This design comes from an exercise in tuning for small area, a short achievable clock period and few clock cycles per item on the open sky130 flow, not from production work. Where RTL was checked, it was by simulation tests only, not by an equivalence proof against the original. The series may have gaps, and a smaller design here may also do less where the tests do not look. Only the layout flow was run in runs 2 to 9, 11 and 12; the RTL was not checked for function there.

`design/flow/run.sh`:
```
#!/bin/bash
# synth_recipe.tcl (not shown) runs the flow's synth.tcl, then flattens the netlist and writes it again
# the make line also repeats each setting of config.mk as NAME=value (left out here)
make -C /OpenROAD-flow-scripts/flow DESIGN_CONFIG=/design/flow/config.mk WORK_HOME=/design/flow/orfs CLKGATE_MAP_FILE= SYNTH_SCRIPT=/design/flow/synth_recipe.tcl finish
```
`design/flow/design.v`:
```
`timescale 1ns/10ps
module leading_ones
  #
  (
   parameter SELECTOR,
   parameter BITS      = 16
   )
  (
   input wire [BITS-1:0]         SW,
   output logic [$clog2(BITS):0] LED
   );
  generate
    if (SELECTOR == "UNIQUE_CASE") begin : g_UNIQUE_CASE
      always_comb begin
        LED           = '0;  
        unique case (1'b1)
          SW[15]:  LED  = 16;
          SW[14]:  LED  = 15;
          SW[13]:  LED  = 14;
          SW[12]:  LED  = 13;
          SW[11]:  LED  = 12;
          SW[10]:  LED  = 11;
          SW[9]:   LED  = 10;
          SW[8]:   LED  = 9;
          SW[7]:   LED  = 8;
          SW[6]:   LED  = 7;
          SW[5]:   LED  = 6;
          SW[4]:   LED  = 5;
          SW[3]:   LED  = 4;
          SW[2]:   LED  = 3;
          SW[1]:   LED  = 2;
          SW[0]:   LED  = 1;
        endcase
      end  
    end else if (SELECTOR == "CASE") begin : g_CASE  
      always_comb begin
        LED           = '0;  
        case (1'b1)
          SW[15]:  LED  = 16;
          SW[14]:  LED  = 15;
          SW[13]:  LED  = 14;
          SW[12]:  LED  = 13;
          SW[11]:  LED  = 12;
          SW[10]:  LED  = 11;
          SW[9]:   LED  = 10;
          SW[8]:   LED  = 9;
          SW[7]:   LED  = 8;
          SW[6]:   LED  = 7;
          SW[5]:   LED  = 6;
          SW[4]:   LED  = 5;
          SW[3]:   LED  = 4;
          SW[2]:   LED  = 3;
          SW[1]:   LED  = 2;
          SW[0]:   LED  = 1;
          default: LED  = 0;
        endcase
      end  
    end else if (SELECTOR == "DOWN_FOR") begin : g_UP_IF
      logic found;
      always_comb begin
        LED = '0;
        found = 1'b0;
        for (int i = $high(SW); i >= $low(SW); i--) begin
          if (SW[i] && !found) begin
            LED = i + 1;
            found = 1'b1;
          end
        end
      end
    end else if (SELECTOR == "UP_FOR") begin : g_DOWN_IF
      always_comb begin
        LED = '0;
        for (int i = $low(SW); i <= $high(SW); i++) begin
          if (SW[i]) begin
            LED = i + 1;
          end
        end
      end
    end
  endgenerate
endmodule
`timescale 1ns/10ps
module divider_nr
  #
  (
   parameter BITS      = 16
   )
  (
   input wire                       clk,
   input wire                       reset,
   input wire                       start,
   input wire unsigned [BITS-1:0]   dividend,
   input wire unsigned [BITS-1:0]   divisor,
   output logic                     done,
   output logic unsigned [BITS-1:0] quotient,
   output logic unsigned [BITS-1:0] remainder
   );
  localparam BC = $clog2(BITS);
  logic [BC:0]                    num_bits_w;
  logic [BC:0]                    num_bits;
  logic signed [BITS:0]           int_remainder;  
  enum bit [3:0]
               {
                IDLE,
                INIT,
                LEFT_SHIFT,
                TEST_REMAINDER0, TEST_REMAINDER1,
                ADJ_REMAINDER0, ADJ_REMAINDER1, ADJ_REMAINDER2,
                UPDATE_QUOTIENT,
                TEST_N,
                DIV_DONE
                } state;
  always @(posedge clk) begin
    done <= '0;
    case (state)
      IDLE: begin
        if (start) state <= INIT;
      end
      INIT: begin
        state         <= LEFT_SHIFT;
        quotient      <= dividend << (BITS - num_bits_w);
        int_remainder <= '0;
        num_bits      <= num_bits_w;
      end
      LEFT_SHIFT: begin
        {int_remainder, quotient} <= {int_remainder, quotient} << 1;
        if (int_remainder[$left(int_remainder)])
          state   <= ADJ_REMAINDER0;
        else
          state   <= ADJ_REMAINDER1;
      end
      ADJ_REMAINDER0: begin
        state     <= UPDATE_QUOTIENT;
        int_remainder <= int_remainder + divisor;
      end
      ADJ_REMAINDER1: begin
        state     <= UPDATE_QUOTIENT;
        int_remainder <= int_remainder - divisor;
      end
      UPDATE_QUOTIENT: begin
        state       <= TEST_N;
        quotient[0] <= ~int_remainder[$left(int_remainder)];
        num_bits    <= num_bits - 1'b1;
      end
      TEST_N: begin
        if (|num_bits)
          state <= LEFT_SHIFT;
        else
          state <= TEST_REMAINDER1;
      end
      TEST_REMAINDER1: begin
        if (int_remainder[$left(int_remainder)])
          state   <= ADJ_REMAINDER2;
        else
          state   <= DIV_DONE;
      end
      ADJ_REMAINDER2: begin
        state     <= DIV_DONE;
        int_remainder <= int_remainder + divisor;
      end
      DIV_DONE: begin
        done <= '1;
        state    <= IDLE;
      end
    endcase  
    if (reset) state <= IDLE;
  end
  assign remainder = int_remainder[BITS-1:0];
  leading_ones
    #
    (
     .SELECTOR  ("DOWN_FOR"),
     .BITS      (BITS)
     )
  u_leading_ones
    (
     .SW        (dividend),
     .LED       (num_bits_w)
     );
endmodule
```
`design/flow/config.mk`:
```
export PLATFORM = sky130hd
export DESIGN_NAME = divider_nr
export DESIGN_NICKNAME = divider_nr
export VERILOG_FILES = /design/flow/design.v
export SDC_FILE = /design/flow/constraint.sdc
export NUM_CORES = 4
export LEC_CHECK = 0
export CAP_MARGIN = 20
export CORE_MARGIN = 2
export CORE_UTILIZATION = 40
export SLEW_MARGIN = 20
```
`design/flow/constraint.sdc`:
```
create_clock -name core_clock -period 5.0 [get_ports {clk}]
set_input_delay 1.0000 -clock core_clock [delete_from_list [all_inputs] [get_ports {clk}]]
set_output_delay 1.0000 -clock core_clock [all_outputs]
set_load 0.01 [all_outputs]
```
==> run summary, run 1 <==
Status: finished clean
TNS Setup: 0 ps
GR Layer Usage met1: 25.8%
CP bufs+invs: 2
Syn Area/Cell: 8.97 µm²
Final core occ: 48.7%
RePlAce Congestion: 0.835
Signal buffers: 71
Synth top area cells: edfxtp_1 29%, ha_1 6.3%, o21ai_0 5.0%
Die Wd: 104 µm
Multi-In Gates: 350
Gr busiest metal: met2
RR Endpoint: int_remainder[16]$_DFFE_PP_
Die Ht: 104 µm
Reg clk slew, reported paths: 100 ps
Crit path DAT: 4460 ps
Adder-Cell Fraction of Synth Area: 6.80%
Synth area leader: edfxtp_1
R2R cell count: 13
Starting Density: 40.9%
Crit end category: flop
Final hold slack: 576 ps
Clock tree sinks: 43
Met1 Wirelength: 4880 µm
Worst slew pin tran: 1140 ps
FF+latch count: 43
Number of logic inverters in the finished layout: 17
Max-slew violations: 0
Post-synthesis sequential area ratio: 31.2%
Final Instance Area: 4740 µm²
Hold path start: quotient[4]$_DFFE_PP_
Xor/xnor cell area share of the yosys netlist: 7.30%
Post-CTS resize count: 0
Hold Path Cell Cnt: 2
Core ar.: 9730 µm²
Initial antenna violation count: 0
Critical Path Sink: int_remainder[16]$_DFFE_PP_
Largest net degree at the start of global routing: 34
Fillers: 958
Pre-CTS WS: 297 ps
Vias in the first global route: 3282
Cells after DPL: 614
Commonest non-fill, non-tap cell in the layout: clkdlybuf4s50_1
TritonCTS clock tree: done
Hold Vio Cnt, Final: 0
CP startpoint: divisor[3]
Clk_skew: 11.3 ps
Non-filler cells in the finished layout: 622
Cell Area, Placed: 4650 µm²
RR Startpoint: state[2]$_SDFFE_PP0P_
GRT met2 Usage: 29.1%
Longest Clk Path Bufs: 2
Worst path depth: 15
Required time worst endpoint: 5030 ps
Max reg flops: 17
Synth Warn #: 2
Post-CTS setup buffers: 0
Drt via density: 5.46
Violation count after the first detailed-route iteration: 174
R2R setup slack: 1320 ps
Post-synth ARST share: 0%
Critical path cell sequence: clkdlybuf4s50_1 > nor3_1 > nand3_1 > or4_1 > o21ai_0 > xnor2_1 > ha_1 > nand2_1 > inv_1 > o21ai_0 > a31oi_1 > or4_1 > a31oi_1 > xnor2_1 > o21ai_0
H-Tree Depth: 2
Mapped Cells: 443
Slowest stage delay, CP: 470 ps
Unrepaired setup endpoints after global routing: false
Max Fanout on Critical Path: 6
Compound-Gate Fraction of Synth Area: 19.8%
Share of layout cells above drive strength 1: 7.77%
Commonest cells after routing, fill and taps aside: 67 x clkdlybuf4s50_1, 50 x nand2_1, 39 x o21ai_0
Clock Tree Root: clkbuf_8
Unique masters post-synth: 66
Die area: 10800 µm²
First-pass DRT Iterations: 4
Final Cycle Share: 88.8%
Kind of cell adding the most delay to the critical path: simple AND/OR/NAND/NOR gates
Min Tclk post-route: 4440 ps
Sequential cell area: 1240 µm²
IO buf count: 67
Most frequent cells after synthesis: 50 x nand2_1, 40 x o21ai_0, 38 x edfxtp_1
FMAX: 225 MHz
Met2 WL post-DR: 4480 µm
Met3 Routed Length: 403 µm
Max-cap viol count: 0
Startpoint types: primary input
Post-Syn Area: 3980 µm²
Final ANT Viol Nets: 0
Multi-input gate area: 2480 µm²
Post-Synth Simple-Gate Area: 19.4%
Type of the worst setup path: primary input to flop
Congestion Overflow GR: 0
First-pass GRT wire length: 16300 µm
FP Rows: 36
Final setup fails: 0
Cell with the most instances after synthesis: nand2_1
Worst hold path class: flop to flop
Fraction of area in registers: 26.2%
Synth Register Bits: 43
Nets: 544
Ports: 68
Mux cell area share after synthesis: 8.94%
Largest regs: int_remainder x17, quotient x16, num_bits x5
Crit path top cell by count: o21ai_0
Multi-input logic portion of the cell area: 52.2%
Slew headroom: 23.4%
Top class by area: multi-input combinational cells
Crit-path slowest cell: or4_1
Top Layer Used: met4
DP Wirelength: 7480 µm
# Taps: 133
Hold Buf Count CTS: 0
Synthesized Nets: 499
Antenna cells: 0
DRC Markers: 0
Largest Register: int_remainder
GR Layer Usage met3: 2.96%
Top cell type's share of synthesized area: 28.7%
Primary FF master, synth: edfxtp_1
Buffering overhead: 14.8%
Largest family of logic cells by synthesized area: compound AO/OA/AOI/OAI gates
Post-synth EDFFs: 38
Clock network area share: 1.95%
Worst Hold End: quotient[5]$_DFFE_PP_
Testbench counts for the RTL of run 1, summed over its fixed seeds: cycles 86,687, items 1,600.
### Drive-strength map, run 1

(4 px per µm)
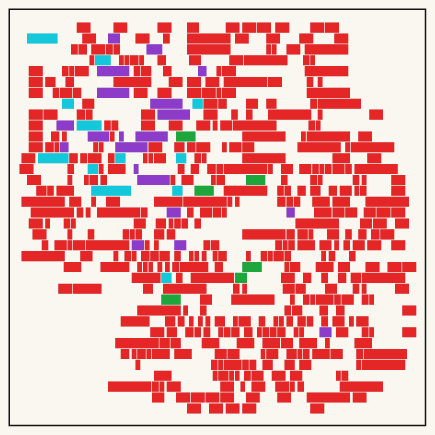
[cyan] drive 3 to 4 | cells: 12 | share: 2.5%
[green] drive 6 and up | cells: 6 | share: 1.2%
[purple] drive 2 | cells: 20 | share: 4.1%
[red] drive 1 or less | cells: 451 | share: 92%
P&R area growth vs syn: 19.3%
Final WS setup: 562 ps

### Clock wiring as the flow saved it, run 1

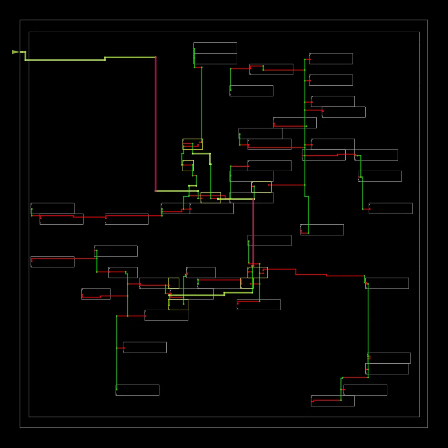
CLK BUF: 5
Clock Latency Late Sink: 310 ps
clock buffer count from CTS: 5

### Wiring by layer, run 1

(6 px per µm) Only two layers are drawn.
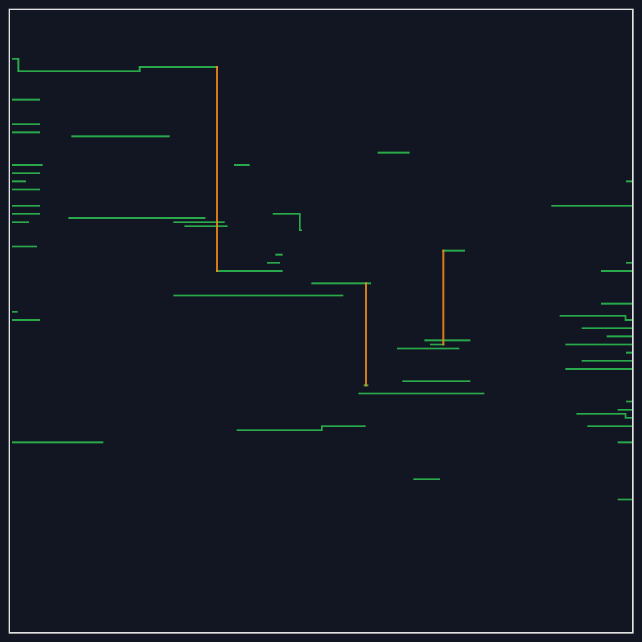
[orange] met4 | wire length: 66.6 µm
[green] met3 | wire length: 404 µm
final wirelength: 9830 µm
Vias: 3397
wire per inst: 15.8 µm
GRT Util Overall: 18.1%

### Wire density map, run 1

(4 px per µm) 21 x 21 tiles, from dark purple (low) to yellow (high), scaled to the fullest tile. Values are wire area over tile area, all layers added.
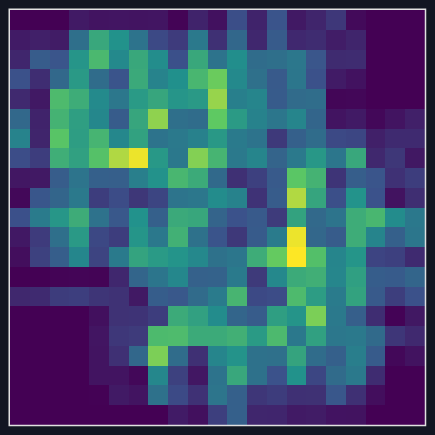

## Run 2: what changed since run 1
--- a/design/flow/design.v
+++ b/design/flow/design.v
@@ -98,83 +98,36 @@
   localparam BC = $clog2(BITS);
-  logic [BC:0]                    num_bits_w;
-  logic [BC:0]                    num_bits;
-  logic signed [BITS:0]           int_remainder;  
-  enum bit [3:0]
-               {
-                IDLE,
-                INIT,
-                LEFT_SHIFT,
-                TEST_REMAINDER0, TEST_REMAINDER1,
-                ADJ_REMAINDER0, ADJ_REMAINDER1, ADJ_REMAINDER2,
-                UPDATE_QUOTIENT,
-                TEST_N,
-                DIV_DONE
-                } state;
-  always @(posedge clk) begin
-    done <= '0;
-    case (state)
-      IDLE: begin
-        if (start) state <= INIT;
-      end
-      INIT: begin
-        state         <= LEFT_SHIFT;
-        quotient      <= dividend << (BITS - num_bits_w);
-        int_remainder <= '0;
-        num_bits      <= num_bits_w;
-      end
-      LEFT_SHIFT: begin
-        {int_remainder, quotient} <= {int_remainder, quotient} << 1;
-        if (int_remainder[$left(int_remainder)])
-          state   <= ADJ_REMAINDER0;
-        else
-          state   <= ADJ_REMAINDER1;
-      end
-      ADJ_REMAINDER0: begin
-        state     <= UPDATE_QUOTIENT;
-        int_remainder <= int_remainder + divisor;
-      end
-      ADJ_REMAINDER1: begin
-        state     <= UPDATE_QUOTIENT;
-        int_remainder <= int_remainder - divisor;
-      end
-      UPDATE_QUOTIENT: begin
-        state       <= TEST_N;
-        quotient[0] <= ~int_remainder[$left(int_remainder)];
-        num_bits    <= num_bits - 1'b1;
-      end
-      TEST_N: begin
-        if (|num_bits)
-          state <= LEFT_SHIFT;
-        else
-          state <= TEST_REMAINDER1;
-      end
-      TEST_REMAINDER1: begin
-        if (int_remainder[$left(int_remainder)])
-          state   <= ADJ_REMAINDER2;
-        else
-          state   <= DIV_DONE;
-      end
-      ADJ_REMAINDER2: begin
-        state     <= DIV_DONE;
-        int_remainder <= int_remainder + divisor;
-      end
-      DIV_DONE: begin
-        done <= '1;
-        state    <= IDLE;
-      end
-    endcase  
-    if (reset) state <= IDLE;
+  logic [BITS-1:0] rem_q;      
+  logic [BITS-1:0] quo_q;      
+  logic [BC-1:0]   idx_q;      
+  logic            busy_q;
+  logic [BC:0] na, nb;
+  leading_ones #(.SELECTOR("DOWN_FOR"), .BITS(BITS)) u_lod_a (.SW(dividend), .LED(na));
+  leading_ones #(.SELECTOR("DOWN_FOR"), .BITS(BITS)) u_lod_b (.SW(divisor | 1'b1), .LED(nb));
+  logic signed [BC+1:0] diff;
+  logic [BC-1:0]        sh;
+  assign diff = $signed({1'b0, na}) - $signed({1'b0, nb});
+  assign sh   = diff[BC+1] ? '0 : diff[BC-1:0];
+  logic [BITS:0]   trial;
+  logic [BITS+1:0] diffr;
+  logic            qbit;
+  assign trial = {rem_q, dividend[idx_q]};
+  assign diffr = {1'b0, trial} - {2'b0, divisor};
+  assign qbit  = ~diffr[BITS+1];
+  assign done      = busy_q && (idx_q == '0);
+  assign quotient  = {quo_q[BITS-2:0], qbit};
+  assign remainder = qbit ? diffr[BITS-1:0] : trial[BITS-1:0];
+  always_ff @(posedge clk) begin
+    if (start) begin
+      busy_q <= 1'b1;
+      idx_q  <= sh;
+      rem_q  <= (dividend >> 1) >> sh;
+      quo_q  <= '0;
+    end else begin
+      if (busy_q) idx_q <= idx_q - 1'b1;
+      if (done) busy_q <= 1'b0;
+      rem_q <= remainder;
+      quo_q <= quotient;
+    end
+    if (reset) busy_q <= 1'b0;
   end
-  assign remainder = int_remainder[BITS-1:0];
-  leading_ones
-    #
-    (
-     .SELECTOR  ("DOWN_FOR"),
-     .BITS      (BITS)
-     )
-  u_leading_ones
-    (
-     .SW        (dividend),
-     .LED       (num_bits_w)
-     );
 endmodule
### Wire density map, run 2

(4 px per µm) 20 x 20 tiles, from dark purple (low) to yellow (high), scaled to the fullest tile. Values are wire area over tile area, all layers added.
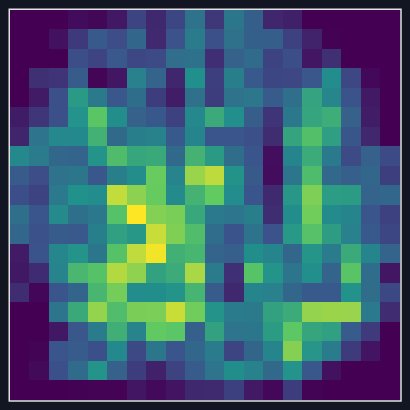
fullest tile: 0.54
tiles over half the peak: 24%
densest ninth of the die: center
mean over tiles: 0.18
nearly empty tiles: 13%
final wirelength: 11100 µm
Vias: 3708
wire per inst: 17.0 µm
GRT Util Overall: 23.1%

### Logic cells by family, run 2

(4 px per µm)
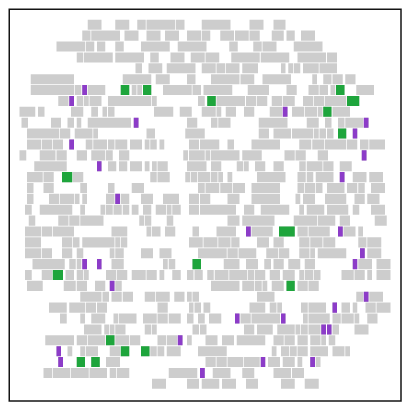
[purple] inverters | cells: 30 | where: all over the die
[green] AND and OR gates | cells: 17 | where: all over the die
non-filler cells in the finished layout: 654
commonest non-fill, non-tap cell in the layout: buf_4
multi-input logic portion of the cell area: 53.9%

==> run summary, run 2 <==
Largest Register: rem_q (was int_remainder)
Vias in the first global route: 3715 (was 3282)
Die Wd: 97.5 µm (was 104 µm)
Xor/xnor cell area share of the yosys netlist: 3.50% (was 7.30%)
Post-synth EDFFs: 4 (was 38)
Max reg flops: 16 (was 17)
Critical Path Sink: remainder[14] (was int_remainder[16]$_DFFE_PP_)
Clock network area share: 1.83% (was 1.95%)
Max-slew violations: 0 (unchanged)
Slew headroom: 56.0% (was 23.4%)
FMAX: 204 MHz (was 225 MHz)
Kind of cell adding the most delay to the critical path: multiplexers (was simple AND/OR/NAND/NOR gates)
Final ANT Viol Nets: 0 (unchanged)
Hold Vio Cnt, Final: 0 (unchanged)
Critical path cell sequence: buf_2 > mux4_2 > mux2_4 > o21ai_4 > ha_4 > fa_2 > nor2b_2 > o31a_1 > or3b_4 > a22oi_2 > a21oi_2 > xor2_1 > mux2_4 > buf_6 (was clkdlybuf4s50_1 > nor3_1 > nand3_1 > or4_1 > o21ai_0 > xnor2_1 > ha_1 > nand2_1 > inv_1 > o21ai_0 > a31oi_1 > or4_1 > a31oi_1 > xnor2_1 > o21ai_0)
Synth Warn #: 2 (unchanged)
CLK BUF: 5 (unchanged)
Worst slew pin tran: 654 ps (was 1140 ps)
Status: finished clean (unchanged)
Starting Density: 40.7% (was 40.9%)
Post-synth ARST share: 0% (unchanged)
Largest family of logic cells by synthesized area: compound AO/OA/AOI/OAI gates (unchanged)
Post-Synth Simple-Gate Area: 18.9% (was 19.4%)
Worst hold path class: flop to flop (unchanged)
Gr busiest metal: met2 (unchanged)
Crit path top cell by count: mux2_4 (was o21ai_0)
CP bufs+invs: 2 (unchanged)
Congestion Overflow GR: 0 (unchanged)
Nets: 605 (was 544)
Synthesized Nets: 490 (was 499)
TritonCTS clock tree: done (unchanged)
Cells after DPL: 643 (was 614)
Type of the worst setup path: primary input to output port (was primary input to flop)
Commonest cells after routing, fill and taps aside: 62 x buf_4, 35 x nor2_1, 35 x clkdlybuf4s50_1 (was 67 x clkdlybuf4s50_1, 50 x nand2_1, 39 x o21ai_0)
Final Cycle Share: 97.9% (was 88.8%)
DRC Markers: 0 (unchanged)
Synth Register Bits: 36 (was 43)
Unique masters post-synth: 72 (was 66)
Hold path start: quo_q[12]$_SDFF_PP0_ (was quotient[4]$_DFFE_PP_)
Worst Hold End: quo_q[13]$_SDFF_PP0_ (was quotient[5]$_DFFE_PP_)
Largest net degree at the start of global routing: 39 (was 34)
Post-synthesis sequential area ratio: 21.7% (was 31.2%)
Final core occ: 55.8% (was 48.7%)
FF+latch count: 36 (was 43)
Min Tclk post-route: 4900 ps (was 4440 ps)
FP Rows: 34 (was 36)
Clock tree sinks: 36 (was 43)
Met1 Wirelength: 4900 µm (was 4880 µm)
Most frequent cells after synthesis: 35 x nor2_1, 32 x dfxtp_1, 30 x inv_1 (was 50 x nand2_1, 40 x o21ai_0, 38 x edfxtp_1)
Fillers: 803 (was 958)
Worst path depth: 14 (was 15)
Initial antenna violation count: 0 (unchanged)
Post-CTS resize count: 87 (was 0)
DP Wirelength: 8930 µm (was 7480 µm)
Clock Tree Root: clkbuf_8 (unchanged)
Fraction of area in registers: 15.9% (was 26.2%)
Clk_skew: 13.1 ps (was 11.3 ps)
Adder-Cell Fraction of Synth Area: 9.37% (was 6.80%)
Synth top area cells: dfxtp_1 18%, ha_1 8.2%, a21oi_1 4.1% (was edfxtp_1 29%, ha_1 6.3%, o21ai_0 5.0%)
Met3 Routed Length: 487 µm (was 403 µm)
CP startpoint: dividend[1] (was divisor[3])
Final hold slack: 461 ps (was 576 ps)
Longest Clk Path Bufs: 2 (unchanged)
Crit-path slowest cell: mux4_2 (was or4_1)
IO buf count: 67 (unchanged)
Die area: 9510 µm² (was 10800 µm²)
Multi-In Gates: 342 (was 350)
Post-Syn Area: 3500 µm² (was 3980 µm²)
Reg clk slew, reported paths: 70 ps (was 100 ps)
First-pass GRT wire length: 18100 µm (was 16300 µm)
Startpoint types: primary input (unchanged)
Slowest stage delay, CP: 450 ps (was 470 ps)
RePlAce Congestion: 0.955 (was 0.835)
Buffering overhead: 23.2% (was 14.8%)
GR Layer Usage met3: 2.88% (was 2.96%)
Ports: 68 (unchanged)
GR Layer Usage met1: 28.8% (was 25.8%)
Top cell type's share of synthesized area: 18.3% (was 28.7%)
Clock buffer count from CTS: 5 (unchanged)
Cell with the most instances after synthesis: nor2_1 (was nand2_1)
Top Layer Used: met4 (unchanged)
GRT met2 Usage: 40.6% (was 29.1%)
Unrepaired setup endpoints after global routing: false (unchanged)
Mux cell area share after synthesis: 12.0% (was 8.94%)
Post-CTS setup buffers: 2 (was 0)
Max-cap viol count: 0 (unchanged)
Cell Area, Placed: 4660 µm² (was 4650 µm²)
Core ar.: 8590 µm² (was 9730 µm²)
Required time worst endpoint: 4000 ps (was 5030 ps)
Syn Area/Cell: 8.14 µm² (was 8.97 µm²)
Met2 WL post-DR: 5410 µm (was 4480 µm)
Multi-input gate area: 2590 µm² (was 2480 µm²)
R2R cell count: 13 (unchanged)
Violation count after the first detailed-route iteration: 175 (was 174)
Max Fanout on Critical Path: 4 (was 6)
Hold Path Cell Cnt: 1 (was 2)
Share of layout cells above drive strength 1: 24.7% (was 7.77%)
First-pass DRT Iterations: 4 (unchanged)
Primary FF master, synth: dfxtp_1 (was edfxtp_1)
RR Startpoint: idx_q[0]$_DFFE_PP_ (was state[2]$_SDFFE_PP0P_)
### Drive-strength map, run 2

(4 px per µm)
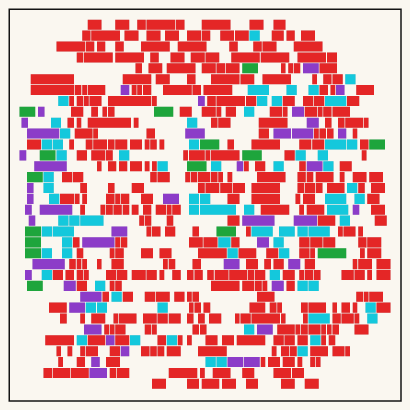
[green] drive 6 and up | cells: 15 | share: 2.7%
[purple] drive 2 | cells: 45 | share: 8.2%
[red] drive 1 or less | cells: 411 | share: 75%
[cyan] drive 3 to 4 | cells: 75 | share: 14%
Final Instance Area: 4800 µm²
P&R area growth vs syn: 37.0%
Final WS setup: 104 ps
Signal buffers: 130

## Run 3: what changed since run 2
--- a/design/flow/config.mk
+++ b/design/flow/config.mk
@@ -10,2 +10,3 @@
 export CORE_UTILIZATION = 40
+export SETUP_SLACK_MARGIN = 0.5
 export SLEW_MARGIN = 20
### Wire density map, run 3

(4 px per µm) 20 x 20 tiles, from dark purple (low) to yellow (high), scaled to the fullest tile. Values are wire area over tile area, all layers added.
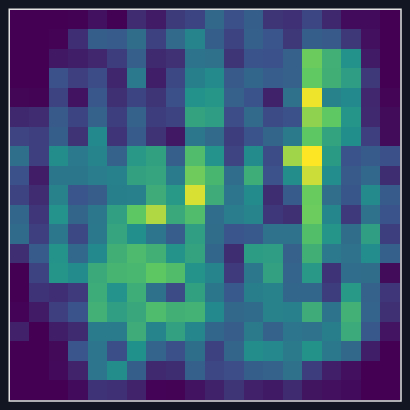
nearly empty tiles: 9.2%
emptiest ninth of the die: upper left
densest ninth of the die: center
mean over tiles: 0.20
tiles over half the peak: 20%
wire per inst: 17.7 µm
GRT Util Overall: 24.2%

### Clock wiring as the flow saved it, run 3

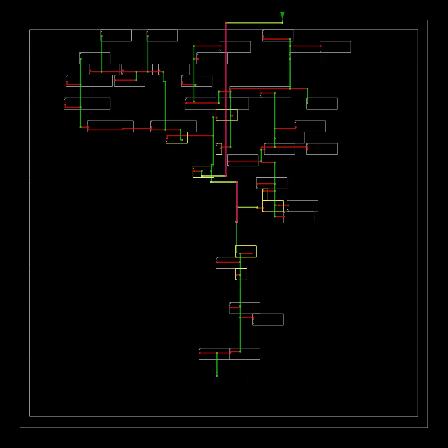
clock tree sinks: 36
clk_skew: 10.6 ps
FF+latch count: 36

### Drive-strength map, run 3

(4 px per µm)
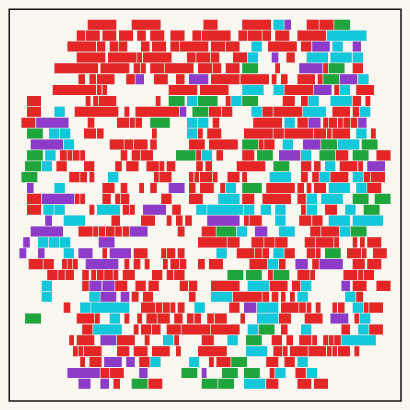
[cyan] drive 3 to 4 | cells: 100 | share: 17%
[purple] drive 2 | cells: 50 | share: 8.7%
[green] drive 6 and up | cells: 41 | share: 7.1%
[red] drive 1 or less | cells: 383 | share: 67%
Final Instance Area: 5260 µm²
P&R area growth vs syn: 50.4%
Final WS setup: 65.4 ps

==> run summary, run 3 <==
Congestion Overflow GR: 0 (unchanged)
Largest regs: rem_q x16, quo_q x15, idx_q x4 (unchanged)
RR Startpoint: idx_q[0]$_DFFE_PP_ (unchanged)
Violation count after the first detailed-route iteration: 163 (was 175)
Largest Register: rem_q (unchanged)
Post-synth ARST share: 0% (unchanged)
Die area: 9510 µm² (unchanged)
Signal buffers: 157 (was 130)
Final wirelength: 12000 µm (was 11100 µm)
Startpoint types: primary input (unchanged)
TritonCTS clock tree: done (unchanged)
Die Wd: 97.5 µm (unchanged)
Initial antenna violation count: 0 (unchanged)
First-pass DRT Iterations: 5 (was 4)
Top class by area: multi-input combinational cells (unchanged)
Die Ht: 97.5 µm (unchanged)
Most frequent cells after synthesis: 35 x nor2_1, 32 x dfxtp_1, 30 x inv_1 (unchanged)
Ports: 68 (unchanged)
Slew headroom: 53.5% (was 56.0%)
Max-slew violations: 0 (unchanged)
Critical Path Sink: remainder[10] (was remainder[14])
CLK BUF: 6 (was 5)
Final core occ: 61.2% (was 55.8%)
GR Layer Usage met1: 28.9% (was 28.8%)
Gr busiest metal: met2 (unchanged)
Post-CTS setup buffers: 15 (was 2)
Hold Path Cell Cnt: 1 (unchanged)
First-pass GRT wire length: 18900 µm (was 18100 µm)
FP Rows: 34 (unchanged)
Critical path cell sequence: buf_6 > mux4_2 > mux2_4 > o21ai_4 > ha_4 > fa_2 > nor2b_2 > o31a_1 > or3b_4 > buf_4 > a41oi_2 > xnor2_1 > mux2_4 > buf_6 (was buf_2 > mux4_2 > mux2_4 > o21ai_4 > ha_4 > fa_2 > nor2b_2 > o31a_1 > or3b_4 > a22oi_2 > a21oi_2 > xor2_1 > mux2_4 > buf_6)
Crit end category: output port (unchanged)
Synth top area cells: dfxtp_1 18%, ha_1 8.2%, a21oi_1 4.1% (unchanged)
Commonest non-fill, non-tap cell in the layout: buf_4 (unchanged)
Primary FF master, synth: dfxtp_1 (unchanged)
Synth Register Bits: 36 (unchanged)
Clock Latency Late Sink: 280 ps (was 290 ps)
Met2 WL post-DR: 6220 µm (was 5410 µm)
Compound-Gate Fraction of Synth Area: 28.3% (unchanged)
DP Wirelength: 8960 µm (was 8930 µm)
Xor/xnor cell area share of the yosys netlist: 3.50% (unchanged)
Worst hold path class: flop to flop (unchanged)
Mapped Cells: 430 (unchanged)
H-Tree Depth: 2 (unchanged)
Synth Warn #: 2 (unchanged)
Final setup fails: 0 (unchanged)
Kind of cell adding the most delay to the critical path: multiplexers (unchanged)
Clock buffer count from CTS: 5 (unchanged)
Final hold slack: 460 ps (was 461 ps)
Drt via density: 5.68 (was 5.67)
GR Layer Usage met3: 2.30% (was 2.88%)
Status: finished clean (unchanged)
Cell Area, Placed: 4680 µm² (was 4660 µm²)
Worst slew pin tran: 696 ps (was 654 ps)
RR Endpoint: rem_q[8]$_DFF_P_ (was rem_q[12]$_DFF_P_)
CP bufs+invs: 3 (was 2)
RePlAce Congestion: 0.923 (was 0.955)
GRT met2 Usage: 44.5% (was 40.6%)
Unrepaired setup endpoints after global routing: true (was false)
Sequential cell area: 761 µm² (unchanged)
Multi-input logic portion of the cell area: 52.8% (was 53.9%)
Min Tclk post-route: 4930 ps (was 4900 ps)
Final ANT Viol Nets: 0 (unchanged)
Vias in the first global route: 3882 (was 3715)
Cells after DPL: 645 (was 643)
Synthesized Nets: 490 (unchanged)
DRC Markers: 0 (unchanged)
Slowest stage delay, CP: 460 ps (was 450 ps)
Unique masters post-synth: 72 (unchanged)
Max-cap viol count: 0 (unchanged)
Top cell type's share of synthesized area: 18.3% (unchanged)
### Wiring by layer, run 3

(6 px per µm) Only two layers are drawn.
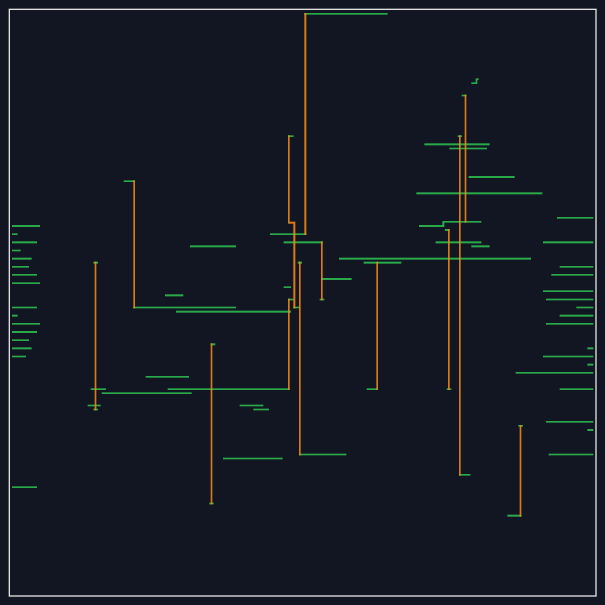

## Run 4: what changed since run 3
--- a/design/flow/config.mk
+++ b/design/flow/config.mk
@@ -10,3 +10,3 @@
 export CORE_UTILIZATION = 40
-export SETUP_SLACK_MARGIN = 0.5
+export SETUP_SLACK_MARGIN = 1.0
 export SLEW_MARGIN = 20
### Wiring by layer, run 4

(6 px per µm) Only two layers are drawn.
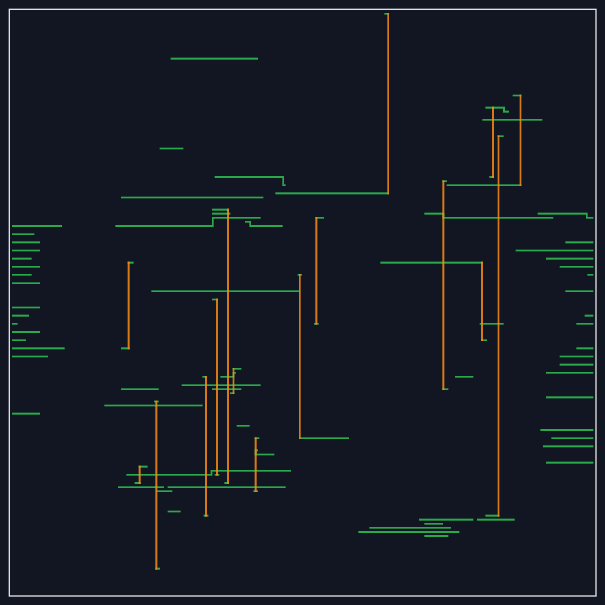
[green] met3 | wire length: 562 µm
[orange] met4 | wire length: 368 µm
GRT Util Overall: 24.5%
final wirelength: 12300 µm
wire per inst: 17.7 µm
Vias: 3955

### Clock wiring as the flow saved it, run 4

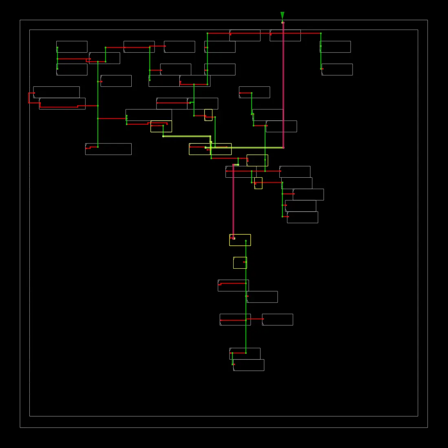
clk_skew: 10.4 ps
Clock Latency Late Sink: 280 ps

### Drive-strength map, run 4

(4 px per µm)
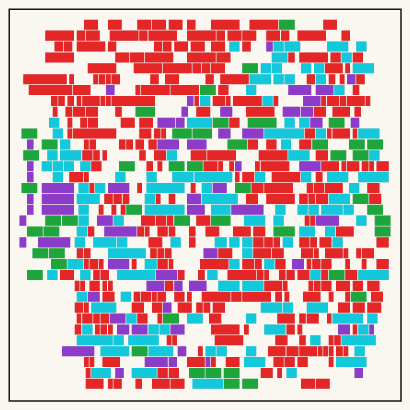
[green] drive 6 and up | cells: 48 | share: 8.2%
[purple] drive 2 | cells: 62 | share: 11%
[red] drive 1 or less | cells: 344 | share: 59%
[cyan] drive 3 to 4 | cells: 129 | share: 22%
Signal buffers: 167
Final Instance Area: 5630 µm²
Final WS setup: 85.9 ps
P&R area growth vs syn: 60.7%

==> run summary, run 4 <==
Startpoint types: primary input (unchanged)
Status: finished clean (unchanged)
Synthesized Nets: 490 (unchanged)
Met3 Routed Length: 562 µm (was 410 µm)
Primary FF master, synth: dfxtp_1 (unchanged)
Top class by area: multi-input combinational cells (unchanged)
Cell Area, Placed: 4800 µm² (was 4680 µm²)
Multi-input gate area: 3050 µm² (was 2780 µm²)
Adder-Cell Fraction of Synth Area: 9.37% (unchanged)
Slew headroom: 52.4% (was 53.5%)
RR Endpoint: rem_q[5]$_DFF_P_ (was rem_q[8]$_DFF_P_)
Number of logic inverters in the finished layout: 30 (unchanged)
Kind of cell adding the most delay to the critical path: multiplexers (unchanged)
Critical Path Sink: remainder[10] (unchanged)
Drt via density: 5.72 (was 5.68)
Final ANT Viol Nets: 0 (unchanged)
RR Startpoint: idx_q[0]$_DFFE_PP_ (unchanged)
Min Tclk post-route: 4910 ps (was 4930 ps)
Compound-Gate Fraction of Synth Area: 28.3% (unchanged)
Max-cap viol count: 0 (unchanged)
Worst slew pin tran: 712 ps (was 696 ps)
Core ar.: 8590 µm² (unchanged)
Clock Tree Root: clkbuf_8 (unchanged)
GR Layer Usage met3: 3.45% (was 2.30%)
Die Wd: 97.5 µm (unchanged)
Required time worst endpoint: 4000 ps (about the same)
Pre-CTS WS: -694 ps (was -663 ps)
Cell with the most instances after synthesis: nor2_1 (unchanged)
Post-Synth Simple-Gate Area: 18.9% (unchanged)
FMAX: 203 MHz (about the same)
Violation count after the first detailed-route iteration: 175 (was 163)
Largest Register: rem_q (unchanged)
Antenna cells: 0 (unchanged)
R2R setup slack: 1200 ps (was 920 ps)
Top cell type's share of synthesized area: 18.3% (unchanged)
Die Ht: 97.5 µm (unchanged)
Vias in the first global route: 3912 (was 3882)
CP startpoint: dividend[13] (was dividend[5])
Type of the worst setup path: primary input to output port (unchanged)
Worst Hold End: quo_q[3]$_SDFF_PP0_ (was quo_q[10]$_SDFF_PP0_)
FF+latch count: 36 (unchanged)
R2R cell count: 18 (unchanged)
Synth area leader: dfxtp_1 (unchanged)
Top Layer Used: met4 (unchanged)
GRT met2 Usage: 44.0% (was 44.5%)
Unique masters post-synth: 72 (unchanged)
DP Wirelength: 9040 µm (was 8960 µm)
TNS Setup: 0 ps (unchanged)
Hold Vio Cnt, Final: 0 (unchanged)
Final Cycle Share: 98.3% (was 98.7%)
Crit end category: output port (unchanged)
Xor/xnor cell area share of the yosys netlist: 3.50% (unchanged)
Post-Syn Area: 3500 µm² (unchanged)
CLK BUF: 5 (was 6)
Critical path cell sequence: buf_6 > mux4_2 > mux2_4 > o21ai_4 > ha_4 > fa_2 > nor2b_1 > o31a_1 > or3b_4 > buf_4 > a41oi_2 > xnor2_1 > mux2_4 > buf_6 (was buf_6 > mux4_2 > mux2_4 > o21ai_4 > ha_4 > fa_2 > nor2b_2 > o31a_1 > or3b_4 > buf_4 > a41oi_2 > xnor2_1 > mux2_4 > buf_6)
Fraction of area in registers: 13.5% (was 14.5%)
Share of layout cells above drive strength 1: 41.0% (was 33.3%)
Starting Density: 40.7% (unchanged)
GR Layer Usage met1: 29.4% (was 28.9%)
First-pass DRT Iterations: 4 (was 5)
Non-filler cells in the finished layout: 691 (was 682)
Mux cell area share after synthesis: 12.0% (unchanged)
Commonest cells after routing, fill and taps aside: 81 x buf_4, 41 x buf_6, 32 x dfxtp_1 (was 73 x buf_4, 36 x buf_6, 34 x nor2_1, 34 x clkdlybuf4s50_1, 32 x dfxtp_1)
Crit path DAT: 3910 ps (was 3930 ps)
Crit-path slowest cell: mux4_2 (unchanged)
Max Fanout on Critical Path: 4 (unchanged)
Sequential cell area: 761 µm² (unchanged)
Met1 Wirelength: 5070 µm (was 5080 µm)
Reg clk slew, reported paths: 80 ps (about the same)
Met2 WL post-DR: 6260 µm (was 6220 µm)
Nets: 642 (was 633)
Synth top area cells: dfxtp_1 18%, ha_1 8.2%, a21oi_1 4.1% (unchanged)
FP Rows: 34 (unchanged)
IO buf count: 67 (unchanged)
RePlAce Congestion: 0.931 (was 0.923)
Clock network area share: 1.56% (was 1.59%)
Ports: 68 (unchanged)
Largest family of logic cells by synthesized area: compound AO/OA/AOI/OAI gates (unchanged)
Cells after DPL: 652 (was 645)
Post-CTS setup buffers: 23 (was 15)
Largest net degree at the start of global routing: 39 (unchanged)
Synth Warn #: 2 (unchanged)
Congestion Overflow GR: 0 (unchanged)
Buffering overhead: 26.3% (was 26.5%)
Worst path depth: 14 (unchanged)
Fillers: 699 (was 778)
TritonCTS clock tree: done (unchanged)
Initial antenna violation count: 0 (unchanged)
Largest regs: rem_q x16, quo_q x15, idx_q x4 (unchanged)
Mapped Cells: 430 (unchanged)
Gr busiest metal: met2 (unchanged)
Post-CTS resize count: 213 (was 166)
Hold path start: quo_q[2]$_SDFF_PP0_ (was quo_q[9]$_SDFF_PP0_)
Final hold slack: 463 ps (was 460 ps)
Syn Area/Cell: 8.14 µm² (unchanged)
Max reg flops: 16 (unchanged)
Hold Buf Count CTS: 0 (unchanged)
Clock tree sinks: 36 (unchanged)
H-Tree Depth: 2 (unchanged)
Final core occ: 65.5% (was 61.2%)
Multi-In Gates: 342 (was 343)
Most frequent cells after synthesis: 35 x nor2_1, 32 x dfxtp_1, 30 x inv_1 (unchanged)
Max-slew violations: 0 (unchanged)
First-pass GRT wire length: 19200 µm (was 18900 µm)
Synth Register Bits: 36 (unchanged)
Post-synth ARST share: 0% (unchanged)
Die area: 9510 µm² (unchanged)
Clock buffer count from CTS: 5 (unchanged)
Post-synth EDFFs: 4 (unchanged)
Multi-input logic portion of the cell area: 54.2% (was 52.8%)
# Taps: 108 (unchanged)
Final setup fails: 0 (unchanged)
Longest Clk Path Bufs: 2 (unchanged)
## Run 5: what changed since run 4
--- a/design/flow/design.v
+++ b/design/flow/design.v
@@ -99,5 +99,7 @@
   logic [BITS-1:0] rem_q;      
-  logic [BITS-1:0] quo_q;      
+  logic [BITS-2:0] quo_q;      
   logic [BC-1:0]   idx_q;      
+  logic            bit_q;      
   logic            busy_q;
+  logic [BITS-1:0] div_q;      
   logic [BC:0] na, nb;
@@ -109,2 +111,4 @@
   assign sh   = diff[BC+1] ? '0 : diff[BC-1:0];
+  logic [BC-1:0] nidx;
+  assign nidx = start ? sh : idx_q - 1'b1;
   logic [BITS:0]   trial;
@@ -112,12 +116,14 @@
   logic            qbit;
-  assign trial = {rem_q, dividend[idx_q]};
-  assign diffr = {1'b0, trial} - {2'b0, divisor};
+  assign trial = {rem_q, bit_q};
+  assign diffr = {1'b0, trial} - {2'b0, div_q};
   assign qbit  = ~diffr[BITS+1];
   assign done      = busy_q && (idx_q == '0);
-  assign quotient  = {quo_q[BITS-2:0], qbit};
+  assign quotient  = {quo_q, qbit};
   assign remainder = qbit ? diffr[BITS-1:0] : trial[BITS-1:0];
   always_ff @(posedge clk) begin
+    idx_q <= nidx;
+    div_q <= divisor;
+    bit_q <= dividend[nidx];
     if (start) begin
       busy_q <= 1'b1;
-      idx_q  <= sh;
       rem_q  <= (dividend >> 1) >> sh;
@@ -125,6 +131,5 @@
     end else begin
-      if (busy_q) idx_q <= idx_q - 1'b1;
       if (done) busy_q <= 1'b0;
       rem_q <= remainder;
-      quo_q <= quotient;
+      quo_q <= quotient[BITS-2:0];
     end
--- a/design/flow/config.mk
+++ b/design/flow/config.mk
@@ -7,2 +7,3 @@
 export LEC_CHECK = 0
+export ABC_AREA = 1
 export CAP_MARGIN = 20
@@ -10,3 +11,2 @@
 export CORE_UTILIZATION = 40
-export SETUP_SLACK_MARGIN = 1.0
 export SLEW_MARGIN = 20
### Drive-strength map, run 5

(4 px per µm)
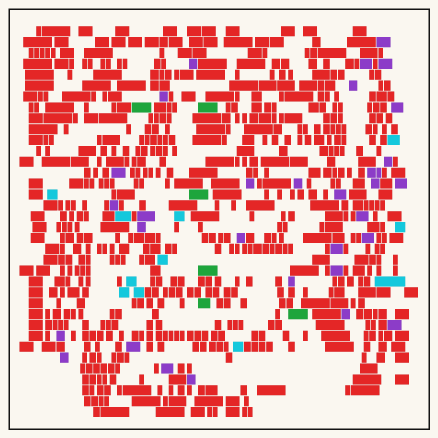
[red] drive 1 or less | cells: 643 | share: 93%
[cyan] drive 3 to 4 | cells: 11 | share: 1.6%
[purple] drive 2 | cells: 32 | share: 4.6%
[green] drive 6 and up | cells: 6 | share: 0.87%
Signal buffers: 75
Final WS setup: 617 ps
Final Instance Area: 4930 µm²
P&R area growth vs syn: 21.7%

### Wire density map, run 5

(4 px per µm) 21 x 21 tiles, from dark purple (low) to yellow (high), scaled to the fullest tile. Values are wire area over tile area, all layers added.
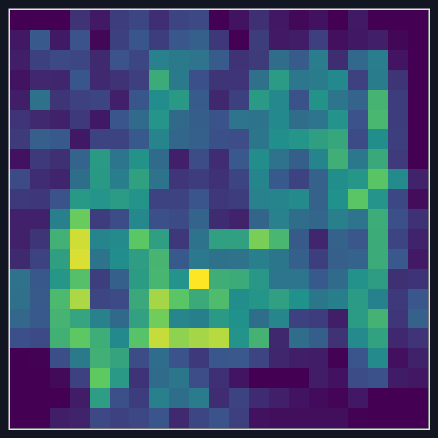
nearly empty tiles: 8.8%
fullest tile: 0.57
tiles over half the peak: 20%
mean over tiles: 0.17
wire per inst: 14.2 µm
Vias: 4240
final wirelength: 11700 µm

==> run summary, run 5 <==
Status: finished clean (unchanged)
R2R cell count: 10 (was 18)
Worst slew pin tran: 786 ps (was 712 ps)
Clock buffer count from CTS: 5 (unchanged)
Top Layer Used: met4 (unchanged)
FF+latch count: 53 (was 36)
Fillers: 1100 (was 699)
Syn Area/Cell: 6.47 µm² (was 8.14 µm²)
Multi-input gate area: 2520 µm² (was 3050 µm²)
Largest regs: div_q x16, rem_q x16, quo_q x15 (was rem_q x16, quo_q x15, idx_q x4)
Die Wd: 105 µm (was 97.5 µm)
Final setup fails: 0 (unchanged)
Drt via density: 5.14 (was 5.72)
Crit end category: flop (was output port)
Buffering overhead: 14.8% (was 26.3%)
Met1 Wirelength: 5440 µm (was 5070 µm)
Number of logic inverters in the finished layout: 96 (was 30)
Starting Density: 41.2% (was 40.7%)
First-pass DRT Iterations: 5 (was 4)
Die Ht: 105 µm (was 97.5 µm)
Hold Buf Count CTS: 0 (unchanged)
DP Wirelength: 9620 µm (was 9040 µm)
Top class by area: multi-input combinational cells (unchanged)
Post-Syn Area: 4050 µm² (was 3500 µm²)
Most frequent cells after synthesis: 128 x nand3_1, 120 x nand2_1, 93 x inv_1 (was 35 x nor2_1, 32 x dfxtp_1, 30 x inv_1)
Xor/xnor cell area share of the yosys netlist: 2.16% (was 3.50%)
Die area: 10900 µm² (was 9510 µm²)
FMAX: 228 MHz (was 203 MHz)
Longest Clk Path Bufs: 2 (unchanged)
Synth Register Bits: 53 (was 36)
Synth Warn #: 2 (unchanged)
Min Tclk post-route: 4380 ps (was 4910 ps)
Synth top area cells: dfxtp_1 26%, nand3_1 16%, nand2_1 11% (was dfxtp_1 18%, ha_1 8.2%, a21oi_1 4.1%)
Kind of cell adding the most delay to the critical path: simple AND/OR/NAND/NOR gates (was multiplexers)
Multi-input logic portion of the cell area: 51.2% (was 54.2%)
Max-slew violations: 0 (unchanged)
Crit path top cell by count: nor2_1
Final hold slack: 423 ps (was 463 ps)
Congestion Overflow GR: 0 (unchanged)
TritonCTS clock tree: done (unchanged)
Unique masters post-synth: 40 (was 72)
Antenna cells: 0 (unchanged)
Cells after DPL: 817 (was 652)
Slew headroom: 47.5% (was 52.4%)
Mux cell area share after synthesis: 0% (was 12.0%)
Startpoint types: primary input (unchanged)
TNS Setup: 0 ps (unchanged)
Core ar.: 9820 µm² (was 8590 µm²)
Ports: 68 (unchanged)
Pre-CTS WS: 377 ps (was -694 ps)
Synth area leader: dfxtp_1 (unchanged)
Type of the worst setup path: primary input to flop (was primary input to output port)
Hold path start: quo_q[12]$_SDFF_PP0_ (was quo_q[2]$_SDFF_PP0_)
# Taps: 133 (was 108)
Multi-In Gates: 460 (was 342)
Post-Synth Simple-Gate Area: 42.3% (was 18.9%)
FP Rows: 36 (was 34)
Commonest non-fill, non-tap cell in the layout: nand3_1 (was buf_4)
R2R setup slack: 2480 ps (was 1200 ps)
### Clock wiring as the flow saved it, run 5

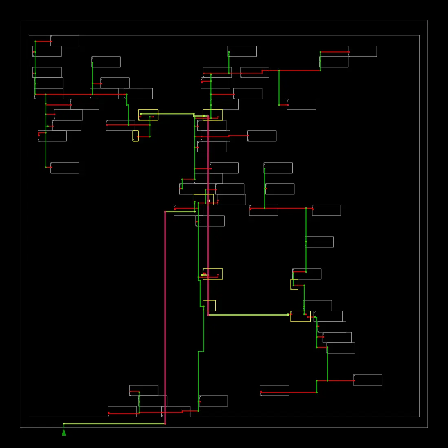
CLK BUF: 6
Clock Latency Late Sink: 310 ps
clk_skew: 4.40 ps

## Run 6: what changed since run 5
--- a/design/flow/config.mk
+++ b/design/flow/config.mk
@@ -7,3 +7,2 @@
 export LEC_CHECK = 0
-export ABC_AREA = 1
 export CAP_MARGIN = 20
==> run summary, run 6 <==
Required time worst endpoint: 5230 ps (was 5190 ps)
Final Cycle Share: 92.3% (was 87.7%)
Initial antenna violation count: 0 (unchanged)
Slew headroom: 51.8% (was 47.5%)
Unrepaired setup endpoints after global routing: false (unchanged)
DP Wirelength: 9300 µm (was 9620 µm)
Sequential cell area: 1060 µm² (unchanged)
Multi-input logic portion of the cell area: 52.5% (was 51.2%)
Number of logic inverters in the finished layout: 43 (was 96)
Post-CTS resize count: 0 (unchanged)
# Taps: 129 (was 133)
Multi-In Gates: 353 (was 460)
Fillers: 940 (was 1100)
Post-Synth Simple-Gate Area: 17.9% (was 42.3%)
Clock Tree Root: clkbuf_8 (unchanged)
Final ANT Viol Nets: 0 (unchanged)
Unique masters post-synth: 62 (was 40)
Gr busiest metal: met2 (unchanged)
Share of layout cells above drive strength 1: 9.06% (was 7.08%)
Largest regs: div_q x16, rem_q x16, quo_q x15 (unchanged)
Post-synthesis sequential area ratio: 27.5% (was 26.2%)
R2R setup slack: 2170 ps (was 2480 ps)
Kind of cell adding the most delay to the critical path: simple AND/OR/NAND/NOR gates (unchanged)
Top cell type's share of synthesized area: 27.5% (was 26.2%)
RePlAce Congestion: 0.908 (was 0.898)
GRT met2 Usage: 36.1% (was 36.8%)
Adder-Cell Fraction of Synth Area: 8.50% (was 8.10%)
Die Wd: 102 µm (was 105 µm)
Worst path depth: 16 (was 19)
Crit-path slowest cell: clkdlybuf4s50_1 (unchanged)
FF+latch count: 53 (unchanged)
TritonCTS clock tree: done (unchanged)
Met2 WL post-DR: 5340 µm (was 5440 µm)
Startpoint types: primary input (unchanged)
R2R cell count: 10 (unchanged)
Cell with the most instances after synthesis: dfxtp_1 (was nand3_1)
Clock network area share: 2.32% (was 1.75%)
Max-slew violations: 0 (unchanged)
Worst slew pin tran: 721 ps (was 786 ps)
Core ar.: 9280 µm² (was 9820 µm²)
IO buf count: 67 (unchanged)
Buffering overhead: 16.7% (was 14.8%)
Clock Latency Late Sink: 320 ps (was 310 ps)
Die area: 10400 µm² (was 10900 µm²)
FMAX: 217 MHz (was 228 MHz)
CP startpoint: divisor[13] (was dividend[14])
Synth area leader: dfxtp_1 (unchanged)
Crit end category: flop (unchanged)
Final core occ: 52.3% (was 50.2%)
Most frequent cells after synthesis: 53 x dfxtp_1, 42 x inv_1, 38 x nor2_1 (was 128 x nand3_1, 120 x nand2_1, 93 x inv_1)
Commonest non-fill, non-tap cell in the layout: clkdlybuf4s50_1 (was nand3_1)
Crit path DAT: 4840 ps (was 4580 ps)
Met3 Routed Length: 531 µm (was 519 µm)
Starting Density: 41.5% (was 41.2%)
Worst hold path class: flop to flop (unchanged)
GR Layer Usage met1: 29.9% (was 27.7%)
Largest net degree at the start of global routing: 23 (was 24)
Status: finished clean (unchanged)
### Drive-strength map, run 6

(4 px per µm)
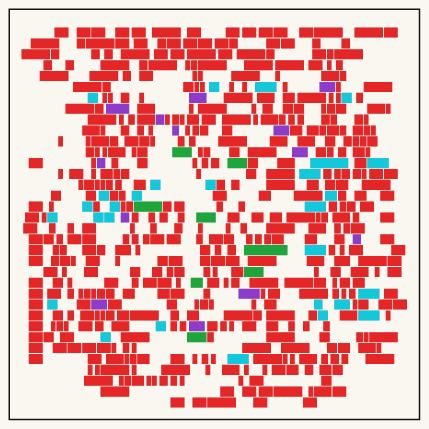
[cyan] drive 3 to 4 | cells: 28 | share: 5.2%
[red] drive 1 or less | cells: 492 | share: 91%
[green] drive 6 and up | cells: 8 | share: 1.5%
[purple] drive 2 | cells: 13 | share: 2.4%
Signal buffers: 84
P&R area growth vs syn: 25.9%
Final WS setup: 387 ps
Final Instance Area: 4860 µm²

### Clock wiring as the flow saved it, run 6

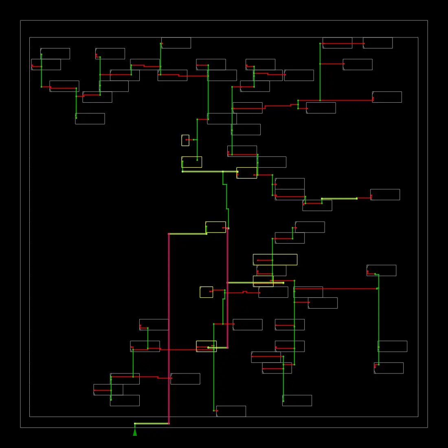
clk_skew: 15.5 ps
clock tree sinks: 53
CLK BUF: 5

### Wiring by layer, run 6

(6 px per µm) Only two layers are drawn.
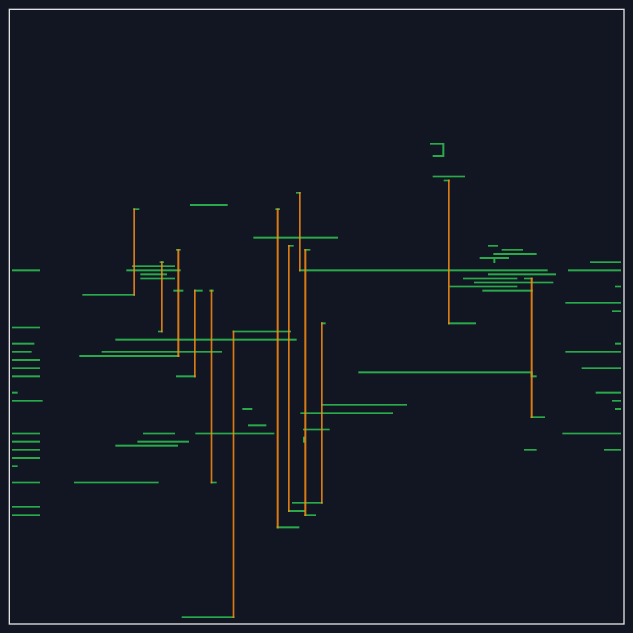
[green] met3 | wire length: 532 µm
[orange] met4 | wire length: 369 µm
Vias: 3742
wire per inst: 17.3 µm
GRT Util Overall: 22.0%
final wirelength: 11600 µm

## Run 7: what changed since run 6
--- a/design/flow/config.mk
+++ b/design/flow/config.mk
@@ -7,2 +7,3 @@
 export LEC_CHECK = 0
+export ABC_AREA = 1
 export CAP_MARGIN = 20
@@ -10,2 +11,3 @@
 export CORE_UTILIZATION = 40
+export SETUP_SLACK_MARGIN = 1.0
 export SLEW_MARGIN = 20
### Drive-strength map, run 7

(4 px per µm)
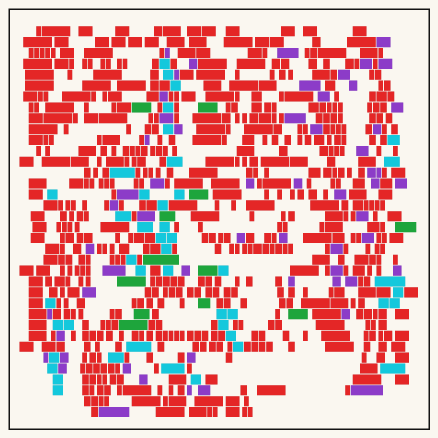
[cyan] drive 3 to 4 | cells: 44 | share: 6.1%
[green] drive 6 and up | cells: 12 | share: 1.7%
[purple] drive 2 | cells: 58 | share: 8.0%
[red] drive 1 or less | cells: 608 | share: 84%
P&R area growth vs syn: 32.9%
Final Instance Area: 5380 µm²
Final WS setup: 1150 ps
Signal buffers: 102

### Clock wiring as the flow saved it, run 7

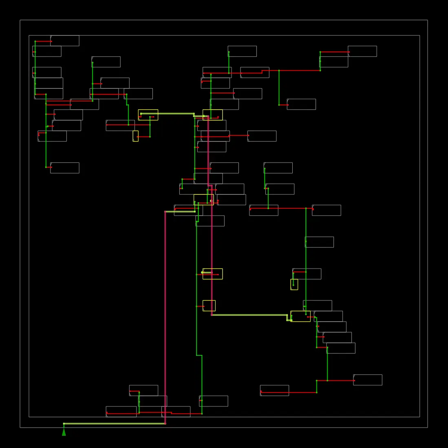
clk_skew: 3.99 ps
FF+latch count: 53
CLK BUF: 6

==> run summary, run 7 <==
GR Layer Usage met1: 27.9% (was 29.9%)
Slew headroom: 44.4% (was 51.8%)
CP bufs+invs: 2 (unchanged)
Max Fanout on Critical Path: 23 (was 14)
Hold Path Cell Cnt: 2 (was 1)
Worst hold path class: flop to flop (unchanged)
Clock Tree Root: clkbuf_8 (unchanged)
H-Tree Depth: 2 (unchanged)
Violation count after the first detailed-route iteration: 264 (was 213)
Initial antenna violation count: 0 (unchanged)
Status: finished clean (unchanged)
RR Startpoint: rem_q[11]$_DFF_P_ (was div_q[1]$_DFF_P_)
Post-synthesis sequential area ratio: 26.2% (was 27.5%)
Type of the worst setup path: flop to output port (was primary input to flop)
Required time worst endpoint: 4000 ps (was 5230 ps)
Commonest cells after routing, fill and taps aside: 125 x nand3_1, 115 x nand2_1, 85 x inv_1 (was 67 x clkdlybuf4s50_1, 53 x dfxtp_1, 42 x inv_1)
Critical Path Sink: remainder[9] (was rem_q[2]$_DFF_P_)
Most frequent cells after synthesis: 128 x nand3_1, 120 x nand2_1, 93 x inv_1 (was 53 x dfxtp_1, 42 x inv_1, 38 x nor2_1)
Met1 Wirelength: 5460 µm (was 5330 µm)
Hold path start: quo_q[12]$_SDFF_PP0_ (was quo_q[10]$_SDFF_PP0_)
Final core occ: 54.8% (was 52.3%)
Post-CTS setup buffers: 8 (was 0)
Cell Area, Placed: 4840 µm² (was 4730 µm²)
DRC Markers: 0 (unchanged)
IO buf count: 67 (unchanged)
Post-synth EDFFs: 0 (unchanged)
Longest Clk Path Bufs: 2 (unchanged)
Post-Synth Simple-Gate Area: 42.3% (was 17.9%)
Compound-Gate Fraction of Synth Area: 9.71% (was 25.2%)
Post-CTS resize count: 16 (was 0)
Synth area leader: dfxtp_1 (unchanged)
Clock buffer count from CTS: 5 (unchanged)
Post-synth ARST share: 0% (unchanged)
Clock Latency Late Sink: 310 ps (was 320 ps)
Primary FF master, synth: dfxtp_1 (unchanged)
Hold Vio Cnt, Final: 0 (unchanged)
Adder-Cell Fraction of Synth Area: 8.10% (was 8.50%)
Number of logic inverters in the finished layout: 97 (was 43)
Pre-CTS WS: 377 ps (was 31.0 ps)
Nets: 781 (was 600)
Largest family of logic cells by synthesized area: simple AND/OR/NAND/NOR gates (was compound AO/OA/AOI/OAI gates)
Met2 WL post-DR: 6060 µm (was 5340 µm)
Unrepaired setup endpoints after global routing: false (unchanged)
Cell with the most instances after synthesis: nand3_1 (was dfxtp_1)
DP Wirelength: 9620 µm (was 9300 µm)
FMAX: 260 MHz (was 217 MHz)
Mux cell area share after synthesis: 0% (was 11.6%)
Core ar.: 9820 µm² (was 9280 µm²)
Worst Hold End: quo_q[13]$_SDFF_PP0_ (was quo_q[11]$_SDFF_PP0_)
Wire per inst: 14.6 µm (was 17.3 µm)
Reg clk slew, reported paths: 90 ps (was 110 ps)
FP Rows: 36 (was 35)
Die Wd: 105 µm (was 102 µm)
Vias in the first global route: 4117 (was 3517)
Gr busiest metal: met2 (unchanged)
Top class by area: multi-input combinational cells (unchanged)
Unique masters post-synth: 40 (was 62)
Final ANT Viol Nets: 0 (unchanged)
Final Cycle Share: 77.0% (was 92.3%)
Multi-input gate area: 2680 µm² (was 2550 µm²)
Non-filler cells in the finished layout: 855 (was 670)
Max-slew violations: 0 (unchanged)
Cells after DPL: 817 (was 662)
Largest net degree at the start of global routing: 24 (was 23)
Top Layer Used: met4 (unchanged)
R2R setup slack: 2870 ps (was 2170 ps)
Synthesized Nets: 686 (was 529)
First-pass DRT Iterations: 5 (unchanged)
Fillers: 1041 (was 940)
Commonest non-fill, non-tap cell in the layout: nand3_1 (was clkdlybuf4s50_1)
RePlAce Congestion: 0.898 (was 0.908)
TritonCTS clock tree: done (unchanged)
Fraction of area in registers: 19.8% (was 21.8%)
Kind of cell adding the most delay to the critical path: buffers and inverters (was simple AND/OR/NAND/NOR gates)
Starting Density: 41.2% (was 41.5%)
TNS Setup: 0 ps (unchanged)
Startpoint types: flop (was primary input)
Synth top area cells: dfxtp_1 26%, nand3_1 16%, nand2_1 11% (was dfxtp_1 28%, ha_1 7.5%, mux2i_1 7.0%)
First-pass GRT wire length: 19400 µm (was 18000 µm)
Crit path DAT: 2850 ps (was 4840 ps)
Final setup fails: 0 (unchanged)
Drt via density: 5.19 (was 5.59)
Max-cap viol count: 0 (unchanged)
Share of layout cells above drive strength 1: 15.8% (was 9.06%)
CP startpoint: rem_q[11]$_DFF_P_ (was divisor[13])
Critical path cell sequence: ha_2 > a21oi_2 > o21ai_1 > a21oi_2 > nand3_4 > buf_8 > or2_2 > and2_1 > clkdlybuf4s50_1 (was clkdlybuf4s50_1 > nor4_2 > nand2_1 > or3_1 > nor3_1 > a2111oi_0 > ha_1 > fa_1 > xnor2_2 > nor2b_1 > a21boi_0 > buf_4 > a21oi_1 > a211oi_1 > a311oi_1 > a221oi_1)
Met3 Routed Length: 639 µm (was 531 µm)
Crit path top cell by count: a21oi_2
Clock tree sinks: 53 (unchanged)
Die area: 10900 µm² (was 10400 µm²)
Clock network area share: 1.61% (was 2.32%)
Worst path depth: 9 (was 16)
Syn Area/Cell: 6.47 µm² (was 8.22 µm²)
Congestion Overflow GR: 0 (unchanged)
R2R cell count: 9 (was 10)
Sequential cell area: 1060 µm² (about the same)
GR Layer Usage met3: 3.31% (was 2.33%)
### Wire density map, run 7

(4 px per µm) 21 x 21 tiles, from dark purple (low) to yellow (high), scaled to the fullest tile. Values are wire area over tile area, all layers added.
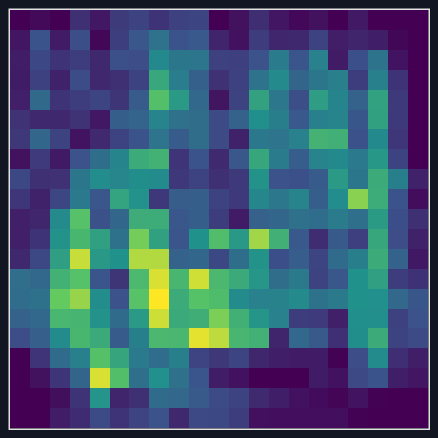
mean over tiles: 0.18
nearly empty tiles: 7.7%
emptiest ninth of the die: upper left
fullest tile: 0.59
tiles over half the peak: 19%
Vias: 4438
GRT Util Overall: 21.9%
final wirelength: 12500 µm

## Run 8: what changed since run 7
--- a/design/flow/config.mk
+++ b/design/flow/config.mk
@@ -11,3 +11,3 @@
 export CORE_UTILIZATION = 40
-export SETUP_SLACK_MARGIN = 1.0
+export SETUP_SLACK_MARGIN = 0.5
 export SLEW_MARGIN = 20
### Clock wiring as the flow saved it, run 8

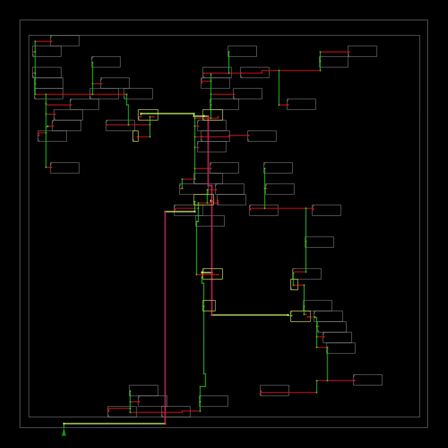
clk_skew: 4.64 ps

### Logic cells by family, run 8

(4 px per µm)
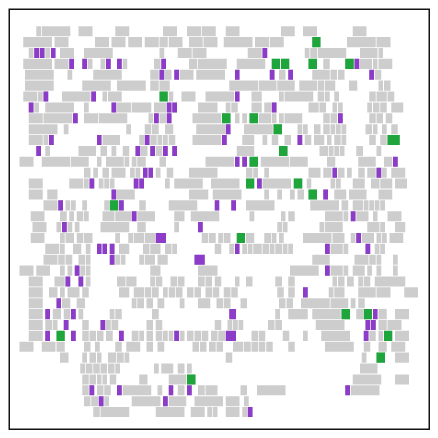
[green] AND and OR gates | cells: 23
[purple] inverters | cells: 98 | where: all over the die
commonest non-fill, non-tap cell in the layout: nand3_1
multi-input logic portion of the cell area: 51.1%
non-filler cells in the finished layout: 827

==> run summary, run 8 <==
Crit path DAT: 3230 ps (was 2850 ps)
Max-cap viol count: 0 (unchanged)
GRT met2 Usage: 36.8% (was 37.8%)
Share of layout cells above drive strength 1: 8.36% (was 15.8%)
Multi-input gate area: 2530 µm² (was 2680 µm²)
Worst hold path class: flop to flop (unchanged)
Hold path start: quo_q[12]$_SDFF_PP0_ (unchanged)
Final hold slack: 423 ps (was 424 ps)
Kind of cell adding the most delay to the critical path: buffers and inverters (unchanged)
Synth Register Bits: 53 (unchanged)
GR Layer Usage met3: 3.31% (unchanged)
Initial antenna violation count: 0 (unchanged)
Unrepaired setup endpoints after global routing: false (unchanged)
Mux cell area share after synthesis: 0% (unchanged)
First-pass DRT Iterations: 5 (unchanged)
Vias in the first global route: 4038 (was 4117)
Status: finished clean (unchanged)
Post-synth ARST share: 0% (unchanged)
Worst Hold End: quo_q[13]$_SDFF_PP0_ (unchanged)
Post-Syn Area: 4050 µm² (unchanged)
Synth top area cells: dfxtp_1 26%, nand3_1 16%, nand2_1 11% (unchanged)
Synth Warn #: 2 (unchanged)
Cell Area, Placed: 4840 µm² (unchanged)
Slew headroom: 48.1% (was 44.4%)
Max-slew violations: 0 (unchanged)
Type of the worst setup path: flop to output port (unchanged)
IO buf count: 67 (unchanged)
FF+latch count: 53 (unchanged)
Signal buffers: 75 (was 102)
Crit end category: output port (unchanged)
DP Wirelength: 9620 µm (unchanged)
FMAX: 236 MHz (was 260 MHz)
Most frequent cells after synthesis: 128 x nand3_1, 120 x nand2_1, 93 x inv_1 (unchanged)
Violation count after the first detailed-route iteration: 214 (was 264)
Largest family of logic cells by synthesized area: simple AND/OR/NAND/NOR gates (unchanged)
Post-Synth Simple-Gate Area: 42.3% (unchanged)
R2R cell count: 10 (was 9)
CP startpoint: div_q[12]$_DFF_P_ (was rem_q[11]$_DFF_P_)
Cells after DPL: 817 (unchanged)
Critical path cell sequence: inv_1 > ha_1 > a21oi_1 > o21ai_1 > a21oi_2 > nand3_2 > buf_4 > or2_2 > and2_1 > clkdlybuf4s50_1 (was ha_2 > a21oi_2 > o21ai_1 > a21oi_2 > nand3_4 > buf_8 > or2_2 > and2_1 > clkdlybuf4s50_1)
FP Rows: 36 (unchanged)
Slowest stage delay, CP: 480 ps (about the same)
Cell with the most instances after synthesis: nand3_1 (unchanged)
Worst path depth: 10 (was 9)
Commonest cells after routing, fill and taps aside: 128 x nand3_1, 117 x nand2_1, 91 x inv_1 (was 125 x nand3_1, 115 x nand2_1, 85 x inv_1)
Synthesized Nets: 686 (unchanged)
DRC Markers: 0 (unchanged)
Final WS setup: 769 ps (was 1150 ps)
CP bufs+invs: 3 (was 2)
Top Layer Used: met4 (unchanged)
Die Ht: 105 µm (unchanged)
Hold Path Cell Cnt: 2 (unchanged)
Nets: 753 (was 781)
Critical Path Sink: remainder[9] (unchanged)
Final core occ: 50.5% (was 54.8%)
Xor/xnor cell area share of the yosys netlist: 2.16% (unchanged)
Reg clk slew, reported paths: 90 ps (about the same)
First-pass GRT wire length: 19100 µm (was 19400 µm)
Synth area leader: dfxtp_1 (unchanged)
Clock buffer count from CTS: 5 (unchanged)
Met1 Wirelength: 5470 µm (was 5460 µm)
TNS Setup: 0 ps (unchanged)
Unique masters post-synth: 40 (unchanged)
Startpoint types: flop (unchanged)
Crit-path slowest cell: clkdlybuf4s50_1 (unchanged)
Largest net degree at the start of global routing: 24 (unchanged)
Compound-Gate Fraction of Synth Area: 9.71% (unchanged)
Post-synthesis sequential area ratio: 26.2% (unchanged)
Met2 WL post-DR: 5470 µm (was 6060 µm)
Top cell type's share of synthesized area: 26.2% (unchanged)
Clock Tree Root: clkbuf_8 (unchanged)
RePlAce Congestion: 0.898 (unchanged)
Final setup fails: 0 (unchanged)
Clock network area share: 1.74% (was 1.61%)
Number of logic inverters in the finished layout: 98 (was 97)
Worst slew pin tran: 776 ps (was 831 ps)
Max Fanout on Critical Path: 23 (unchanged)
Gr busiest metal: met2 (unchanged)
Clock Latency Late Sink: 310 ps (about the same)
Die area: 10900 µm² (unchanged)
RR Endpoint: rem_q[8]$_DFF_P_ (unchanged)
# Taps: 133 (unchanged)
Largest regs: div_q x16, rem_q x16, quo_q x15 (unchanged)
Die Wd: 105 µm (unchanged)
H-Tree Depth: 2 (unchanged)
Post-CTS resize count: 0 (was 16)
Vias: 4269 (was 4438)
Pre-CTS WS: 377 ps (unchanged)
Fillers: 1100 (was 1041)
Multi-In Gates: 460 (was 462)
Final Instance Area: 4960 µm² (was 5380 µm²)
Met3 Routed Length: 565 µm (was 639 µm)
Hold Buf Count CTS: 0 (unchanged)
Adder-Cell Fraction of Synth Area: 8.10% (unchanged)
Required time worst endpoint: 4000 ps (about the same)
Top class by area: multi-input combinational cells (unchanged)
Antenna cells: 0 (unchanged)
Sequential cell area: 1060 µm² (about the same)
P&R area growth vs syn: 22.5% (was 32.9%)
Drt via density: 5.16 (was 5.19)
Longest Clk Path Bufs: 2 (unchanged)
Final Cycle Share: 84.6% (was 77.0%)
Fraction of area in registers: 21.4% (was 19.8%)
Mapped Cells: 626 (unchanged)
Post-CTS setup buffers: 0 (was 8)
Hold Vio Cnt, Final: 0 (unchanged)
Ports: 68 (unchanged)
Core ar.: 9820 µm² (unchanged)
GR Layer Usage met1: 27.7% (was 27.9%)
Primary FF master, synth: dfxtp_1 (unchanged)
Min Tclk post-route: 4230 ps (was 3850 ps)
Starting Density: 41.2% (unchanged)
TritonCTS clock tree: done (unchanged)
Post-synth EDFFs: 0 (unchanged)
Congestion Overflow GR: 0 (unchanged)
Final ANT Viol Nets: 0 (unchanged)
Buffering overhead: 14.7% (was 18.7%)
RR Startpoint: div_q[12]$_DFF_P_ (was rem_q[11]$_DFF_P_)
R2R setup slack: 2490 ps (was 2870 ps)
CLK BUF: 6 (unchanged)
### Wire density map, run 8

(4 px per µm) 21 x 21 tiles, from dark purple (low) to yellow (high), scaled to the fullest tile. Values are wire area over tile area, all layers added.
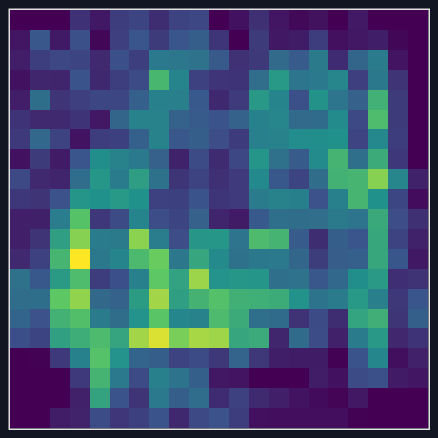
fullest tile: 0.58
tiles over half the peak: 19%
mean over tiles: 0.17
nearly empty tiles: 9.1%
GRT Util Overall: 21.6%
final wirelength: 11800 µm
wire per inst: 14.3 µm

## Run 9: what changed since run 8
--- a/design/flow/config.mk
+++ b/design/flow/config.mk
@@ -11,3 +11,3 @@
 export CORE_UTILIZATION = 40
-export SETUP_SLACK_MARGIN = 0.5
+export SETUP_SLACK_MARGIN = 1.5
 export SLEW_MARGIN = 20
### Clock wiring as the flow saved it, run 9

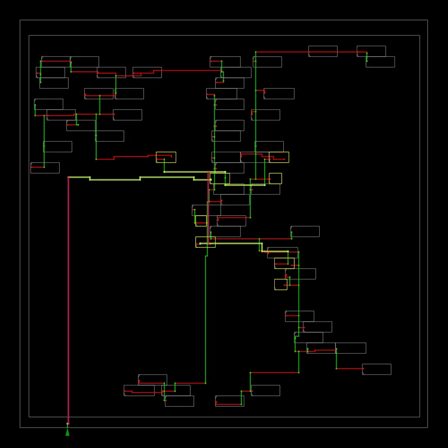
clk_skew: 12.2 ps
CLK BUF: 5
Clock Latency Late Sink: 320 ps

### Logic cells by family, run 9

(4 px per µm)
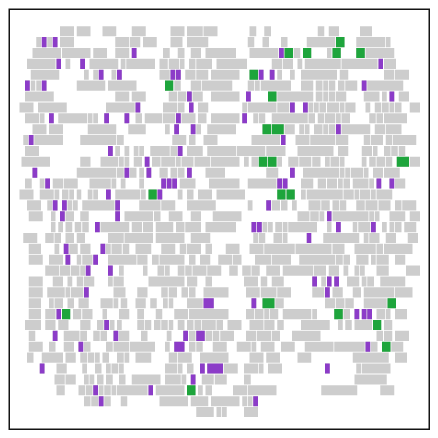
[green] AND and OR gates | cells: 23
[purple] inverters | cells: 98 | where: all over the die
multi-input logic portion of the cell area: 52.2%
commonest non-fill, non-tap cell in the layout: nand2_1
non-filler cells in the finished layout: 887

### Wiring by layer, run 9

(6 px per µm) Only two layers are drawn.
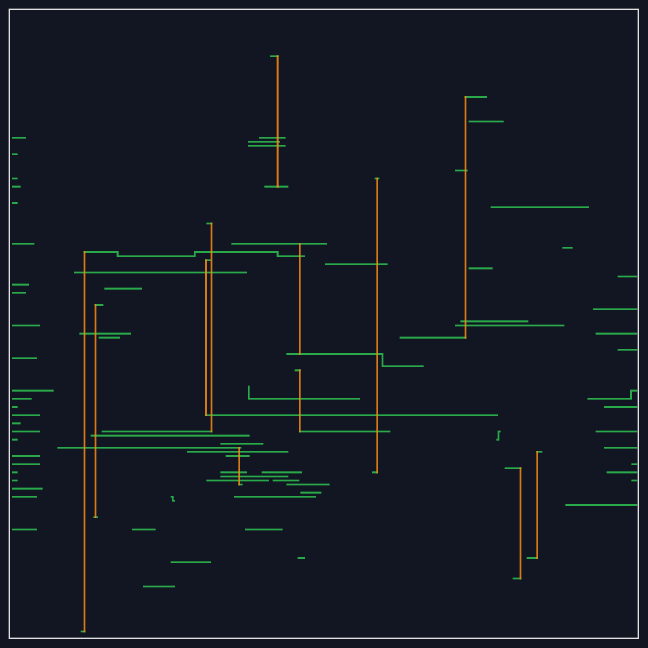
[orange] met4 | wire length: 341 µm
[green] met3 | wire length: 637 µm
wire per inst: 15.7 µm
GRT Util Overall: 24.7%
final wirelength: 14000 µm

==> run summary, run 9 <==
Status: finished clean (unchanged)
Met1 Wirelength: 6020 µm (was 5470 µm)
Antenna cells: 0 (unchanged)
FF+latch count: 53 (unchanged)
RR Endpoint: rem_q[14]$_DFF_P_ (was rem_q[8]$_DFF_P_)
Nets: 813 (was 753)
Top cell type's share of synthesized area: 26.2% (unchanged)
Number of logic inverters in the finished layout: 98 (unchanged)
Most frequent cells after synthesis: 128 x nand3_1, 120 x nand2_1, 93 x inv_1 (unchanged)
Synth area leader: dfxtp_1 (unchanged)
Hold Vio Cnt, Final: 0 (unchanged)
FMAX: 282 MHz (was 236 MHz)
IO buf count: 67 (unchanged)
DP Wirelength: 9500 µm (was 9620 µm)
Largest net degree at the start of global routing: 20 (was 24)
TritonCTS clock tree: done (unchanged)
GRT met2 Usage: 43.0% (was 36.8%)
Sequential cell area: 1070 µm² (was 1060 µm²)
Type of the worst setup path: primary input to flop (was flop to output port)
H-Tree Depth: 2 (unchanged)
Post-Synth Simple-Gate Area: 42.3% (unchanged)
Die area: 10900 µm² (unchanged)
Required time worst endpoint: 5200 ps (was 4000 ps)
CP bufs+invs: 6 (was 3)
Slew headroom: 74.2% (was 48.1%)
Worst path depth: 18 (was 10)
Worst slew pin tran: 387 ps (was 776 ps)
Mapped Cells: 626 (unchanged)
Reg clk slew, reported paths: 110 ps (was 90 ps)
Max-slew violations: 0 (unchanged)
DRC Markers: 0 (unchanged)
Commonest cells after routing, fill and taps aside: 95 x nand2_1, 91 x nand3_1, 73 x inv_1 (was 128 x nand3_1, 117 x nand2_1, 91 x inv_1)
Hold Path Cell Cnt: 2 (unchanged)
Post-synth EDFFs: 0 (unchanged)
Violation count after the first detailed-route iteration: 322 (was 214)
Post-synthesis sequential area ratio: 26.2% (unchanged)
Crit-path slowest cell: fa_2 (was clkdlybuf4s50_1)
Synth top area cells: dfxtp_1 26%, nand3_1 16%, nand2_1 11% (unchanged)
Die Wd: 105 µm (unchanged)
Primary FF master, synth: dfxtp_1 (unchanged)
Hold path start: quo_q[10]$_SDFF_PP0_ (was quo_q[12]$_SDFF_PP0_)
Cells after DPL: 818 (was 817)
Multi-input gate area: 3250 µm² (was 2530 µm²)
Vias in the first global route: 4585 (was 4038)
Max-cap viol count: 0 (unchanged)
Startpoint types: primary input (was flop)
Ports: 68 (unchanged)
Initial antenna violation count: 0 (unchanged)
Clock network area share: 1.51% (was 1.74%)
Top class by area: multi-input combinational cells (unchanged)
Syn Area/Cell: 6.47 µm² (unchanged)
Multi-In Gates: 461 (was 460)
Post-synth ARST share: 0% (unchanged)
GR Layer Usage met1: 30.7% (was 27.7%)
Final Cycle Share: 70.8% (was 84.6%)
R2R cell count: 12 (was 10)
Met2 WL post-DR: 6960 µm (was 5470 µm)
FP Rows: 36 (unchanged)
Core ar.: 9820 µm² (unchanged)
Fraction of area in registers: 17.2% (was 21.4%)
Final core occ: 63.4% (was 50.5%)
Compound-Gate Fraction of Synth Area: 9.71% (unchanged)
Clock Tree Root: clkbuf_8 (unchanged)
RePlAce Congestion: 0.942 (was 0.898)
Die Ht: 105 µm (unchanged)
Post-CTS setup buffers: 42 (was 0)
### Drive-strength map, run 9

(4 px per µm)
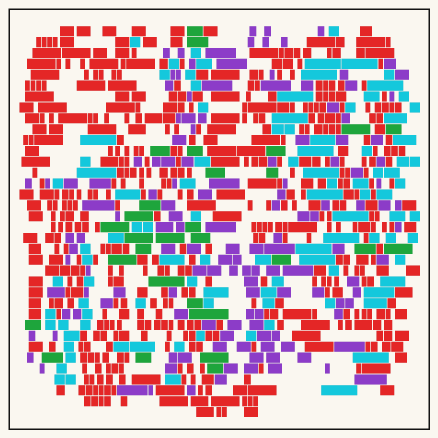

## Run 10: what changed since run 9
--- a/design/flow/design.v
+++ b/design/flow/design.v
@@ -104,9 +104,23 @@
   logic [BITS-1:0] div_q;      
-  logic [BC:0] na, nb;
-  leading_ones #(.SELECTOR("DOWN_FOR"), .BITS(BITS)) u_lod_a (.SW(dividend), .LED(na));
-  leading_ones #(.SELECTOR("DOWN_FOR"), .BITS(BITS)) u_lod_b (.SW(divisor | 1'b1), .LED(nb));
-  logic signed [BC+1:0] diff;
-  logic [BC-1:0]        sh;
-  assign diff = $signed({1'b0, na}) - $signed({1'b0, nb});
-  assign sh   = diff[BC+1] ? '0 : diff[BC-1:0];
+  function automatic logic [3:0] msb_pos(input logic [15:0] x);
+    logic [7:0] y8;
+    logic [3:0] y4;
+    logic [1:0] y2;
+    msb_pos[3] = |x[15:8];
+    y8         = msb_pos[3] ? x[15:8] : x[7:0];
+    msb_pos[2] = |y8[7:4];
+    y4         = msb_pos[2] ? y8[7:4] : y8[3:0];
+    msb_pos[1] = |y4[3:2];
+    y2         = msb_pos[1] ? y4[3:2] : y4[1:0];
+    msb_pos[0] = y2[1];
+  endfunction
+  logic [3:0] pa, pb;
+  logic [4:0] pdiff;
+  logic       neg;
+  logic [BC-1:0] sh;
+  assign pa    = msb_pos(dividend);
+  assign pb    = msb_pos(divisor);
+  assign pdiff = {1'b0, pa} - {1'b0, pb};
+  assign neg   = pdiff[4];
+  assign sh    = neg ? '0 : pdiff[3:0];
   logic [BC-1:0] nidx;
@@ -128,3 +142,3 @@
       busy_q <= 1'b1;
-      rem_q  <= (dividend >> 1) >> sh;
+      rem_q  <= neg ? (dividend >> 1) : ((dividend >> 1) >> pdiff[3:0]);
       quo_q  <= '0;
--- a/design/flow/config.mk
+++ b/design/flow/config.mk
@@ -11,3 +11,3 @@
 export CORE_UTILIZATION = 40
-export SETUP_SLACK_MARGIN = 1.5
+export SETUP_SLACK_MARGIN = 1.0
 export SLEW_MARGIN = 20
### Drive-strength map, run 10

(4 px per µm)
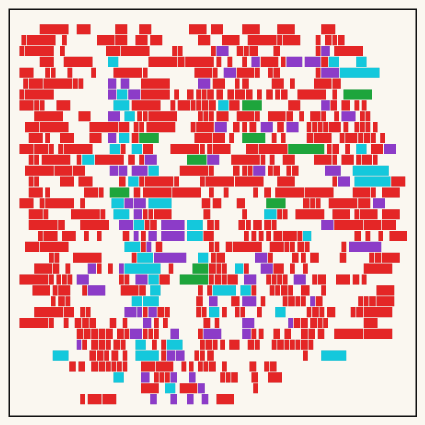
[cyan] drive 3 to 4 | cells: 45 | share: 6.8%
[green] drive 6 and up | cells: 10 | share: 1.5%
[purple] drive 2 | cells: 74 | share: 11%
[red] drive 1 or less | cells: 528 | share: 80%
P&R area growth vs syn: 34.5%
Final WS setup: 1140 ps

### Wire density map, run 10

(4 px per µm) 20 x 20 tiles, from dark purple (low) to yellow (high), scaled to the fullest tile. Values are wire area over tile area, all layers added.
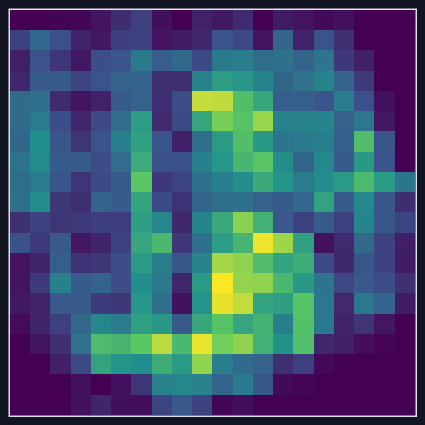
tiles over half the peak: 21%
nearly empty tiles: 13%
mean over tiles: 0.19
fullest tile: 0.61
emptiest ninth of the die: lower right
Vias: 4006
GRT Util Overall: 22.9%
wire per inst: 15.3 µm
final wirelength: 12000 µm

### Clock wiring as the flow saved it, run 10

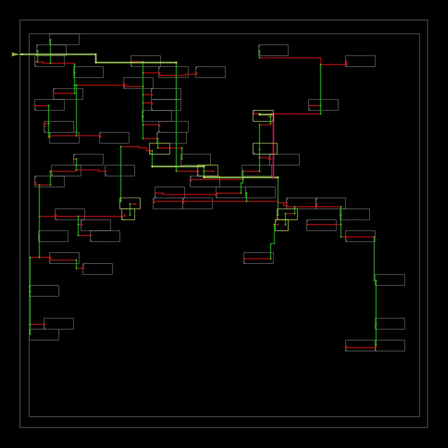
clk_skew: 6.69 ps

==> run summary, run 10 <==
Status: finished clean (unchanged)
FMAX: 259 MHz (was 282 MHz)
Xor/xnor cell area share of the yosys netlist: 3.86% (was 2.16%)
Fraction of area in registers: 20.8% (was 17.2%)
Crit end category: flop (unchanged)
Syn Area/Cell: 6.61 µm² (was 6.47 µm²)
TritonCTS clock tree: done (unchanged)
Unique masters post-synth: 48 (was 40)
Reg clk slew, reported paths: 110 ps (about the same)
Post-synth ARST share: 0% (unchanged)
First-pass DRT Iterations: 5 (was 4)
CP bufs+invs: 5 (was 6)
DP Wirelength: 8820 µm (was 9500 µm)
Most frequent cells after synthesis: 126 x nand2_1, 83 x inv_1, 62 x nor2_1 (was 128 x nand3_1, 120 x nand2_1, 93 x inv_1)
Buffering overhead: 17.5% (was 20.2%)
Unrepaired setup endpoints after global routing: false (was true)
Mux cell area share after synthesis: 0.528% (was 0%)
Type of the worst setup path: primary input to flop (unchanged)
Initial antenna violation count: 0 (unchanged)
Worst slew pin tran: 558 ps (was 387 ps)
GRT met2 Usage: 36.7% (was 43.0%)
Post-Syn Area: 3790 µm² (was 4050 µm²)
CLK BUF: 5 (unchanged)
Mapped Cells: 574 (was 626)
Commonest cells after routing, fill and taps aside: 119 x nand2_1, 78 x inv_1, 57 x nor2_1 (was 95 x nand2_1, 91 x nand3_1, 73 x inv_1)
Cells after DPL: 756 (was 818)
Die area: 10300 µm² (was 10900 µm²)
Clock network area share: 2.01% (was 1.51%)
Post-CTS setup buffers: 9 (was 42)
Worst Hold End: quo_q[14]$_SDFF_PP0_ (was quo_q[11]$_SDFF_PP0_)
Congestion Overflow GR: 0 (unchanged)
Multi-input logic portion of the cell area: 49.6% (was 52.2%)
R2R cell count: 12 (unchanged)
Worst path depth: 18 (unchanged)
Required time worst endpoint: 5270 ps (was 5200 ps)
Hold Buf Count CTS: 0 (unchanged)
Clock tree sinks: 53 (unchanged)
Top cell type's share of synthesized area: 28.0% (was 26.2%)
Clock buffer count from CTS: 5 (unchanged)
Synth top area cells: dfxtp_1 28%, nand2_1 12%, inv_1 8.2% (was dfxtp_1 26%, nand3_1 16%, nand2_1 11%)
Violation count after the first detailed-route iteration: 333 (was 322)
Startpoint types: primary input (unchanged)
Cell Area, Placed: 4550 µm² (was 4880 µm²)
Largest net degree at the start of global routing: 40 (was 20)
Ports: 68 (unchanged)
Share of layout cells above drive strength 1: 19.6% (was 35.5%)
Top Layer Used: met4 (unchanged)
FP Rows: 35 (was 36)
Max-cap viol count: 0 (unchanged)
Die Wd: 101 µm (was 105 µm)
Multi-In Gates: 415 (was 461)
Critical path cell sequence: clkdlybuf4s50_1 > inv_2 > o21ai_2 > o21ai_2 > nand2_1 > o21bai_1 > nand3_1 > a21oi_2 > ha_4 > inv_2 > fa_2 > buf_12 > clkinvlp_4 > mux2i_1 > o211ai_1 > a21oi_1 > o21ai_1 > nand2_1 (was clkdlybuf4s50_1 > inv_2 > nand3_2 > nor2_4 > nand3_2 > inv_2 > nand4_1 > nor2_1 > nor2_2 > ha_2 > fa_2 > inv_2 > nand2_8 > buf_12 > inv_8 > or2_4 > nand4_1 > nand2_1)
Met1 Wirelength: 5590 µm (was 6020 µm)
Synth area leader: dfxtp_1 (unchanged)
Slew headroom: 62.6% (was 74.2%)
IO buf count: 67 (unchanged)
Final Cycle Share: 77.2% (was 70.8%)
Multi-input gate area: 2530 µm² (was 3250 µm²)
Max-slew violations: 0 (unchanged)
Die Ht: 101 µm (was 105 µm)
Synthesized Nets: 632 (was 686)
Synth Warn #: 1 (was 2)
Min Tclk post-route: 3860 ps (was 3540 ps)
H-Tree Depth: 2 (unchanged)
GR Layer Usage met3: 4.21% (was 3.68%)
Crit-path slowest cell: fa_2 (unchanged)
Post-CTS resize count: 56 (was 156)
Critical Path Sink: rem_q[3]$_DFF_P_ (was rem_q[12]$_DFF_P_)
Hold Vio Cnt, Final: 0 (unchanged)
Top class by area: multi-input combinational cells (unchanged)
Final setup fails: 0 (unchanged)
DRC Markers: 0 (unchanged)
Primary FF master, synth: dfxtp_1 (unchanged)
# Taps: 129 (was 133)
Antenna cells: 0 (unchanged)
RePlAce Congestion: 0.915 (was 0.942)
Cell with the most instances after synthesis: nand2_1 (was nand3_1)
Longest Clk Path Bufs: 2 (unchanged)
Clock Latency Late Sink: 320 ps (about the same)
Slowest stage delay, CP: 600 ps (was 520 ps)
Adder-Cell Fraction of Synth Area: 7.98% (was 8.10%)
Kind of cell adding the most delay to the critical path: buffers and inverters (was simple AND/OR/NAND/NOR gates)
CP startpoint: dividend[2] (was divisor[9])
Max Fanout on Critical Path: 7 (unchanged)
Sequential cell area: 1060 µm² (was 1070 µm²)
Hold Path Cell Cnt: 2 (unchanged)
Signal buffers: 91 (was 134)
Post-Synth Simple-Gate Area: 29.8% (was 42.3%)
Worst hold path class: flop to flop (unchanged)
Vias in the first global route: 3669 (was 4585)
Core ar.: 9240 µm² (was 9820 µm²)
Final hold slack: 426 ps (was 427 ps)
GR Layer Usage met1: 32.1% (was 30.7%)
Met2 WL post-DR: 5600 µm (was 6960 µm)
R2R setup slack: 2510 ps (was 2970 ps)
Nets: 714 (was 813)
Final core occ: 55.2% (was 63.4%)
Largest family of logic cells by synthesized area: simple AND/OR/NAND/NOR gates (unchanged)
Number of logic inverters in the finished layout: 90 (was 98)
Fillers: 905 (was 929)
RR Endpoint: rem_q[12]$_DFF_P_ (was rem_q[14]$_DFF_P_)
Non-filler cells in the finished layout: 786 (was 887)
Synth Register Bits: 53 (unchanged)
Compound-Gate Fraction of Synth Area: 18.6% (was 9.71%)
Starting Density: 41.0% (was 41.2%)
Final Instance Area: 5100 µm² (was 6230 µm²)
Gr busiest metal: met2 (unchanged)
Final ANT Viol Nets: 0 (unchanged)
Hold path start: quo_q[13]$_SDFF_PP0_ (was quo_q[10]$_SDFF_PP0_)
Clock Tree Root: clkbuf_8 (unchanged)
Post-synthesis sequential area ratio: 28.0% (was 26.2%)
Testbench counts for the RTL of run 10, summed over its fixed seeds: cycles 5,943, items 1,600.
## Run 11: what changed since run 10
--- a/design/flow/design.v
+++ b/design/flow/design.v
@@ -99,51 +99,57 @@
   logic [BITS-1:0] rem_q;      
-  logic [BITS-2:0] quo_q;      
-  logic [BC-1:0]   idx_q;      
-  logic            bit_q;      
+  logic [BITS-3:0] quo_q;      
+  logic [BC-2:0]   cnt_q;      
+  logic [1:0]      bits_q;     
   logic            busy_q;
-  logic [BITS-1:0] div_q;      
-  function automatic logic [3:0] msb_pos(input logic [15:0] x);
-    logic [7:0] y8;
-    logic [3:0] y4;
-    logic [1:0] y2;
-    msb_pos[3] = |x[15:8];
-    y8         = msb_pos[3] ? x[15:8] : x[7:0];
-    msb_pos[2] = |y8[7:4];
-    y4         = msb_pos[2] ? y8[7:4] : y8[3:0];
-    msb_pos[1] = |y4[3:2];
-    y2         = msb_pos[1] ? y4[3:2] : y4[1:0];
-    msb_pos[0] = y2[1];
-  endfunction
-  logic [3:0] pa, pb;
-  logic [4:0] pdiff;
-  logic       neg;
-  logic [BC-1:0] sh;
-  assign pa    = msb_pos(dividend);
-  assign pb    = msb_pos(divisor);
-  assign pdiff = {1'b0, pa} - {1'b0, pb};
-  assign neg   = pdiff[4];
-  assign sh    = neg ? '0 : pdiff[3:0];
-  logic [BC-1:0] nidx;
-  assign nidx = start ? sh : idx_q - 1'b1;
-  logic [BITS:0]   trial;
-  logic [BITS+1:0] diffr;
-  logic            qbit;
-  assign trial = {rem_q, bit_q};
-  assign diffr = {1'b0, trial} - {2'b0, div_q};
-  assign qbit  = ~diffr[BITS+1];
-  assign done      = busy_q && (idx_q == '0);
-  assign quotient  = {quo_q, qbit};
-  assign remainder = qbit ? diffr[BITS-1:0] : trial[BITS-1:0];
+  logic [BC:0] na, nb;
+  leading_ones #(.SELECTOR("DOWN_FOR"), .BITS(BITS)) u_lod_a (.SW(dividend), .LED(na));
+  leading_ones #(.SELECTOR("DOWN_FOR"), .BITS(BITS)) u_lod_b (.SW(divisor | 1'b1), .LED(nb));
+  logic signed [BC+1:0] diff;
+  logic [BC-2:0]        sh;
+  assign diff = $signed({1'b0, na}) - $signed({1'b0, nb});
+  assign sh   = diff[BC+1] ? '0 : diff[BC-1:1];
+  logic [BC-2:0] psel;
+  assign psel = start ? sh : cnt_q - 1'b1;
+  localparam W = BITS + 3;
+  logic [W-1:0] t, b1, b2, d1, d2, d3, cs_s, cs_c;
+  assign t  = {3'b0, rem_q, bits_q};
+  assign b1 = {3'b0, divisor};
+  assign b2 = {2'b0, divisor, 1'b0};
+  assign d1 = t - b1;
+  assign d2 = t - b2;
+  assign cs_s = t ^ ~b1 ^ ~b2;
+  assign cs_c = {((t & ~b1) | (t & ~b2) | (~b1 & ~b2)), 1'b0};
+  assign d3 = cs_s + cs_c + 2'd2;
+  logic [1:0]      q;
+  logic [BITS-1:0] rn;
+  always_comb begin
+    if (!d3[W-1]) begin
+      q  = 2'd3;
+      rn = d3[BITS-1:0];
+    end else if (!d2[W-1]) begin
+      q  = 2'd2;
+      rn = d2[BITS-1:0];
+    end else if (!d1[W-1]) begin
+      q  = 2'd1;
+      rn = d1[BITS-1:0];
+    end else begin
+      q  = 2'd0;
+      rn = t[BITS-1:0];
+    end
+  end
+  assign done      = busy_q && (cnt_q == '0);
+  assign quotient  = {quo_q, q};
+  assign remainder = rn;
   always_ff @(posedge clk) begin
-    idx_q <= nidx;
-    div_q <= divisor;
-    bit_q <= dividend[nidx];
+    bits_q <= dividend[2*psel +: 2];
     if (start) begin
       busy_q <= 1'b1;
-      rem_q  <= neg ? (dividend >> 1) : ((dividend >> 1) >> pdiff[3:0]);
+      cnt_q  <= sh;
+      rem_q  <= (dividend >> 2) >> {sh, 1'b0};
       quo_q  <= '0;
     end else begin
+      if (busy_q) cnt_q <= cnt_q - 1'b1;
       if (done) busy_q <= 1'b0;
-      rem_q <= remainder;
-      quo_q <= quotient[BITS-2:0];
+      rem_q <= rn;
+      quo_q <= {quo_q[BITS-5:0], q};
     end
--- a/design/flow/config.mk
+++ b/design/flow/config.mk
@@ -7,3 +7,3 @@
 export LEC_CHECK = 0
-export ABC_AREA = 1
+export ABC_CLOCK_PERIOD_IN_PS = 2500
 export CAP_MARGIN = 20
@@ -11,3 +11,2 @@
 export CORE_UTILIZATION = 40
-export SETUP_SLACK_MARGIN = 1.0
 export SLEW_MARGIN = 20
==> run summary, run 11 <==
Clock tree sinks: 36 (was 53)
Worst Hold End: quo_q[8]$_SDFF_PP0_ (was quo_q[14]$_SDFF_PP0_)
DP Wirelength: 18600 µm (was 8820 µm)
Slew headroom: 39.9% (was 62.6%)
GR Layer Usage met1: 37.0% (was 32.1%)
Post-synthesis sequential area ratio: 12.9% (was 28.0%)
Required time worst endpoint: 4000 ps (was 5270 ps)
Non-filler cells in the finished layout: 1263 (was 786)
Drt via density: 5.83 (was 5.10)
Syn Area/Cell: 7.85 µm² (was 6.61 µm²)
Critical Path Sink: remainder[5] (was rem_q[3]$_DFF_P_)
Commonest cells after routing, fill and taps aside: 272 x buf_4, 64 x nor2_1, 53 x a21oi_1 (was 119 x nand2_1, 78 x inv_1, 57 x nor2_1)
GRT met2 Usage: 53.2% (was 36.7%)
R2R cell count: 26 (was 12)
Failed Checks: negative setup slack
Pre-CTS WS: -1360 ps (was 149 ps)
Hold Buf Count CTS: 0 (unchanged)
Met2 WL post-DR: 11700 µm (was 5600 µm)
Share of layout cells above drive strength 1: 41.9% (was 19.6%)
Largest family of logic cells by synthesized area: compound AO/OA/AOI/OAI gates (was simple AND/OR/NAND/NOR gates)
TNS Setup: -3880 ps (was 0 ps)
R2R setup slack: 680 ps (was 2510 ps)
Post-CTS resize count: 222 (was 56)
RR Endpoint: rem_q[6]$_DFF_P_ (was rem_q[12]$_DFF_P_)
Post-synth ARST share: 0% (unchanged)
Critical path cell sequence: clkdlybuf4s15_1 > inv_2 > fa_1 > ha_1 > ha_4 > o21ai_2 > a2111oi_4 > nand3_1 > nand3b_1 > xor2_2 > buf_6 > buf_6 > buf_6 > a21oi_2 > a32oi_1 > buf_2 (was clkdlybuf4s50_1 > inv_2 > o21ai_2 > o21ai_2 > nand2_1 > o21bai_1 > nand3_1 > a21oi_2 > ha_4 > inv_2 > fa_2 > buf_12 > clkinvlp_4 > mux2i_1 > o211ai_1 > a21oi_1 > o21ai_1 > nand2_1)
CP startpoint: divisor[9] (was dividend[2])
FP Rows: 44 (was 35)
Final WS setup: -357 ps (was 1140 ps)
Multi-In Gates: 627 (was 415)
Primary FF master, synth: dfxtp_1 (unchanged)
Ports: 68 (unchanged)
First-pass DRT Iterations: 5 (unchanged)
Worst hold path class: flop to flop (unchanged)
Max Fanout on Critical Path: 7 (unchanged)
Final setup fails: 17 (was 0)
Hold Vio Cnt, Final: 0 (unchanged)
Starting Density: 40.5% (was 41.0%)
Synth Warn #: 2 (was 1)
Min Tclk post-route: 5360 ps (was 3860 ps)
Top Layer Used: met4 (unchanged)
Cells after DPL: 1194 (was 756)
Core ar.: 14400 µm² (was 9240 µm²)
Top cell type's share of synthesized area: 15.7% (was 28.0%)
Final ANT Viol Nets: 0 (unchanged)
Compound-Gate Fraction of Synth Area: 28.9% (was 18.6%)
Max reg flops: 16
Cell Area, Placed: 8390 µm² (was 4550 µm²)
Die Wd: 125 µm (was 101 µm)
Slowest stage delay, CP: 480 ps (was 600 ps)
Post-Synth Simple-Gate Area: 21.4% (was 29.8%)
Xor/xnor cell area share of the yosys netlist: 4.36% (was 3.86%)
Mapped Cells: 742 (was 574)
Kind of cell adding the most delay to the critical path: adder cells (was buffers and inverters)
Fraction of area in registers: 7.81% (was 20.8%)
Most frequent cells after synthesis: 73 x ha_1, 73 x nor2_1, 61 x a21oi_1 (was 126 x nand2_1, 83 x inv_1, 62 x nor2_1)
Crit path DAT: 4360 ps (was 4130 ps)
Largest Register: rem_q
Top class by area: multi-input combinational cells (unchanged)
P&R area growth vs syn: 65.1% (was 34.5%)
Nets: 1205 (was 714)
Final hold slack: 461 ps (was 426 ps)
RR Startpoint: bits_q[1]$_DFF_P_ (was bit_q$_DFF_P_)
Die Ht: 125 µm (was 101 µm)
Sequential cell area: 751 µm² (was 1060 µm²)
Longest Clk Path Bufs: 2 (unchanged)
TritonCTS clock tree: done (unchanged)
Vias in the first global route: 7535 (was 3669)
Clock network area share: 1.73% (was 2.01%)
Unrepaired setup endpoints after global routing: true (was false)
IO buf count: 67 (unchanged)
Status: finished with violations (was finished clean)
First-pass GRT wire length: 37900 µm (was 18500 µm)
### Wiring by layer, run 11

(6 px per µm) Only two layers are drawn.
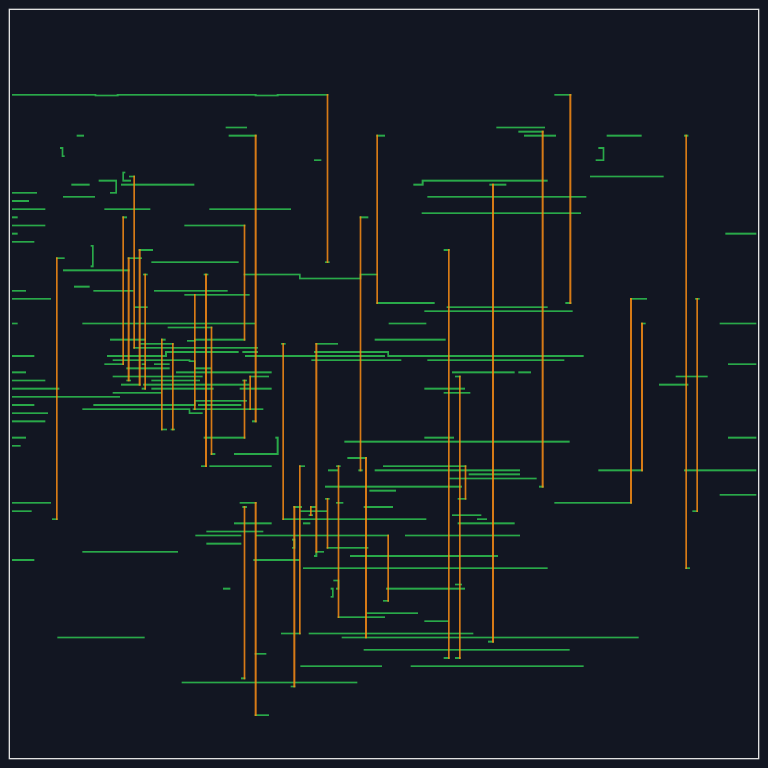
[green] met3 | wire length: 1620 µm
[orange] met4 | wire length: 1160 µm
final wirelength: 24000 µm
wire per inst: 19.0 µm

### Drive-strength map, run 11

(4 px per µm)
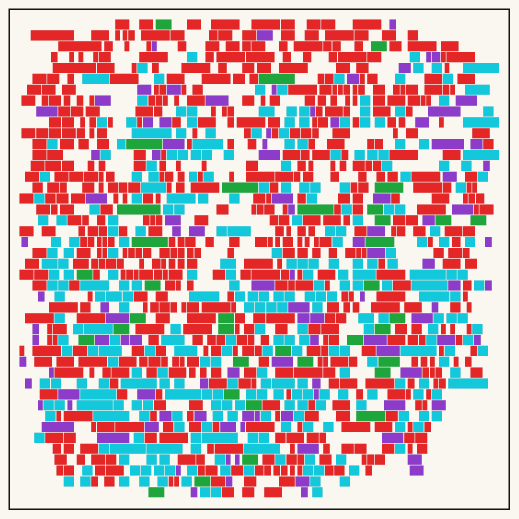
[cyan] drive 3 to 4 | cells: 312 | share: 29%
[red] drive 1 or less | cells: 627 | share: 58%
[green] drive 6 and up | cells: 36 | share: 3.3%
[purple] drive 2 | cells: 104 | share: 9.6%
Signal buffers: 363
Final Instance Area: 9610 µm²

### Wire density map, run 11

(3 px per µm) 25 x 25 tiles, from dark purple (low) to yellow (high), scaled to the fullest tile. Values are wire area over tile area, all layers added.
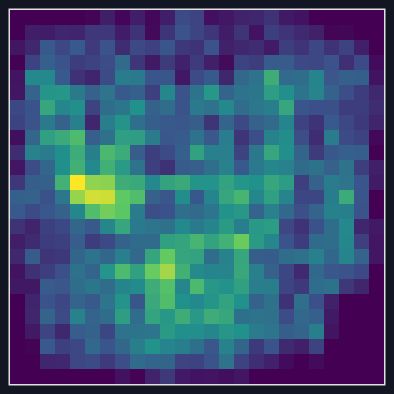
fullest tile: 0.87
emptiest ninth of the die: lower right
mean over tiles: 0.26
nearly empty tiles: 11%
tiles over half the peak: 16%
Vias: 7365
GRT Util Overall: 30.2%

## Run 12: what changed since run 11
--- a/design/flow/config.mk
+++ b/design/flow/config.mk
@@ -7,3 +7,2 @@
 export LEC_CHECK = 0
-export ABC_CLOCK_PERIOD_IN_PS = 2500
 export CAP_MARGIN = 20
### Clock wiring as the flow saved it, run 12

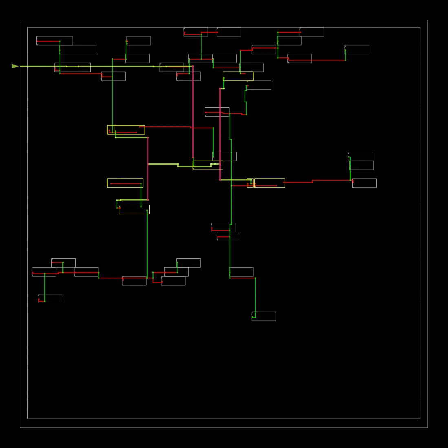
Clock Latency Late Sink: 290 ps
FF+latch count: 36
clk_skew: 6.81 ps
clock tree sinks: 36

==> run summary, run 12 <==
Status: finished with violations (unchanged)
Failed Checks: negative setup slack (unchanged)
Post-synth EDFFs: 3 (unchanged)
Vias in the first global route: 7535 (unchanged)
Final wirelength: 24000 µm (unchanged)
Fraction of area in registers: 7.81% (unchanged)
Type of the worst setup path: primary input to output port (unchanged)
Longest Clk Path Bufs: 2 (unchanged)
Hold path start: quo_q[6]$_SDFF_PP0_ (unchanged)
Max reg flops: 16 (unchanged)
Commonest cells after routing, fill and taps aside: 272 x buf_4, 64 x nor2_1, 53 x a21oi_1 (unchanged)
Crit path top cell by count: buf_6 (unchanged)
Wire per inst: 19.0 µm (unchanged)
Final setup fails: 17 (unchanged)
TNS Setup: -3880 ps (unchanged)
Hold Path Cell Cnt: 1 (unchanged)
Crit path DAT: 4360 ps (about the same)
Critical Path Sink: remainder[5] (unchanged)
Worst slew pin tran: 898 ps (unchanged)
RR Endpoint: rem_q[6]$_DFF_P_ (unchanged)
Reg clk slew, reported paths: 70 ps (about the same)
Top class by area: multi-input combinational cells (unchanged)
Clock buffer count from CTS: 5 (unchanged)
Slowest stage delay, CP: 480 ps (about the same)
Mapped Cells: 742 (unchanged)
Largest Register: rem_q (unchanged)
Hold Vio Cnt, Final: 0 (unchanged)
Adder-Cell Fraction of Synth Area: 22.2% (unchanged)
H-Tree Depth: 2 (unchanged)
# Taps: 184 (unchanged)
Hold Buf Count CTS: 0 (unchanged)
P&R area growth vs syn: 65.1% (unchanged)
Die area: 15500 µm² (unchanged)
Worst path depth: 16 (unchanged)
Die Ht: 125 µm (unchanged)
GRT Util Overall: 30.2% (unchanged)
TritonCTS clock tree: done (unchanged)
DP Wirelength: 18600 µm (unchanged)
Synth area leader: ha_1 (unchanged)
Synth top area cells: ha_1 16%, dfxtp_1 11%, fa_1 6.5% (unchanged)
Required time worst endpoint: 4000 ps (about the same)
Drt via density: 5.83 (unchanged)
Post-CTS resize count: 222 (unchanged)
Worst Hold End: quo_q[8]$_SDFF_PP0_ (unchanged)
First-pass DRT Iterations: 5 (unchanged)
R2R setup slack: 680 ps (about the same)
Final ANT Viol Nets: 0 (unchanged)
Largest family of logic cells by synthesized area: compound AO/OA/AOI/OAI gates (unchanged)
Max-slew violations: 0 (unchanged)
Post-CTS setup buffers: 57 (unchanged)
Crit end category: output port (unchanged)
Crit-path slowest cell: fa_1 (unchanged)
Fillers: 1185 (unchanged)
Syn Area/Cell: 7.85 µm² (unchanged)
Buffering overhead: 30.5% (unchanged)
Multi-In Gates: 627 (unchanged)
Slew headroom: 39.9% (unchanged)
Number of logic inverters in the finished layout: 45 (unchanged)
Final Cycle Share: 107% (unchanged)
FP Rows: 44 (unchanged)
R2R cell count: 26 (unchanged)
Pre-CTS WS: -1360 ps (unchanged)
RePlAce Congestion: 0.980 (unchanged)
Post-Syn Area: 5820 µm² (unchanged)
Sequential cell area: 751 µm² (unchanged)
Startpoint types: primary input (unchanged)
Starting Density: 40.5% (unchanged)
Initial antenna violation count: 0 (unchanged)
Gr busiest metal: met2 (unchanged)
Min Tclk post-route: 5360 ps (unchanged)
Antenna cells: 0 (unchanged)
Top Layer Used: met4 (unchanged)
IO buf count: 67 (unchanged)
Largest net degree at the start of global routing: 25 (unchanged)
First-pass GRT wire length: 37900 µm (unchanged)
Ports: 68 (unchanged)
Multi-input gate area: 5360 µm² (unchanged)
Synth Warn #: 2 (unchanged)
Max-cap viol count: 0 (unchanged)
Post-synth ARST share: 0% (unchanged)
Clock network area share: 1.73% (unchanged)
Top cell type's share of synthesized area: 15.7% (unchanged)
CP bufs+invs: 6 (unchanged)
Met1 Wirelength: 9500 µm (unchanged)
Synth Register Bits: 36 (unchanged)
Post-synthesis sequential area ratio: 12.9% (unchanged)
Post-Synth Simple-Gate Area: 21.4% (unchanged)
Clock Tree Root: clkbuf_16 (unchanged)
Vias: 7365 (unchanged)
Nets: 1205 (unchanged)
GR Layer Usage met3: 3.74% (unchanged)
Worst hold path class: flop to flop (unchanged)
Max Fanout on Critical Path: 7 (unchanged)
CP startpoint: divisor[9] (unchanged)
Share of layout cells above drive strength 1: 41.9% (unchanged)
Xor/xnor cell area share of the yosys netlist: 4.36% (unchanged)
Cell Area, Placed: 8390 µm² (unchanged)
Final Instance Area: 9610 µm² (unchanged)
Final WS setup: -357 ps (unchanged)
Compound-Gate Fraction of Synth Area: 28.9% (unchanged)
Unique masters post-synth: 86 (unchanged)
Die Wd: 125 µm (unchanged)
Synthesized Nets: 869 (unchanged)
Primary FF master, synth: dfxtp_1 (unchanged)
Congestion Overflow GR: 0 (unchanged)
Final hold slack: 461 ps (unchanged)
Largest regs: rem_q x16, quo_q x14, cnt_q x3 (unchanged)
Signal buffers: 363 (unchanged)
Violation count after the first detailed-route iteration: 502 (unchanged)
Unrepaired setup endpoints after global routing: true (unchanged)
### Logic cells by family, run 12

(3 px per µm)
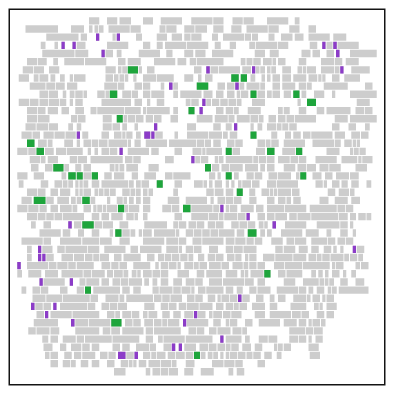
[green] AND and OR gates | cells: 36
[purple] inverters | cells: 45 | where: all over the die
multi-input logic portion of the cell area: 55.7%
commonest non-fill, non-tap cell in the layout: buf_4
non-filler cells in the finished layout: 1263


==> screenshots <==
Wiring by layer.
(6 px per µm) Only two layers are drawn.
(a)
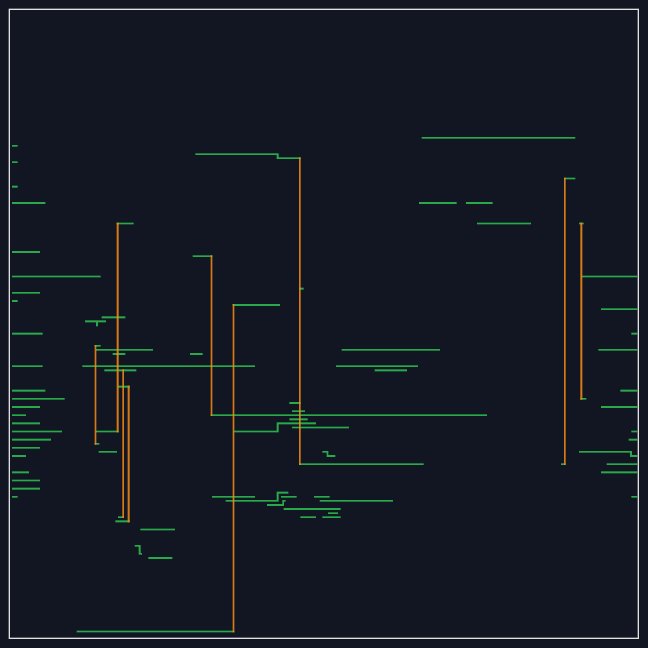
(b)
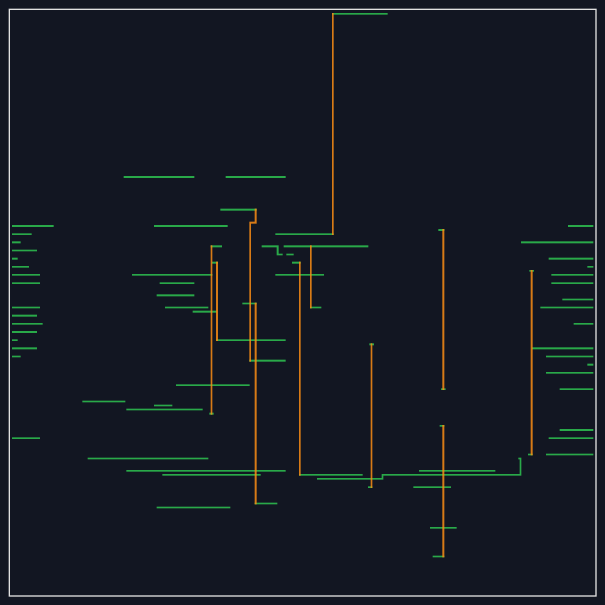
(c)
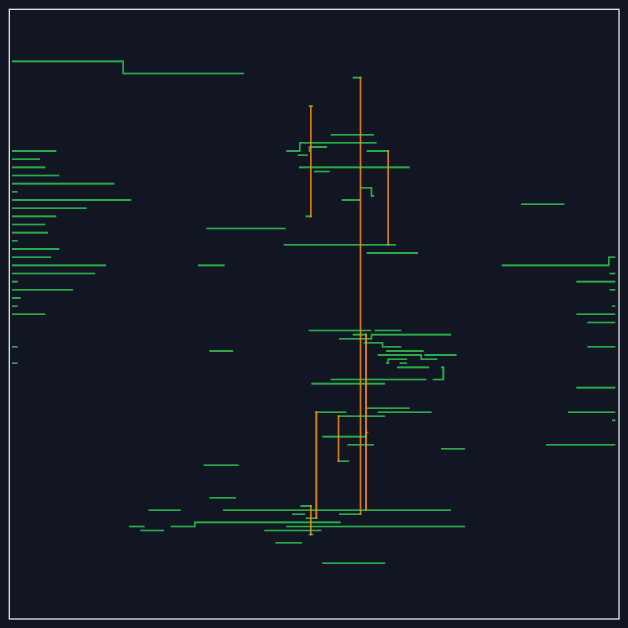
| from | picture |
|---|---|
| run 5 | (a) |
| run 10 | (c) |
| run 2 | (b) |

Key to (a):
[green] met3 | wire length: 520 µm
[orange] met4 | wire length: 307 µm


==> notes/layouts.md <==
Pictures saved along the way, in no particular order.

Wire density map.
image #1
(4 px per µm) 20 x 20 tiles, from dark purple (low) to yellow (high), scaled to the fullest tile. Values are wire area over tile area, all layers added.
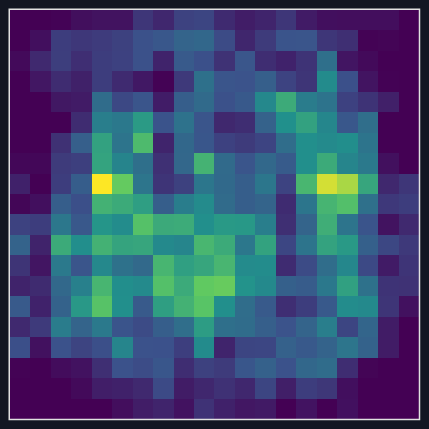
image #2
(4 px per µm) 21 x 21 tiles, from dark purple (low) to yellow (high), scaled to the fullest tile. Values are wire area over tile area, all layers added.
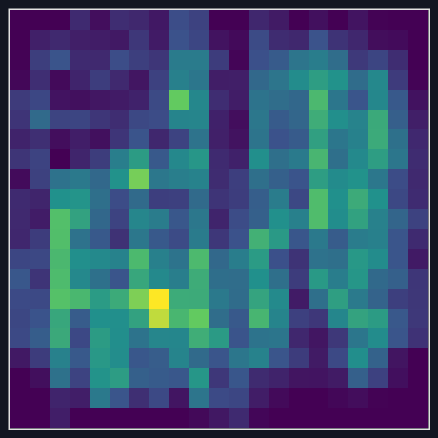
image #3
(4 px per µm) 20 x 20 tiles, from dark purple (low) to yellow (high), scaled to the fullest tile. Values are wire area over tile area, all layers added.
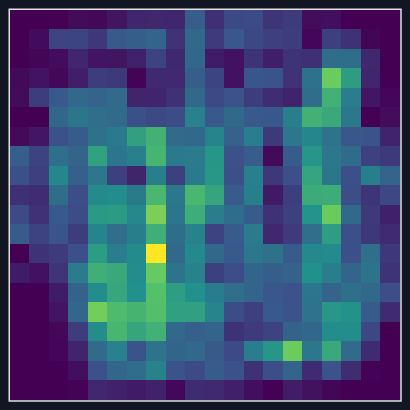
run 4: image #3
run 9: image #2
run 6: image #1

==> port drivers added, routing unchanged <==
The flow's constraints put no driver on any port. The routed layouts listed below were extracted and timed again, unchanged, in two steps. Step 1 sets driving cells, clkbuf_16 on the clock port and buf_2 on the other inputs (assumed; they add their load-dependent delay and slew). Step 2, shift: input delay + t, output delay - t, t = (earliest + latest rising clock arrival at the registers) / 2. This alone moves slack from input paths to output paths. a / b / c = no drivers / after step 1 / after step 2; a / b = the first two.
run | t, ns | setup slack, ns | worst setup path after step 2 | worst slew at a driven data input, ns
run 1 | 0.334 | 0.562 / 0.573 / 0.240 | input to register | 0.03
run 2 | 0.310 | 0.104 / 0.075 / 0.075 | input to output | 0.04
run 3 | 0.304 | 0.065 / 0.033 / 0.033 | input to output | 0.05
run 4 | 0.306 | 0.086 / 0.055 / 0.055 | input to output | 0.04
run 5 | 0.337 | 0.617 / 0.627 / 0.291 | input to register | 0.04
run 6 | 0.342 | 0.387 / 0.393 / 0.051 | input to register | 0.04
run 7 | 0.339 | 1.149 / 1.116 / 0.859 | input to register | 0.04
run 8 | 0.336 | 0.769 / 0.737 / 0.462 | input to register | 0.04
run 9 | 0.348 | 1.460 / 1.461 / 1.113 | input to register | 0.05
run 10 | 0.342 | 1.140 / 1.138 / 0.797 | input to register | 0.04
run 11 | 0.326 | -0.357 / -0.391 / -0.391 | input to output | 0.04
run 12 | 0.326 | -0.357 / -0.391 / -0.391 | input to output | 0.04
The setup slack of run 9, which loses most, moves by +0.001 ns with the drivers and by -0.347 ns with both steps.
